Context: an optimization exercise on an open-source flow, tuned for small area and a short achievable clock period. The choices shown serve that exercise and are no tape-out recipe.
RTL that was checked went through simulation tests only; none was proved equivalent to the original.
Not every run is shown, and edits may drop behaviour that the tests do not exercise.
The RTL of run 6 was laid out without a check of its function.

Run 1, final layout:
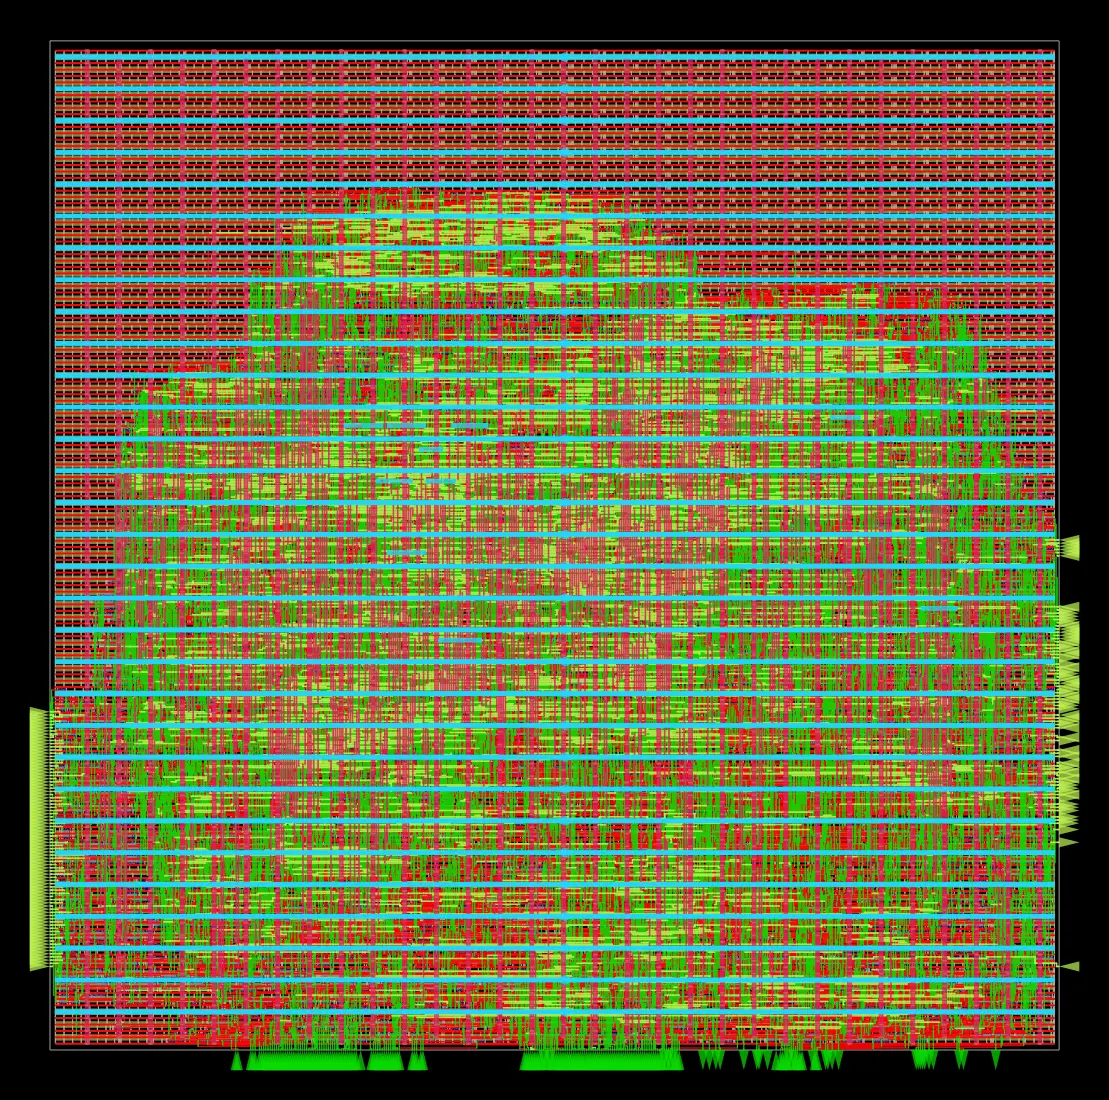
Run 1, routed metal, one colour a layer:
Drawn at 1 px/um. Only two layers are drawn.
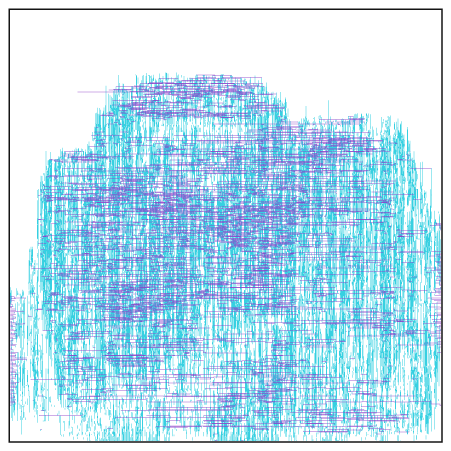
Run 1, clock tree after CTS:
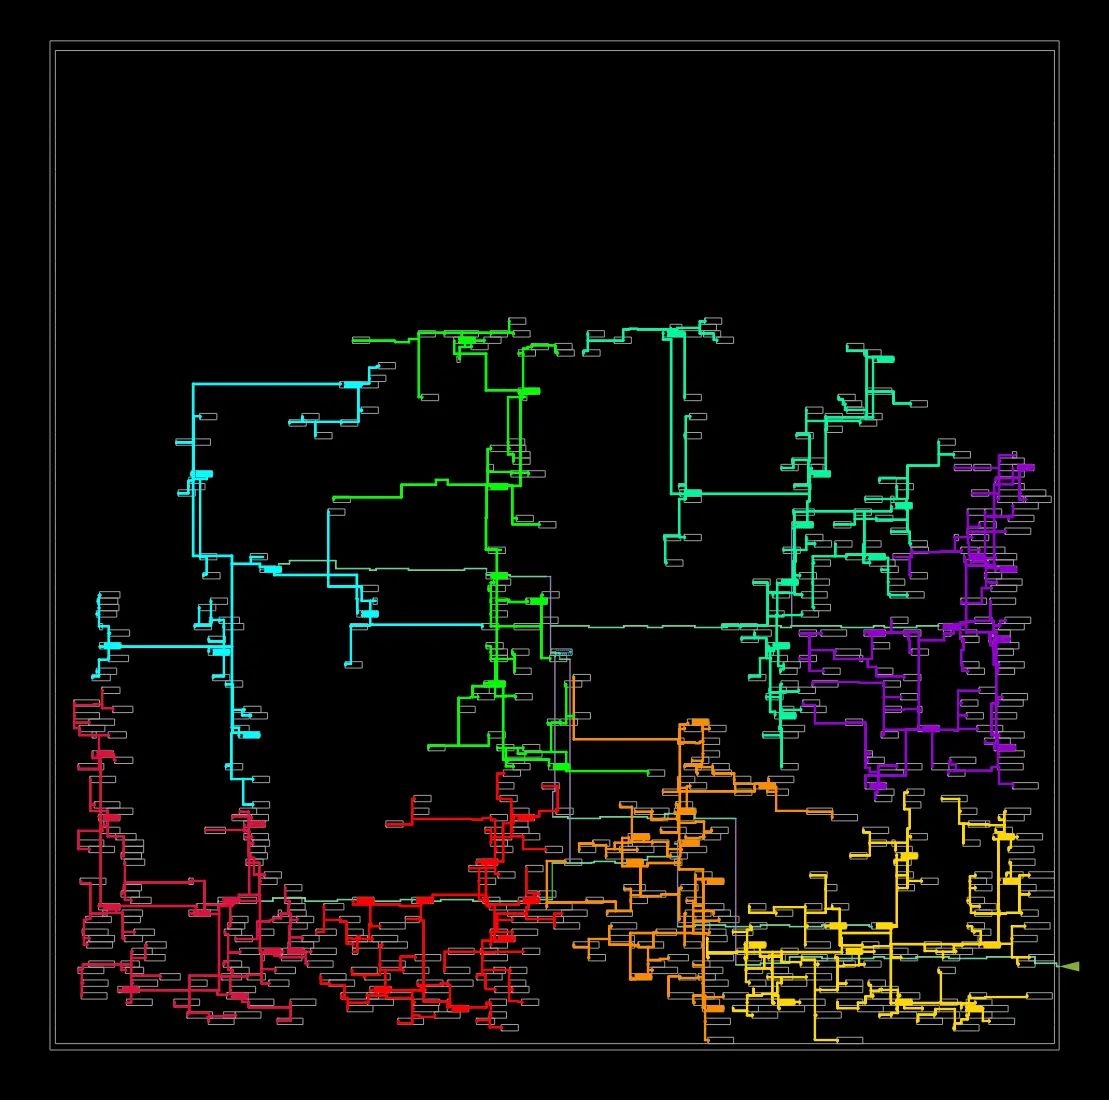
==> flow/design.v, too long to show whole: its modules and the start of the top module <==
// module dff: 12 lines
// module dffre: 14 lines
// module mul64: 7627 lines
// module cpa104: 675 lines
// module cpa32: 125 lines
// module sparc_mul_cntl: 91 lines
// module sparc_mul_dp: 112 lines
// module sparc_mul_top: 69 lines
module sparc_mul_top(
   mul_exu_ack, mul_spu_ack, mul_spu_shf_ack, mul_data_out,
   rclk, grst_l, exu_mul_input_vld, exu_mul_rs1_data, exu_mul_rs2_data,
   spu_mul_req_vld, spu_mul_acc, spu_mul_areg_shf, spu_mul_areg_rst,
   spu_mul_op1_data, spu_mul_op2_data, spu_mul_mulres_lshft
   );
  // ...
==> flow/flow/run.sh <==
#!/bin/bash
# Standard layout with two changes:
# - synthesis skips the quick ABC pass that Yosys's synth runs before ORFS's
#   full-adder extraction: that pass rewrites the carry-save tree's gates with
#   mixed polarities, and extract_fa then leaves an inverter on most
#   full-adder connections. Registers are as the standard synthesis makes them.
# - the delay cells are kept out of the cell choice, so that the port buffers
#   (buffer_ports takes the weakest buffer) are plain buffers.
set -euo pipefail
export SYNTH_ARGS="-noabc"
# repair timing towards a 4.7 ns period (the clock stays at 10 ns)
export SETUP_SLACK_MARGIN=5.3
DLY=""
for c in clkdlybuf4s15_1 clkdlybuf4s15_2 clkdlybuf4s18_1 clkdlybuf4s18_2 \
         clkdlybuf4s25_1 clkdlybuf4s25_2 clkdlybuf4s50_1 clkdlybuf4s50_2 \
         dlygate4sd1_1 dlygate4sd2_1 dlygate4sd3_1 \
         dlymetal6s2s_1 dlymetal6s4s_1 dlymetal6s6s_1; do
  DLY="$DLY sky130_fd_sc_hd__$c"
done
export DONT_USE_CELLS="$DLY"
bash standard.sh finish > flow_make.log 2>&1
==> flow/standard.sh <==
#!/bin/bash
# synth_recipe.tcl (not shown) runs the flow's synth.tcl, then flattens the netlist and writes it again
# the make line also repeats each setting of config.mk as NAME=value (left out here)
make -C /OpenROAD-flow-scripts/flow DESIGN_CONFIG=/design/flow/config.mk WORK_HOME=/design/flow/orfs CLKGATE_MAP_FILE= SYNTH_SCRIPT=/design/flow/synth_recipe.tcl "${@:-finish}"
==> flow/config.mk <==
export PLATFORM = sky130hd
export DESIGN_NAME = sparc_mul_top
export DESIGN_NICKNAME = sparc_mul_top
export VERILOG_FILES = /design/flow/design.v
export SDC_FILE = /design/flow/constraint.sdc
export NUM_CORES = 4
export LEC_CHECK = 0
export CAP_MARGIN = 20
export CORE_MARGIN = 2
export CORE_UTILIZATION = 40
export SLEW_MARGIN = 20
==> flow/constraint.sdc <==
create_clock -name core_clock -period 10.0 [get_ports {rclk}]
set_input_delay 2.0000 -clock core_clock [delete_from_list [all_inputs] [get_ports {rclk}]]
set_output_delay 2.0000 -clock core_clock [all_outputs]
set_load 0.01 [all_outputs]
==> notes.md, run 1 <==
- Critical path class: flop to flop
- ClkCell Share: 2.992%
- Setup ws final: 5274 ps
- # IOs: 331
- Ys Warns: 2
- R2R Setup Slk: 5270 ps
- Placement Setup Slack: 4381 ps
- Critical path peak fanout: 44
- Gr busiest metal: met2
- Largest net degree at the start of global routing: 109
- TritonRoute pass-1 iters: 9
- Placed inst area: 77810 um2
- Post-synthesis cell count: 6533
- Worst-Margin Slew: 1070 ps
- Top cell category: multi-input combinational cells
- Ranking of synthesized cells by area: fa_1 (34%), xnor2_1 (13%), dfxtp_1 (12%), a22oi_1 (11%), edfxtp_1 (6.6%)
- Synth area leader: fa_1
- Status: timing/DRC/antenna clean
- Mapped cell area: 72990 um2
- Final instance area: 81850 um2
- Seq area share: 16.65%
- Residual DRC: 0
- CP Data Required Time: 10580 ps
- Worst path depth: 10
- Main combinational cell family by area after synthesis: adder cells
- Hold Buf Count CTS: 0
- Max Clk Rate: 211.6 MHz
- Worst-path clk slew: 60 ps
- Final Setup Violations: 0
- Max reg flops: 136
- Layout fillers: 16730
-- 'final layout' (at the start) --
Non-Filler Instances: 8845
Die Y: 431.2 um
Finished Core Util: 45.19%
Die ar.: 185900 um2
FP Rows: 156

-- 'routed metal, one colour a layer' (at the start) --
[M2] cyan | wire length: 136 mm
[M3] purple | wire length: 41.7 mm
Total GRT Usage: 33.32%
drt wl/cell: 35.72 um

-- 'clock tree after CTS' (at the start) --
clock net sink count: 592
H-tree levels: 3

Run 1, cells coloured by class:
Drawn at 1 px/um. Fill, decap, tap and diode cells in grey.
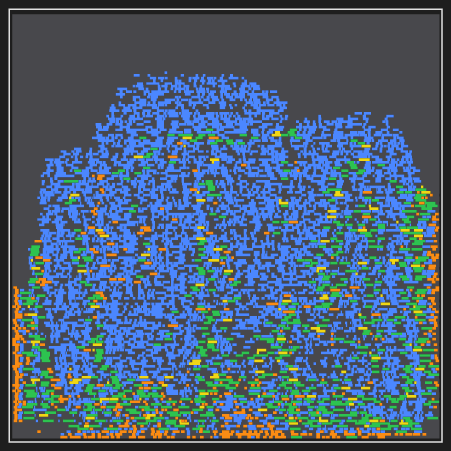

==> run 2, diff against run 1 <==
--- a/flow/design.v
+++ b/flow/design.v
@@ -8611,10 +8611,9 @@
   b_two <= e_two;
   b_neg <= e_neg;
   b_top <= chunk[31];
-  if (~c1_act) begin
-    rs1_ff <= op1[63:32];
+  rs1_ff <= op1[63:32];
+  if (~c1_act)
     rs2_ff <= x2 ? {op2, 1'b0} : {1'b0, op2};
-  end
 end
 wire [135:0] acc_d;
 wire [31:0] ea = acc_d[31:0] & {32{acc_actc1}};
==> flow/flow/run.sh (replaced) <==
#!/bin/bash
# Standard layout (standard.sh's make call) with a config that adds to
# the standard flow's config.mk:
# - SYNTH_ARGS=-noabc: synthesis skips the quick ABC pass that Yosys's synth
#   runs before ORFS's full-adder extraction. That pass rewrites the
#   carry-save tree's gates with mixed polarities, and extract_fa then leaves
#   an inverter on most full-adder connections. The registers are the ones
#   the standard synthesis makes.
# - the delay cells join DONT_USE_CELLS, so that the port buffers
#   (buffer_ports takes the weakest buffer) are plain buffers.
# - timing repair aims at a 4.7 ns period (the clock stays at 10 ns).
set -euo pipefail
W=$PWD
DLY=""
for c in clkdlybuf4s15_1 clkdlybuf4s15_2 clkdlybuf4s18_1 clkdlybuf4s18_2 \
         clkdlybuf4s25_1 clkdlybuf4s25_2 clkdlybuf4s50_1 clkdlybuf4s50_2 \
         dlygate4sd1_1 dlygate4sd2_1 dlygate4sd3_1 \
         dlymetal6s2s_1 dlymetal6s4s_1 dlymetal6s6s_1; do
  DLY="$DLY sky130_fd_sc_hd__$c"
done
cat > $W/flow/own_config.mk <<EOC
include $W/config.mk
export SYNTH_ARGS = -noabc
export SETUP_SLACK_MARGIN = 5.3
export DONT_USE_CELLS = $DLY
EOC
sed "s#DESIGN_CONFIG=[^ ]*#DESIGN_CONFIG=$W/flow/own_config.mk#" standard.sh > $W/flow/own_standard.sh
bash $W/flow/own_standard.sh finish > flow_make.log 2>&1
--- a/flow/config.mk
+++ b/flow/config.mk
@@ -8,4 +8,5 @@
 export CAP_MARGIN = 20
 export CORE_MARGIN = 2
 export CORE_UTILIZATION = 40
+export CTS_BUF_LIST = sky130_fd_sc_hd__clkbuf_8
 export SLEW_MARGIN = 20
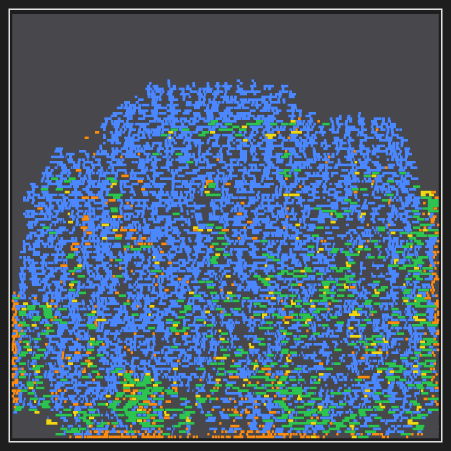
Run 2: cells coloured by class
Drawn at 1 px/um. Fill, decap, tap and diode cells in grey.
[clock drivers and dummy loads] yellow | cells: 195 | share of their area: 3.0%
[remaining logic cells] blue | cells: 5295 | share of their area: 75%
[remaining buffers and delay cells] orange | cells: 581 | share of their area: 4.6%
[sequential cells] green | cells: 592 | share of their area: 17%
final instance area: 79360 um2
total core area: 180900 um2
Finished Core Util: 43.86%
Seq area share: 16.78%

==> run 2 against run 1 <==
Compared with the run above:
- core utilization is 1.3 points lower
- critical path depth decreased by 1
- final cell count rose by 2.2%
- still clean
- largest cell class unchanged
- wire length about the same
- area after synthesis hardly changed
==> notes.md, run 2 <==
- Ys flop type: dfxtp_1
- ClkCell Share: 2.926%
- Final Critical Period: 4719 ps
- Post-synthesis cell count: 6613
- Max Used Layer: met5
- Final Setup Violations: 0
- Setup ws final: 5281 ps
- Die ar.: 185800 um2
- Critical path peak fanout: 31
- Hold Buf Count CTS: 0
- Fraction of area in multi-input gates: 71.48%
- Area growth, synth to finish: 8.787%
- Layout fillers: 16980
- Gr busiest metal: met2
- Total GRT Usage: 33.35%
- Synth area leader: fa_1
- CP Data Required Time: 10750 ps
- Critical path class: flop to flop
- Worst-path clk slew: 70 ps
- Status: timing/DRC/antenna clean
- Drt wl/cell: 34.96 um
- Multi-In Gates: 5173
- Top-area cell type share of the netlist area: 34.25%
- Main combinational cell family by area after synthesis: adder cells
- H-tree levels: 3
- Max Clk Rate: 211.9 MHz
- Max reg flops: 136
- Clock net sink count: 592
- TritonRoute pass-1 iters: 8
- Maximum Capacitance Violations: 0
- Residual DRC: 0
- Top cell category: multi-input combinational cells
- Final #Nets: 8322
- FP Rows: 156
- Placement Setup Slack: 4452 ps
- Worst-Margin Slew: 1091 ps
- Ranking of synthesized cells by area: fa_1 (34%), dfxtp_1 (13%), xnor2_1 (13%), a22oi_1 (11%), edfxtp_1 (5.3%)
- Non-Filler Instances: 9044
- # IOs: 331
- Ys Warns: 2
- Initial drt markers: 8142
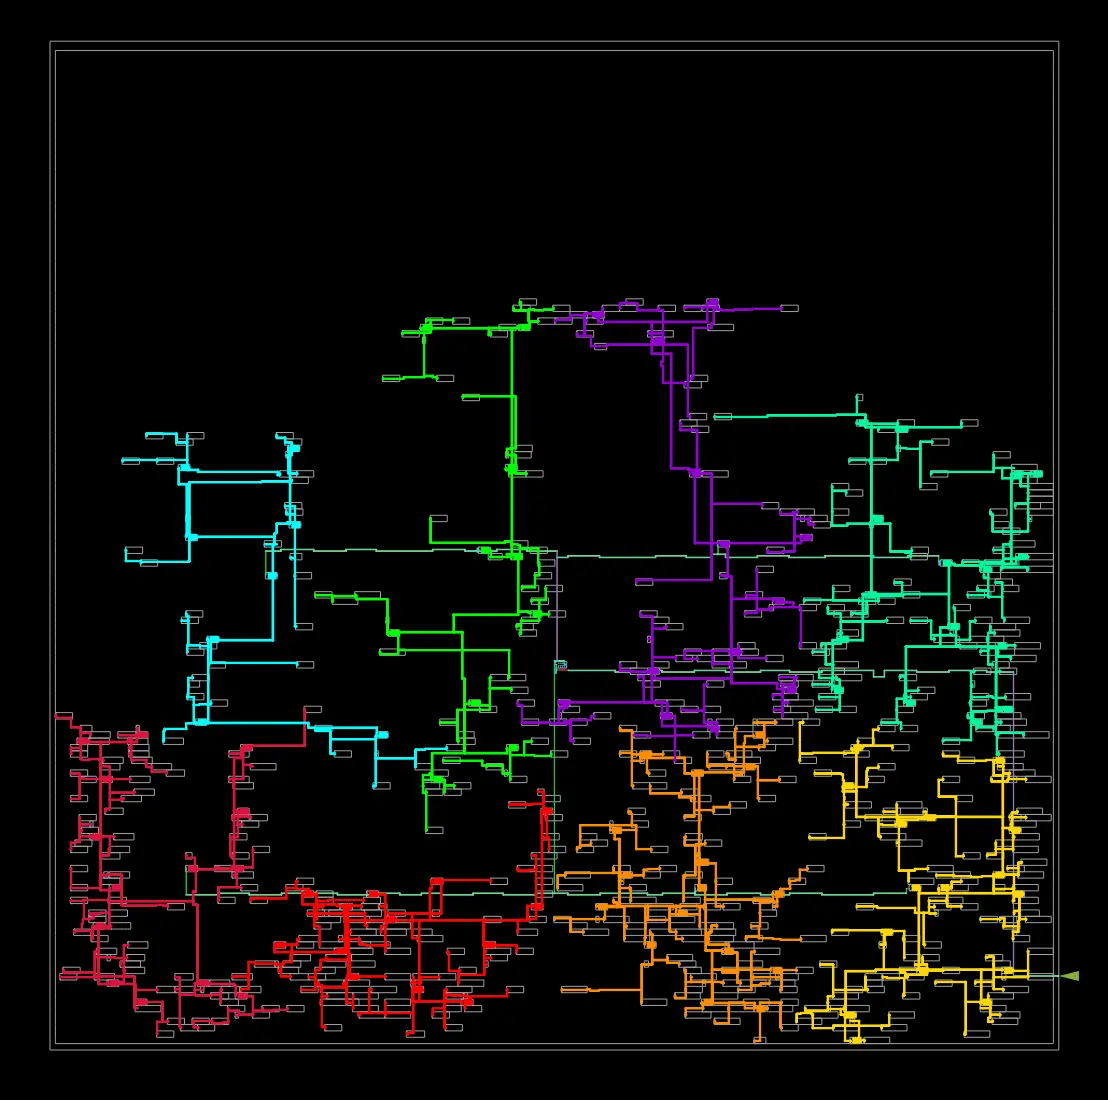
Run 2: clock tree after CTS
total CTS buffers: 107
FFs & Latches: 592
CTS root buf: clkbuf_8

Run 2, final layout:
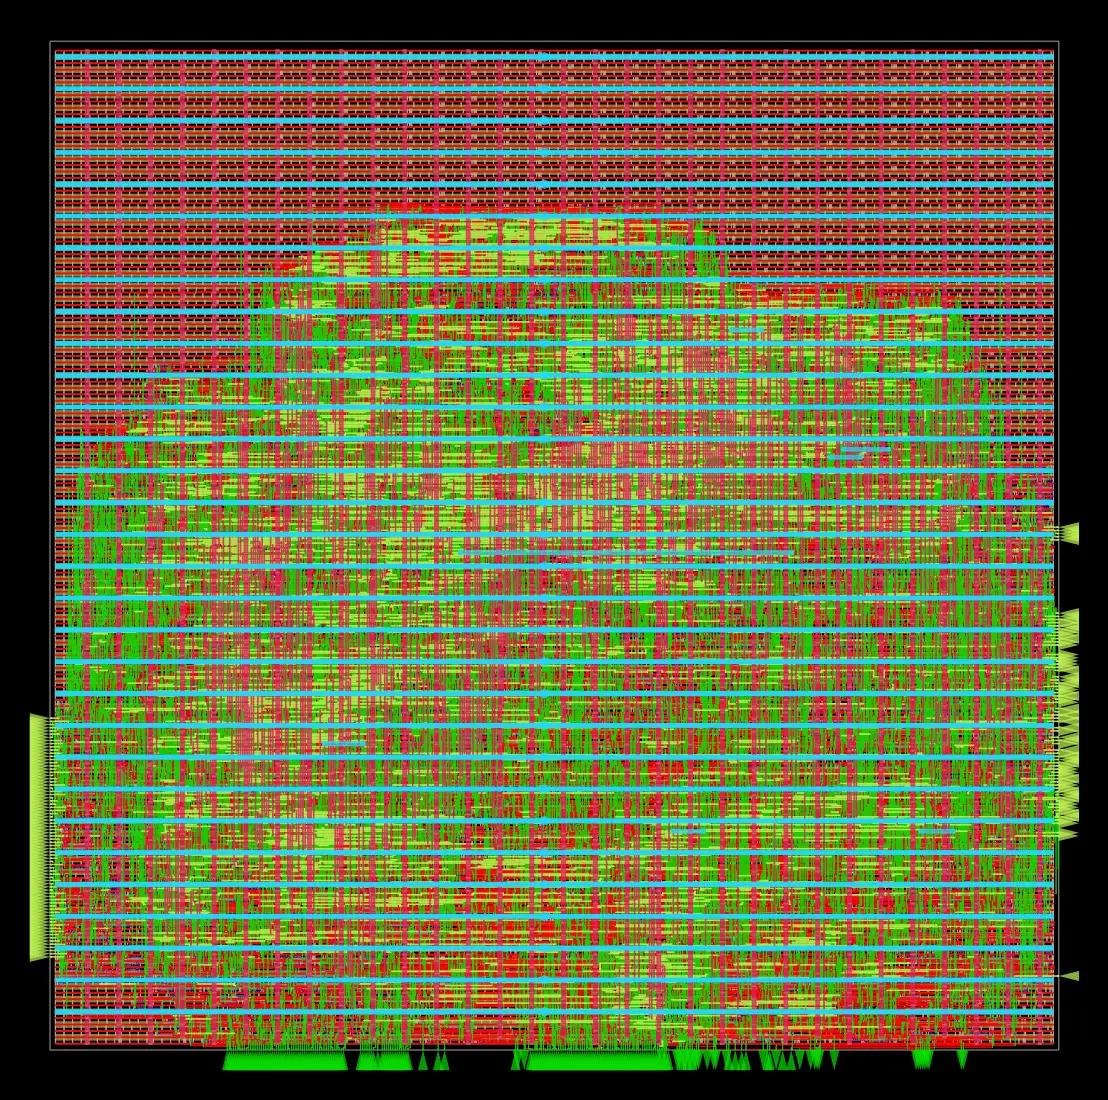

## Run 3: large edit since run 2, in outline
flow/design.v: 8724 -> 8460 lines; modules unchanged: 7
  mul64: edited, 7627 -> 7363 lines
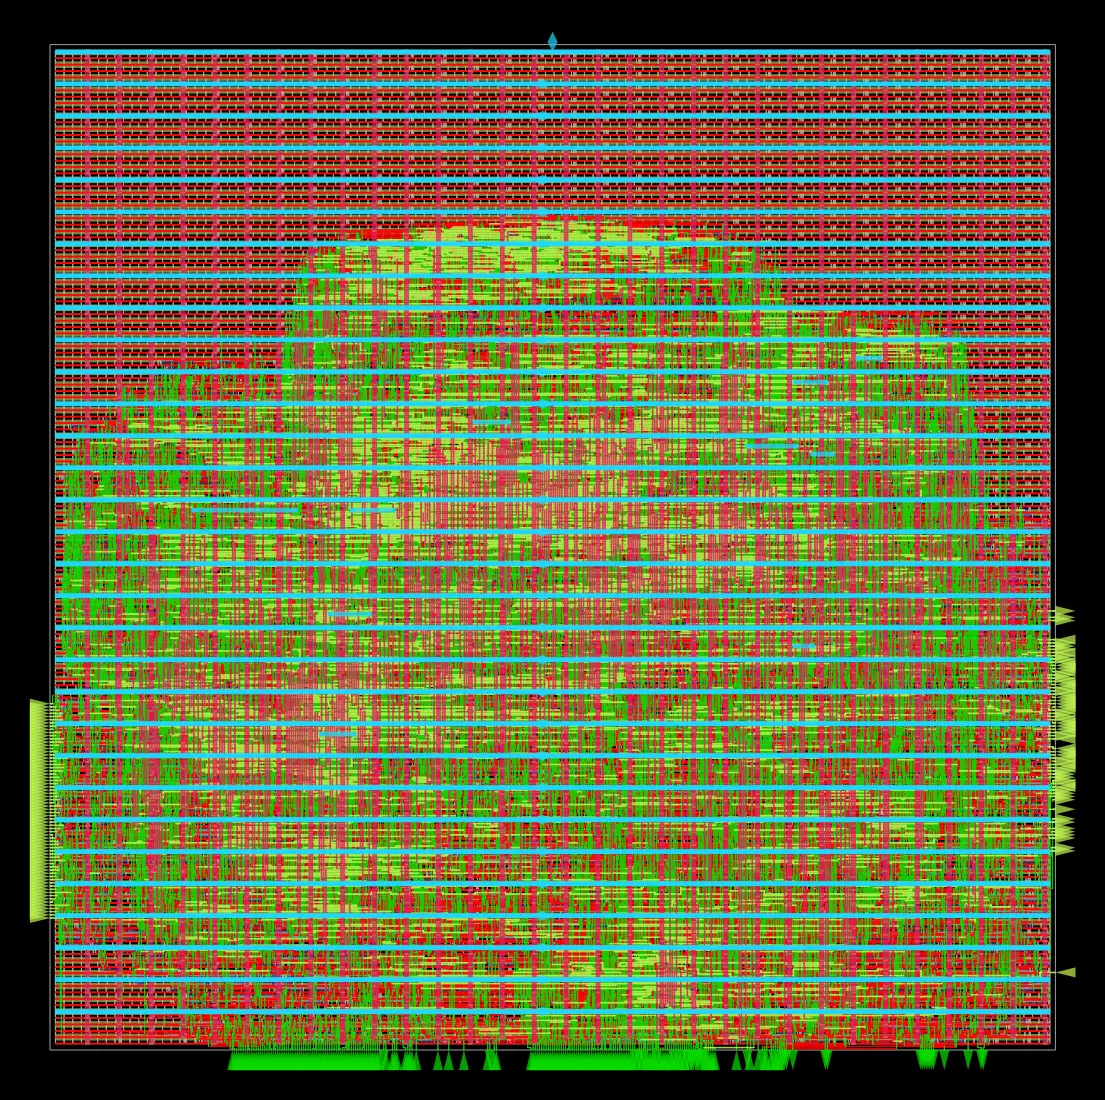
Run 3: final layout
final instance area: 78170 um2
Die ar.: 182700 um2
Die Y: 427.4 um

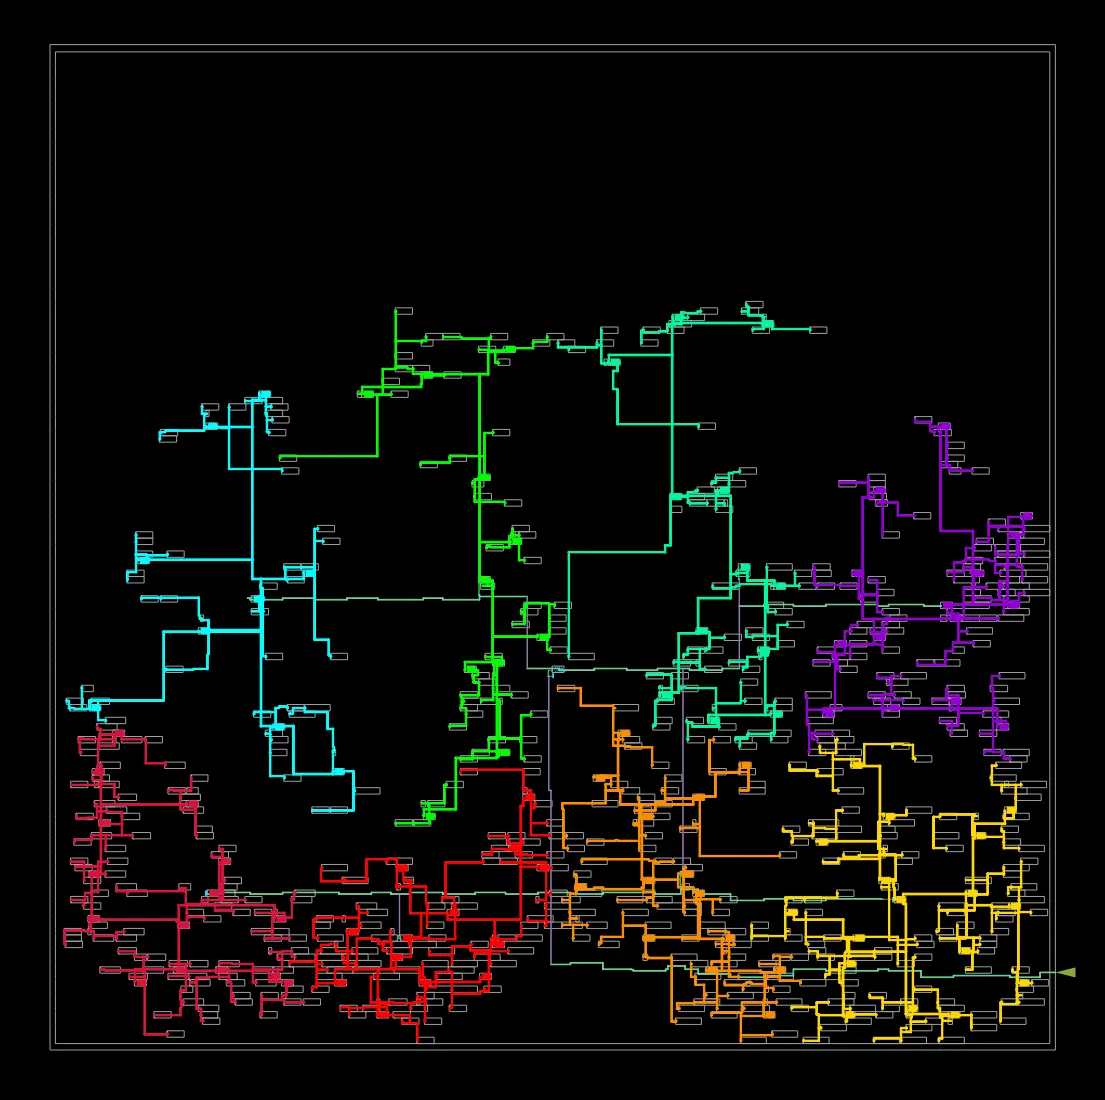
Run 3: clock tree after CTS

==> run 3 against run 2 <==
Compared with the run above:
- still clean on timing, DRC and antenna
- wire length rose by 1.2%
- first-iteration DRC count fell by 1.3%
- design area fell by 1.5%
- clock skew fell by 2.5 ps
- non-clock buffer count rose by 28
- final cell count rose by 0.97%
- die area fell by 1.7%
- global-route usage rose by 1.1 points
- via count rose by 1.6%
- critical endpoint is now dpath.rc[64]
- highest routed layer unchanged
==> notes.md, run 3 <==
- Main combinational cell family by area after synthesis: adder cells
- FFs & Latches: 592
- Final Setup Violations: 0
- Top cell category: multi-input combinational cells
- FP Rows: 155
- Total CTS buffers: 107
- Initial antenna violation count: 24
- Drt wl/cell: 35.06 um
- TritonRoute pass-1 iters: 9
- Placement Setup Slack: 4529 ps
- ClkCell Share: 2.925%
- Finished Core Util: 43.86%
- Largest net degree at the start of global routing: 80
- Final Critical Period: 4691 ps
- Area growth, synth to finish: 9.000%
- Max reg flops: 136
- Fraction of area in multi-input gates: 70.99%
- Top-area cell type share of the netlist area: 33.95%
- Status: timing/DRC/antenna clean
- Hold Buf Count CTS: 0
- Multi-In Gates: 5248
- Final #Nets: 8357
- Initial drt markers: 8038
- Mapped cell area: 71710 um2
- Seq area share: 17.03%
- Worst-path clk slew: 60 ps
- Total core area: 178200 um2
- Synth area leader: fa_1
- Worst path depth: 10
- Total GRT Usage: 34.41%
- R2R Setup Slk: 5310 ps
- CP Data Required Time: 10700 ps
- Post-synthesis cell count: 6700
- Max Used Layer: met5
- Placed inst area: 74150 um2
- CTS root buf: clkbuf_8
- Gr busiest metal: met2
- # IOs: 331
- Non-Filler Instances: 9132
- Ys flop type: dfxtp_1
- Critical path class: flop to flop
- Ranking of synthesized cells by area: fa_1 (34%), xnor2_1 (13%), dfxtp_1 (13%), a22oi_1 (11%), edfxtp_1 (5.4%)
- Clock net sink count: 592
- Layout fillers: 16840
- Max Clk Rate: 213.2 MHz
Run 3, routed metal, one colour a layer:
Drawn at 1 px/um. Only two layers are drawn.
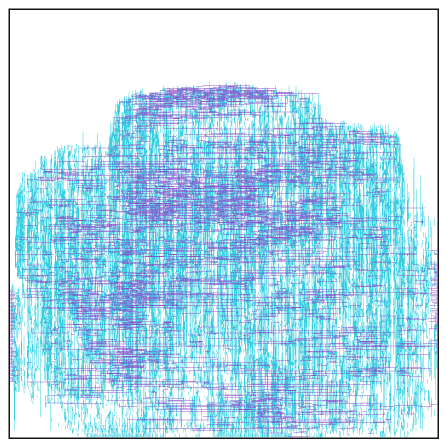

==> run 4, diff against run 3 <==
--- a/flow/flow/run.sh
+++ b/flow/flow/run.sh
@@ -8,7 +8,6 @@
 #   the standard synthesis makes.
 # - the delay cells join DONT_USE_CELLS, so that the port buffers
 #   (buffer_ports takes the weakest buffer) are plain buffers.
-# - timing repair aims at a 4.7 ns period (the clock stays at 10 ns).
 set -euo pipefail
 W=$PWD
 DLY=""
@@ -21,7 +20,6 @@
 cat > $W/flow/own_config.mk <<EOC
 include $W/config.mk
 export SYNTH_ARGS = -noabc
-export SETUP_SLACK_MARGIN = 5.3
 export DONT_USE_CELLS = $DLY
 EOC
 sed "s#DESIGN_CONFIG=[^ ]*#DESIGN_CONFIG=$W/flow/own_config.mk#" standard.sh > $W/flow/own_standard.sh
--- a/flow/config.mk
+++ b/flow/config.mk
@@ -9,4 +9,5 @@
 export CORE_MARGIN = 2
 export CORE_UTILIZATION = 40
 export CTS_BUF_LIST = sky130_fd_sc_hd__clkbuf_8
+export SETUP_SLACK_MARGIN = 5.0
 export SLEW_MARGIN = 20
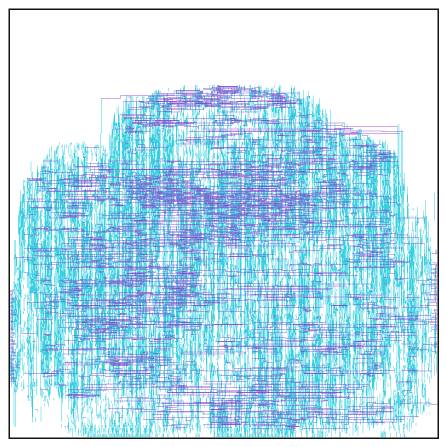
Run 4: routed metal, one colour a layer
Drawn at 1 px/um. Only two layers are drawn.
[M2] cyan | wire length: 132 mm
[M3] purple | wire length: 42.1 mm
final WL: 309300 um
Total GRT Usage: 33.53%
drt wl/cell: 34.17 um

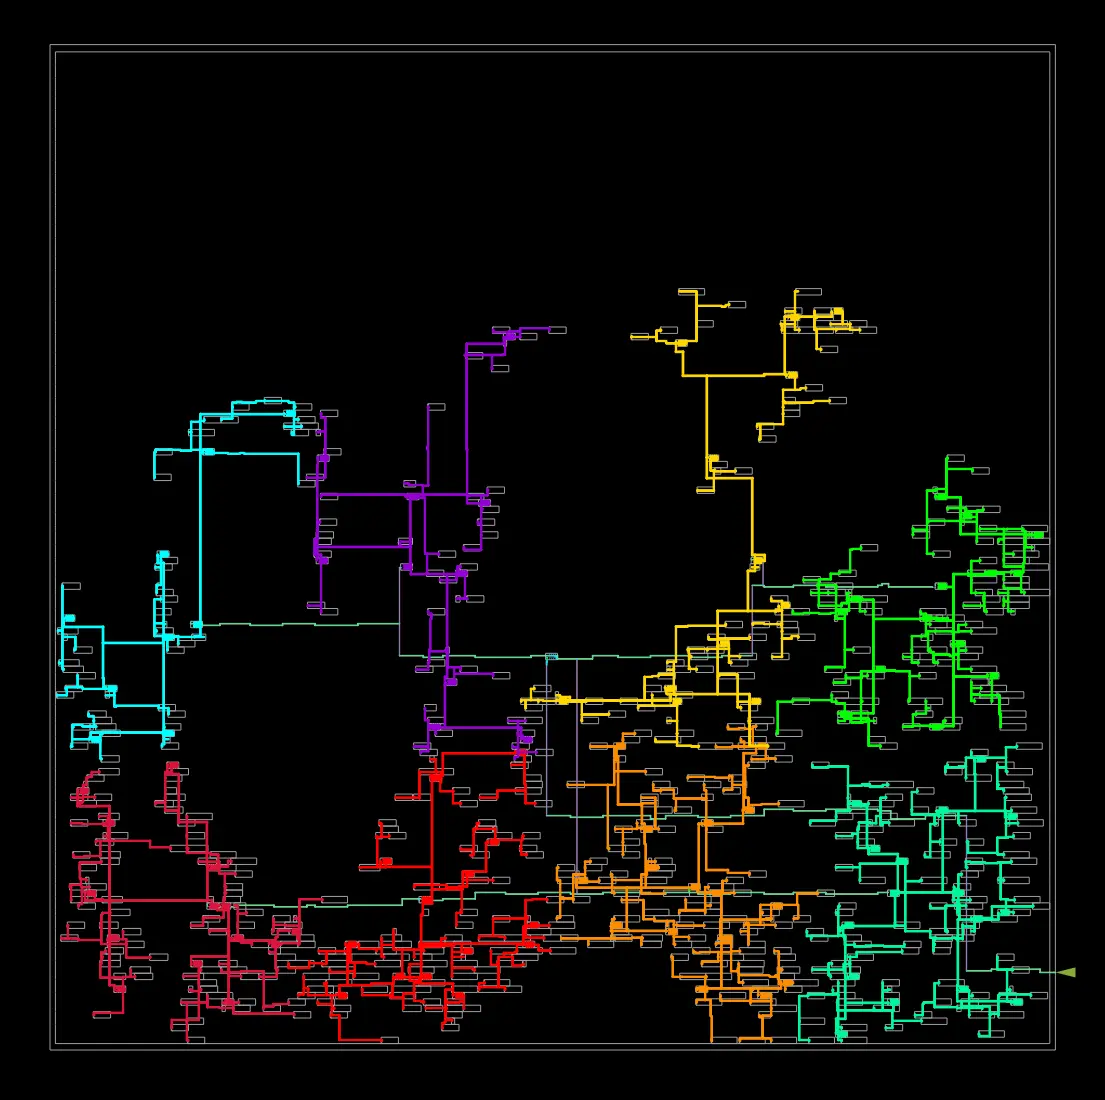
Run 4: clock tree after CTS
total CTS buffers: 106

==> run 4 against run 3 <==
Compared with the run above:
- sequential share of layout area grew 0.14 points
- critical path depth is the same
- clock skew shrank 7.2 ps
- still clean on timing, DRC and antenna
- non-clock buffer count fell by 76
==> notes.md, run 4 <==
- GR Layer Usage met2: 49.72%
- Initial antenna violation count: 25
- Mapped cell area: 71710 um2
- Synth area leader: fa_1
- CP Data Required Time: 10760 ps
- Die Y: 427.4 um
- Hold Buf Count CTS: 0
- TritonRoute pass-1 iters: 9
- Worst path depth: 10
- FP Rows: 155
- Seq area share: 17.17%
- Total core area: 178200 um2
- Ys flop type: dfxtp_1
- FFs & Latches: 592
- Clock net sink count: 592
- Largest net degree at the start of global routing: 75
- Critical path class: flop to flop
- Port Buf Inserts: 330
- Ranking of synthesized cells by area: fa_1 (34%), xnor2_1 (13%), dfxtp_1 (13%), a22oi_1 (11%), edfxtp_1 (5.4%)
- Status: timing/DRC/antenna clean
- Maximum Capacitance Violations: 0
- Finished Core Util: 43.37%
- Final period util: 50.05%
- Top cell category: multi-input combinational cells
- Max Clk Rate: 199.8 MHz
- Max Used Layer: met5
- Multi-In Gates: 5248
- # IOs: 331
- Worst-path clk slew: 60 ps
- Worst-Margin Slew: 1164 ps
- Placement Setup Slack: 4314 ps
- Critical path peak fanout: 16
- Residual DRC: 0
- Non-Filler Instances: 9054
- R2R Setup Slk: 5000 ps
- CTS root buf: clkbuf_8
- Placed inst area: 74130 um2
- Die ar.: 182700 um2
- Final #Nets: 8280
- Main combinational cell family by area after synthesis: adder cells
- Max reg flops: 136
- Setup ws final: 4995 ps
- Synthesized Nets: 8379
- Vias in the first global route: 61540
- Post-synthesis cell count: 6700
- Final Setup Violations: 0
Run 4, register map, names as in the netlist:
Drawn at 1.5 px/um.
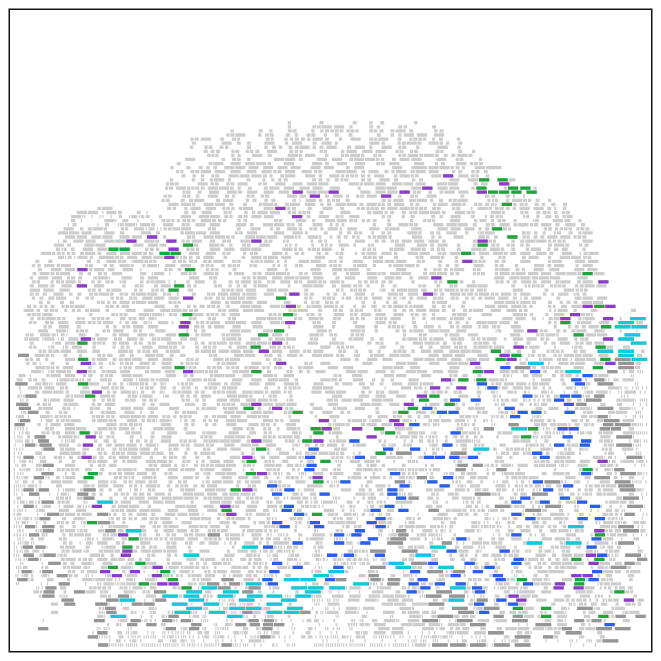

==> run 5, diff against run 4 <==
--- a/flow/flow/run.sh
+++ b/flow/flow/run.sh
@@ -8,6 +8,7 @@
 #   the standard synthesis makes.
 # - the delay cells join DONT_USE_CELLS, so that the port buffers
 #   (buffer_ports takes the weakest buffer) are plain buffers.
+# - timing repair aims at a 4.55 ns period (the clock stays at 10 ns).
 set -euo pipefail
 W=$PWD
 DLY=""
@@ -20,6 +21,7 @@
 cat > $W/flow/own_config.mk <<EOC
 include $W/config.mk
 export SYNTH_ARGS = -noabc
+export SETUP_SLACK_MARGIN = 5.45
 export DONT_USE_CELLS = $DLY
 EOC
 sed "s#DESIGN_CONFIG=[^ ]*#DESIGN_CONFIG=$W/flow/own_config.mk#" standard.sh > $W/flow/own_standard.sh
--- a/flow/config.mk
+++ b/flow/config.mk
@@ -9,5 +9,4 @@
 export CORE_MARGIN = 2
 export CORE_UTILIZATION = 40
 export CTS_BUF_LIST = sky130_fd_sc_hd__clkbuf_8
-export SETUP_SLACK_MARGIN = 5.0
 export SLEW_MARGIN = 20
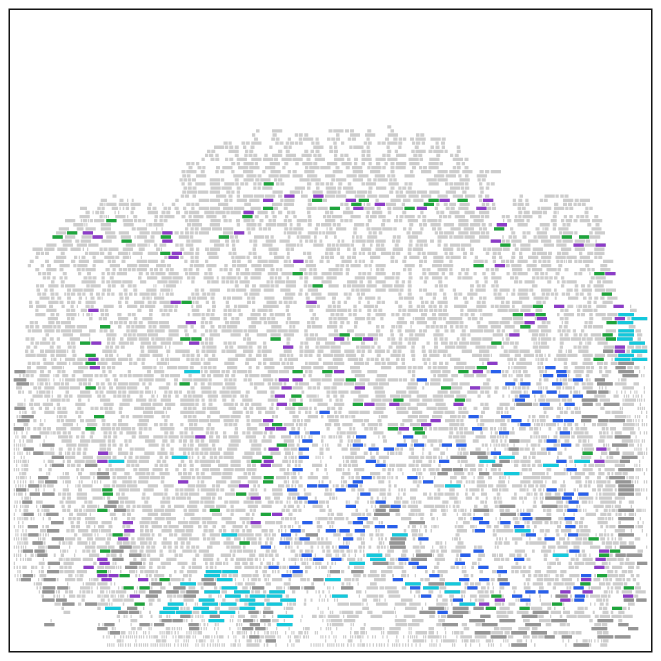
Run 5: register map, names as in the netlist
Drawn at 1.5 px/um.
[dpath.rs] green | placed flops: 97
[dpath.rc] purple | placed flops: 98
[dpath.rs2_ff] cyan | placed flops: 65
[dpath.acc_reg] blue | placed flops: 136
Seq area share: 16.92%
area taken by flip-flops and latches: 13330 um2

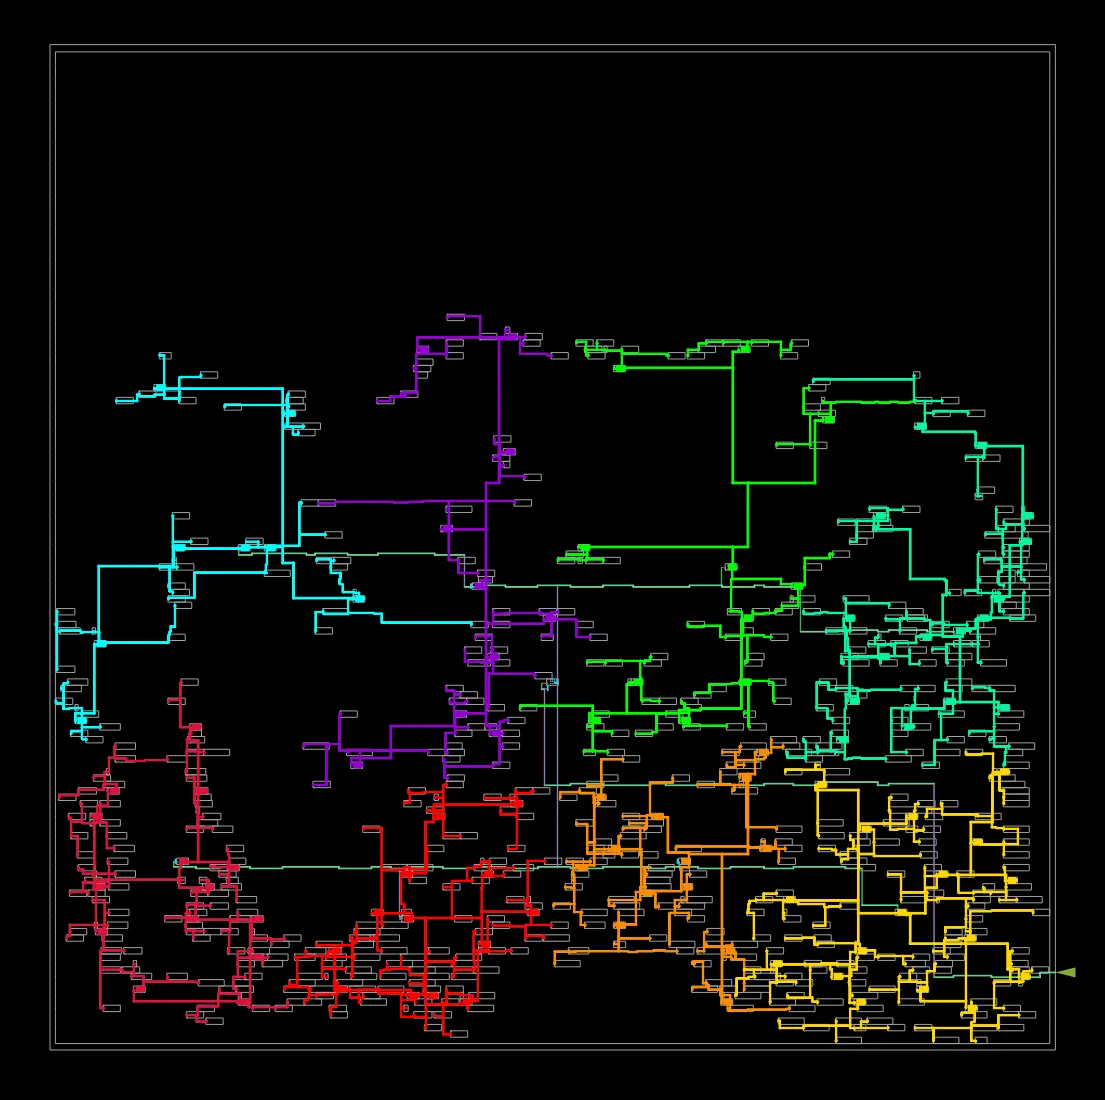
Run 5: clock tree after CTS
total CTS buffers: 103

==> run 5 against run 4 <==
Compared with the run above:
- still clean
- synthesized cell count is the same
- design area is 1.9% higher
- sequential share of layout area shrank 0.26 points
- highest routed layer unchanged
==> notes.md, run 5 <==
- Initial antenna violation count: 22
- Ys flop type: dfxtp_1
- Main combinational cell family by area after synthesis: adder cells
- Placed inst area: 74130 um2
- Drt wl/cell: 35.06 um
- Max Clk Rate: 218.3 MHz
- Initial drt markers: 8459
- Hold Buf Count CTS: 0
- Residual DRC: 0
- Synthesized Nets: 8379
- Final #Nets: 8351
- Max Used Layer: met5
- Synth area leader: fa_1
- H-tree levels: 3
- Maximum Capacitance Violations: 0
- Multi-In Gates: 5247
- Mapped cell area: 71710 um2
- # IOs: 331
- Post-synthesis cell count: 6700
- Final period util: 45.81%
- Final instance area: 78780 um2
- R2R Setup Slk: 5440 ps
- GR Layer Usage met2: 50.40%
- Total GRT Usage: 34.22%
- Worst path depth: 4
- Layout fillers: 16660
- ClkCell Share: 2.813%
- Max reg flops: 136
- FP Rows: 155
- Top-area cell type share of the netlist area: 33.95%
- Total core area: 178200 um2
- Die Y: 427.4 um
- Final WL: 320100 um
- Status: timing/DRC/antenna clean
- Finished Core Util: 44.20%
- TritonRoute pass-1 iters: 8
- CP Data Required Time: 8000 ps
- Ys Warns: 2
- Gr busiest metal: met2
- Ranking of synthesized cells by area: fa_1 (34%), xnor2_1 (13%), dfxtp_1 (13%), a22oi_1 (11%), edfxtp_1 (5.4%)
- Clock net sink count: 592
- Final Critical Period: 4581 ps
- Placement Setup Slack: 4308 ps
- Area growth, synth to finish: 9.856%
- Port Buf Inserts: 330
- Vias in the first global route: 61490
- Fraction of area in multi-input gates: 70.62%
Run 5, cells coloured by class:
Drawn at 1 px/um. Fill, decap, tap and diode cells in grey.
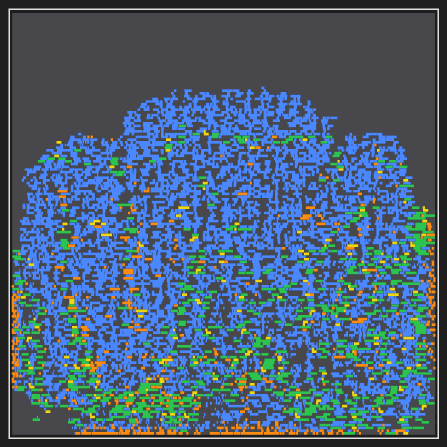

==> run 6: too many edits to list; what changed since run 5 <==
flow/design.v: 8460 -> 7733 lines; modules unchanged: 2
  mul64: edited, 7363 -> 7457 lines
  sparc_mul_cntl: edited, 91 -> 90 lines
  sparc_mul_dp: edited, 111 -> 93 lines
  sparc_mul_top: edited, 69 -> 67 lines
  removed: cpa104, cpa32
==> module sparc_mul_top as of run 6 <==
module sparc_mul_top(
   mul_exu_ack, mul_spu_ack, mul_spu_shf_ack, mul_data_out,
   rclk, grst_l, exu_mul_input_vld, exu_mul_rs1_data, exu_mul_rs2_data,
   spu_mul_req_vld, spu_mul_acc, spu_mul_areg_shf, spu_mul_areg_rst,
   spu_mul_op1_data, spu_mul_op2_data, spu_mul_mulres_lshft
   );
input		rclk;
input		grst_l;
input		exu_mul_input_vld;
input [63:0]	exu_mul_rs1_data;
input [63:0]	exu_mul_rs2_data;
input		spu_mul_req_vld;
input		spu_mul_acc;
input		spu_mul_areg_shf;
input		spu_mul_areg_rst;
input [63:0]	spu_mul_op1_data;
input [63:0]	spu_mul_op2_data;
input		spu_mul_mulres_lshft;
output		mul_exu_ack;
output		mul_spu_ack;
output		mul_spu_shf_ack;
output [63:0]	mul_data_out;
wire sel_spu, x2, c1_act, c2_act, c3_act, acc_actc2, acc_actc3, acc_clr;
wire acc_reg_rst, acc_reg_shf, acc_reg_shf2;
sparc_mul_cntl control (
	.ecl_mul_req_vld	(exu_mul_input_vld),
	.spu_mul_req_vld	(spu_mul_req_vld),
	.spu_mul_acc		(spu_mul_acc),
	.spu_mul_areg_shf	(spu_mul_areg_shf),
	.spu_mul_areg_rst	(spu_mul_areg_rst),
	.spu_mul_mulres_lshft	(spu_mul_mulres_lshft),
	.sel_spu		(sel_spu),
	.x2			(x2),
	.c1_act			(c1_act),
	.c2_act			(c2_act),
	.c3_act			(c3_act),
	.acc_actc2		(acc_actc2),
	.acc_actc3		(acc_actc3),
	.acc_clr		(acc_clr),
	.acc_reg_rst		(acc_reg_rst),
	.acc_reg_shf		(acc_reg_shf),
	.acc_reg_shf2		(acc_reg_shf2),
	.mul_ecl_ack		(mul_exu_ack),
	.mul_spu_ack		(mul_spu_ack),
	.mul_spu_shf_ack	(mul_spu_shf_ack),
	.grst_l			(grst_l),
	.rclk			(rclk));
sparc_mul_dp dpath (
	.ecl_mul_rs1_data	(exu_mul_rs1_data),
	.ecl_mul_rs2_data	(exu_mul_rs2_data),
	.spu_mul_op1_data	(spu_mul_op1_data),
	.spu_mul_op2_data	(spu_mul_op2_data),
	.spu_mul_acc		(spu_mul_acc),
	.sel_spu		(sel_spu),
	.x2			(x2),
	.c1_act			(c1_act),
	.c2_act			(c2_act),
	.c3_act			(c3_act),
	.acc_actc2		(acc_actc2),
	.acc_actc3		(acc_actc3),
	.acc_clr		(acc_clr),
	.acc_reg_rst		(acc_reg_rst),
	.acc_reg_shf		(acc_reg_shf),
	.acc_reg_shf2		(acc_reg_shf2),
	.mul_data_out		(mul_data_out),
	.rclk			(rclk));
endmodule
==> module sparc_mul_cntl as of run 6 <==
module sparc_mul_cntl(
  ecl_mul_req_vld,
  spu_mul_req_vld,
  spu_mul_acc,
  spu_mul_areg_shf,
  spu_mul_areg_rst,
  spu_mul_mulres_lshft,
  sel_spu,
  x2,
  c1_act,
  c2_act,
  c3_act,
  acc_actc2,
  acc_actc3,
  acc_clr,
  acc_reg_rst,
  acc_reg_shf,
  acc_reg_shf2,
  mul_ecl_ack,
  mul_spu_ack,
  mul_spu_shf_ack,
  grst_l,
  rclk
  );
input		rclk;
input		grst_l;
input		ecl_mul_req_vld;
input		spu_mul_req_vld;
input		spu_mul_acc;
input 		spu_mul_areg_shf;
input 		spu_mul_areg_rst;
input		spu_mul_mulres_lshft;
output		sel_spu;		 
output		x2;
output		c1_act, c2_act, c3_act;	 
output		acc_actc2, acc_actc3;	 
output		acc_clr;		 
output		acc_reg_rst;
output		acc_reg_shf;
output		acc_reg_shf2;
output		mul_ecl_ack;
output		mul_spu_ack;
output		mul_spu_shf_ack;
reg		rst_l;
reg		c1_act, c2_act, c3_act;
reg		spu_ack_d, favor_e;
reg		acc_actc1, acc_actc2, acc_actc3, acc_actc4;
reg		acc_reg_shf, acc_reg_rst, acc_reg_shf2;
reg		ok;		 
reg		ok_f;		 
reg		ok_nb;		 
reg		nf;		 
reg		nf_nb;		 
wire		nb3 = acc_actc2 | acc_actc3 | acc_actc4;
assign mul_ecl_ack = ecl_mul_req_vld &
		     (ok_f | (ok & ~spu_mul_req_vld) | (ok_nb & ~spu_mul_acc));
assign mul_spu_ack = spu_mul_req_vld & ok & (spu_mul_acc | ~ok_nb) &
		     (~favor_e | ~ecl_mul_req_vld);
assign sel_spu = ~ecl_mul_req_vld | (spu_mul_req_vld & nf & (spu_mul_acc | nf_nb));
assign x2 = sel_spu & spu_mul_mulres_lshft;
wire c0_act = mul_ecl_ack | mul_spu_ack;
wire noshft = acc_actc1 | acc_actc2 | c3_act | acc_actc4;
wire acc_reg_shf_in = spu_mul_areg_shf & ~noshft & ~acc_reg_shf;
wire ok_n  = grst_l & ~c0_act;
wire fe_n  = rst_l & spu_ack_d;
wire nb3_n = rst_l & (acc_actc1 | acc_actc2 | acc_actc3);
always @(posedge rclk)
  begin
	rst_l <= grst_l;
	c1_act <= c0_act;
	c2_act <= rst_l & c1_act;
	c3_act <= rst_l & c2_act;
	spu_ack_d <= mul_spu_ack;
	favor_e <= fe_n;
	acc_actc1 <= mul_spu_ack & spu_mul_acc;
	acc_actc2 <= rst_l & acc_actc1;
	acc_actc3 <= rst_l & acc_actc2;
	acc_actc4 <= rst_l & acc_actc3;
	acc_reg_shf <= rst_l & acc_reg_shf_in;
	acc_reg_rst <= spu_mul_areg_rst;
	acc_reg_shf2 <= acc_reg_shf;
	ok <= ok_n;
	ok_f <= ok_n & fe_n;
	ok_nb <= ok_n & nb3_n;
	nf <= ~fe_n;
	nf_nb <= ~fe_n & ~nb3_n;
  end
assign mul_spu_shf_ack = acc_reg_shf;
assign acc_clr = acc_reg_rst & ~(acc_actc3 | acc_actc4);
endmodule
==> module sparc_mul_dp as of run 6 <==
module sparc_mul_dp(
  ecl_mul_rs1_data,
  ecl_mul_rs2_data,
  spu_mul_op1_data,
  spu_mul_op2_data,
  spu_mul_acc,
  sel_spu,
  x2,
  c1_act,
  c2_act,
  c3_act,
  acc_actc2,
  acc_actc3,
  acc_clr,
  acc_reg_rst,
  acc_reg_shf,
  acc_reg_shf2,
  mul_data_out,
  rclk
  );
input [63:0]	ecl_mul_rs1_data;
input [63:0]	ecl_mul_rs2_data;
input [63:0]	spu_mul_op1_data;
input [63:0]	spu_mul_op2_data;
input		spu_mul_acc;
input		sel_spu;
input		x2;
input		c1_act, c2_act, c3_act;
input		acc_actc2, acc_actc3;
input		acc_clr;
input		acc_reg_rst;
input		acc_reg_shf;
input		acc_reg_shf2;
input		rclk;
output [63:0]	mul_data_out;
reg  [63:0]	rs1_ff;
reg  [64:0]	rs2_ff;
reg  [98:0]	rs, rc;
reg  [31:0]	lw;
reg		lc1, lc2;
reg  [63:0]	myout;
reg  [135:0]	acc_reg;
wire [63:0] op1 = sel_spu ? spu_mul_op1_data : ecl_mul_rs1_data;
wire [63:0] op2 = sel_spu ? (spu_mul_acc ? spu_mul_op2_data : acc_reg[63:0])
			  : ecl_mul_rs2_data;
always @(posedge rclk) begin
  if (c1_act) begin
    rs1_ff <= {32'b0, rs1_ff[63:32]};
  end else begin
    rs1_ff <= op1;
    rs2_ff <= x2 ? {op2, 1'b0} : {1'b0, op2};
  end
end
wire [98:0] ts, tc;
mul64 mulcore (.ch(rs1_ff[31:0]), .b(rs2_ff), .p2(c2_act),
	       .si(rs), .ci(rc), .so(ts), .co(tc));
always @(posedge rclk) begin
  rs <= ts;
  rc <= tc;
end
wire [31:0] areg2 = acc_reg[31:0] & {32{acc_actc2}};
wire [31:0] l_s = rs[31:0] ^ rc[31:0] ^ areg2;
wire [31:0] l_c = (rs[31:0] & rc[31:0]) | (rs[31:0] & areg2) | (rc[31:0] & areg2);
wire [32:0] l_sum = {1'b0, l_s} + {1'b0, l_c[30:0], 1'b0};
always @(posedge rclk) begin
  lw  <= l_sum[31:0];
  lc1 <= l_c[31];
  lc2 <= l_sum[32];
end
wire        xd = rs[98] ^ rc[98];
wire [6:0]  top = acc_reg_rst ? 7'b0 : acc_reg[135:129];
wire [6:0]  topx = top - {5'b0, xd, 1'b0};
wire [103:0] h_a = {6'b0, rs[97:0]};
wire [103:0] h_b = {6'b0, rc[97:0]};
wire [103:0] h_c = {topx, acc_reg[128:32] & {97{acc_actc3}}};
wire [103:0] h_s = h_a ^ h_b ^ h_c;
wire [103:0] h_k = (h_a & h_b) | (h_a & h_c) | (h_b & h_c);
wire [103:0] hi = h_s + {h_k[102:0], lc1} + {103'b0, lc2};
wire [135:0] result = {hi, lw};
always @(posedge rclk) begin
  if (c3_act)
    myout <= result[63:0];
end
always @(posedge rclk) begin
  if (acc_clr)
    acc_reg <= 136'b0;
  else if (acc_actc3)
    acc_reg <= result;
  else if (acc_reg_shf)
    acc_reg <= {64'b0, acc_reg[135:64]};
end
assign mul_data_out = acc_reg_shf2 ? acc_reg[63:0] : myout;
endmodule
==> flow/flow/run.sh (replaced) <==
#!/bin/bash
# Standard layout, except that synthesis skips the quick ABC pass that Yosys's
# synth runs before ORFS's full-adder extraction: that pass rewrites the
# carry-save tree's gates with mixed polarities, and extract_fa then leaves an
# inverter on most full-adder connections. Registers and everything else are
# as the standard synthesis makes them.
set -euo pipefail
export SYNTH_ARGS="-noabc"
bash standard.sh finish > flow_make.log 2>&1
--- a/flow/config.mk
+++ b/flow/config.mk
@@ -9,4 +9,4 @@
 export CORE_MARGIN = 2
 export CORE_UTILIZATION = 40
-export CTS_BUF_LIST = sky130_fd_sc_hd__clkbuf_8
+export SETUP_SLACK_MARGIN = 5.0
 export SLEW_MARGIN = 20
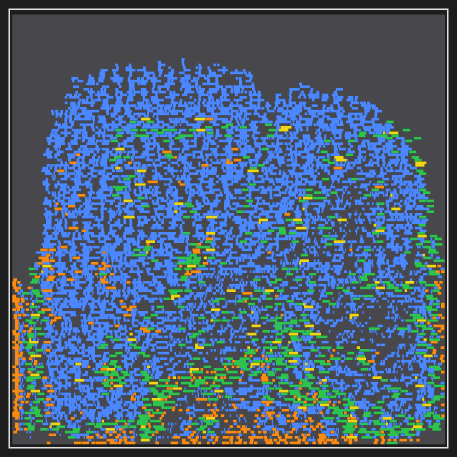
Run 6: cells coloured by class
Drawn at 1 px/um. Fill, decap, tap and diode cells in grey.
[remaining logic cells] blue | cells: 6020 | share of their area: 74%
[sequential cells] green | cells: 576 | share of their area: 16%
[remaining buffers and delay cells] orange | cells: 522 | share of their area: 7.1%
[clock drivers and dummy loads] yellow | cells: 132 | share of their area: 3.1%
final instance area: 83990 um2
total core area: 185800 um2
Finished Core Util: 45.20%

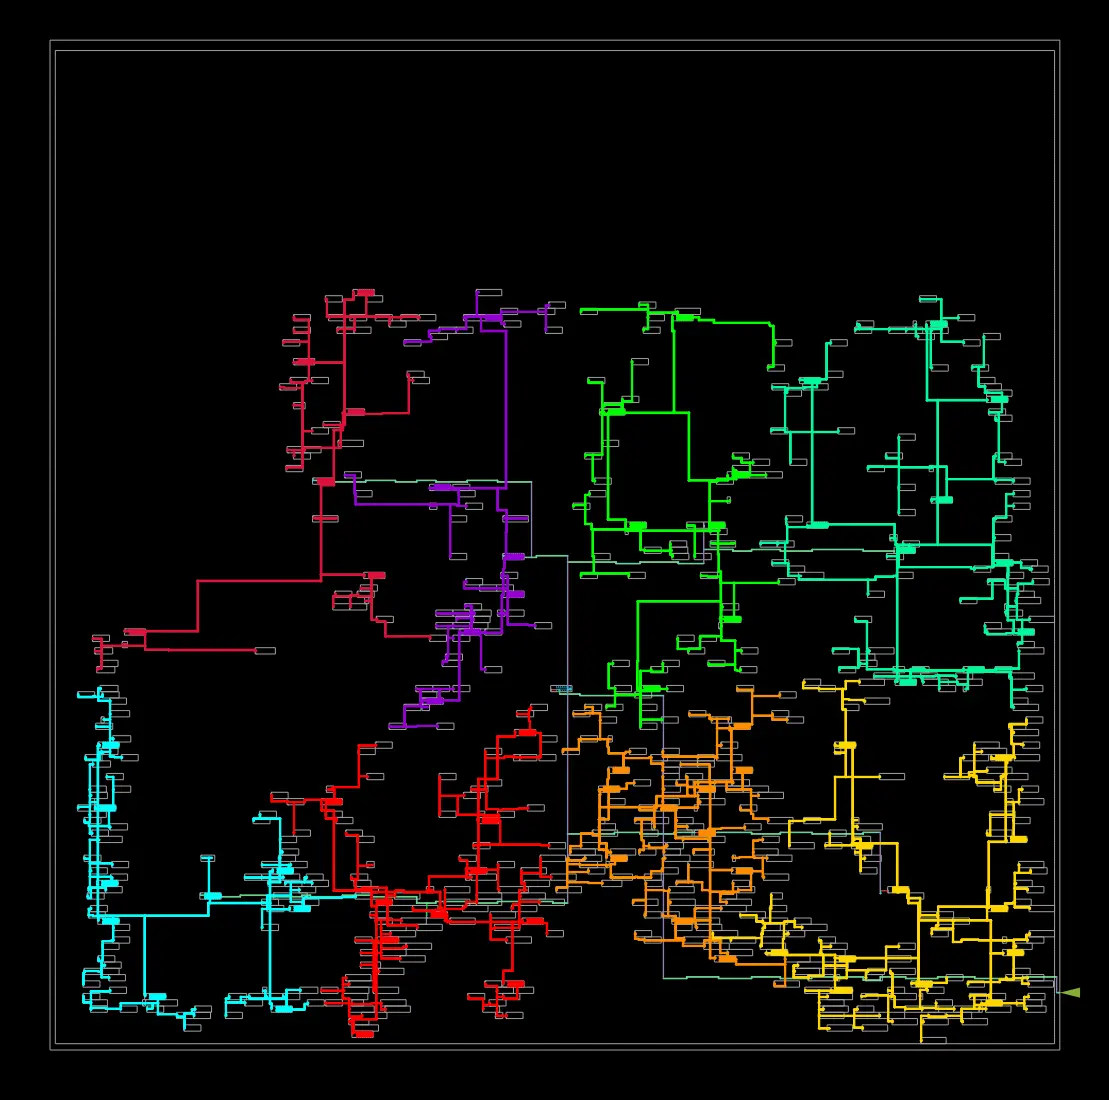
Run 6: clock tree after CTS
CTS root buf: clkbuf_16
total CTS buffers: 72
FFs & Latches: 576
clock net sink count: 576

==> run 6 against run 5 <==
Compared with the run above:
- critical endpoint is now dpath.rc[71]
- still clean
- register-to-register slack lost 430 ps
- non-clock buffer count shrank 85
- flip-flop and latch count down 16
- largest cell class unchanged
- synthesized cell count is 10% higher
- core utilization grew 0.99 points
- wire length up 7.6%
- setup slack worse by 410 ps
==> notes.md, run 6 <==
- Final period util: 49.90%
- Placed inst area: 79860 um2
- Max reg flops: 136
- Worst-path clk slew: 60 ps
- Seq area share: 15.32%
- Total GRT Usage: 35.18%
- Post-synthesis cell count: 7367
- Final Critical Period: 4990 ps
- Gr busiest metal: met2
- Max Used Layer: met5
- H-tree levels: 3
- Residual DRC: 0
- Initial drt markers: 8741
- Maximum Capacitance Violations: 0
- Setup ws final: 5010 ps
- Layout fillers: 17380
- Top-area cell type share of the netlist area: 32.78%
- Ranking of synthesized cells by area: fa_1 (33%), xnor2_1 (13%), dfxtp_1 (12%), a22oi_1 (9.6%), edfxtp_1 (5.2%)
- Drt wl/cell: 35.37 um
- Die Y: 437.0 um
- Vias in the first global route: 65240
- GR Layer Usage met2: 51.72%
- Multi-In Gates: 5834
- Fraction of area in multi-input gates: 70.15%
- Final Setup Violations: 0
- Worst path depth: 11
- Critical path peak fanout: 26
- Synthesized Nets: 9058
- Initial antenna violation count: 24
- Port Buf Inserts: 330
- Status: timing/DRC/antenna clean
- Final #Nets: 8883
- Mapped cell area: 74990 um2
- FP Rows: 158
- ClkCell Share: 2.978%
- Worst-Margin Slew: 1051 ps
- Die ar.: 190900 um2
- Hold Buf Count CTS: 0
- Ys flop type: dfxtp_1

==> notes/layouts.md <==
Pictures saved along the way, in no particular order.

Routed metal, one colour a layer.
Drawn at 1 px/um. Only two layers are drawn.
picture 1
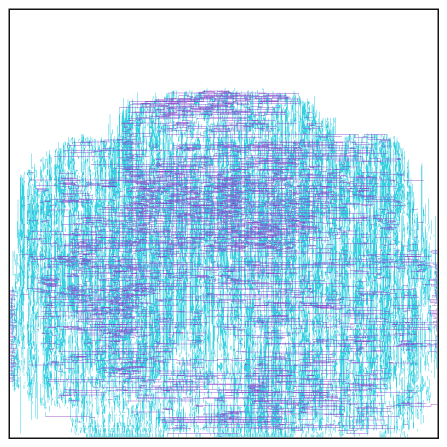
picture 2
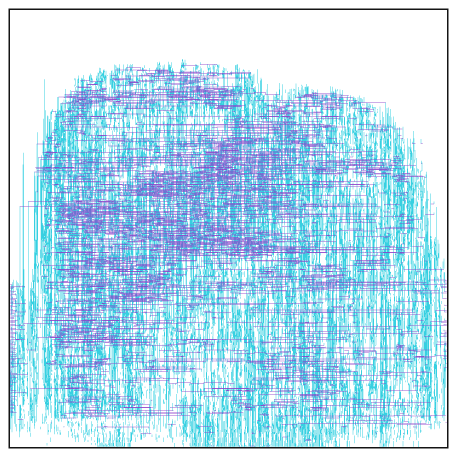
picture 3
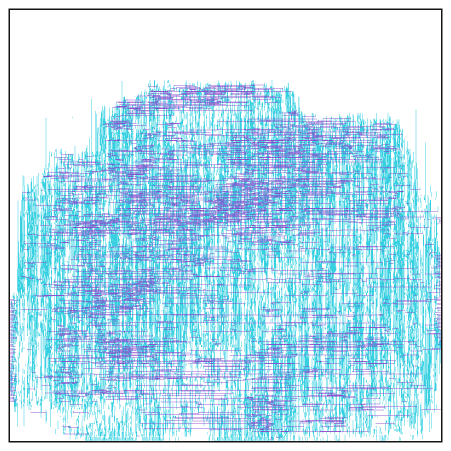
picture 2: run 6
picture 1: run 5
picture 3: run 2

Key to picture 3:
[M3] purple | wire length: 40.2 mm
[M2] cyan | wire length: 137 mm

==> afterwards: timing with drivers on the ports <==
The results above use ideal ports. As a check the final layouts listed here were re-extracted and re-timed, cells and wires unchanged.
Step 1: set_driving_cell puts a clkbuf_16 on rclk and a buf_2 on each other input, an assumption about the parent block.
Step 2 moves the port delays by t, midway between the first and last clock arrival at a register: inputs arrive t later, outputs are due t later. That takes back most of the time a late clock gives input paths.
Three values: ideal, step 1, step 2; two values: the first two.
run	t, ns	setup WS [ns]	worst setup path at the end	worst register clock-pin slew, ns	worst slew at a driven data input, ns
run 1	0.786	5.274 / 5.238 / 4.823	input to register	0.07 / 0.07	0.12
run 2	0.940	5.281 / 5.242 / 5.084	input to register	0.08 / 0.08	0.12
run 3	0.958	5.309 / 5.123 / 5.059	input to register	0.08 / 0.08	0.19
run 4	0.940	4.995 / 4.995 / 4.995	register to register	0.08 / 0.08	0.06
run 5	0.983	5.419 / 5.269 / 4.681	input to register	0.08 / 0.08	0.16
run 6	0.798	5.010 / 5.006 / 5.006	input to output	0.07 / 0.07	0.18
After both steps every run listed still meets setup and hold. The setup slack of run 5, which loses most, moves by -0.150 ns with the drivers and by -0.738 ns with both steps.
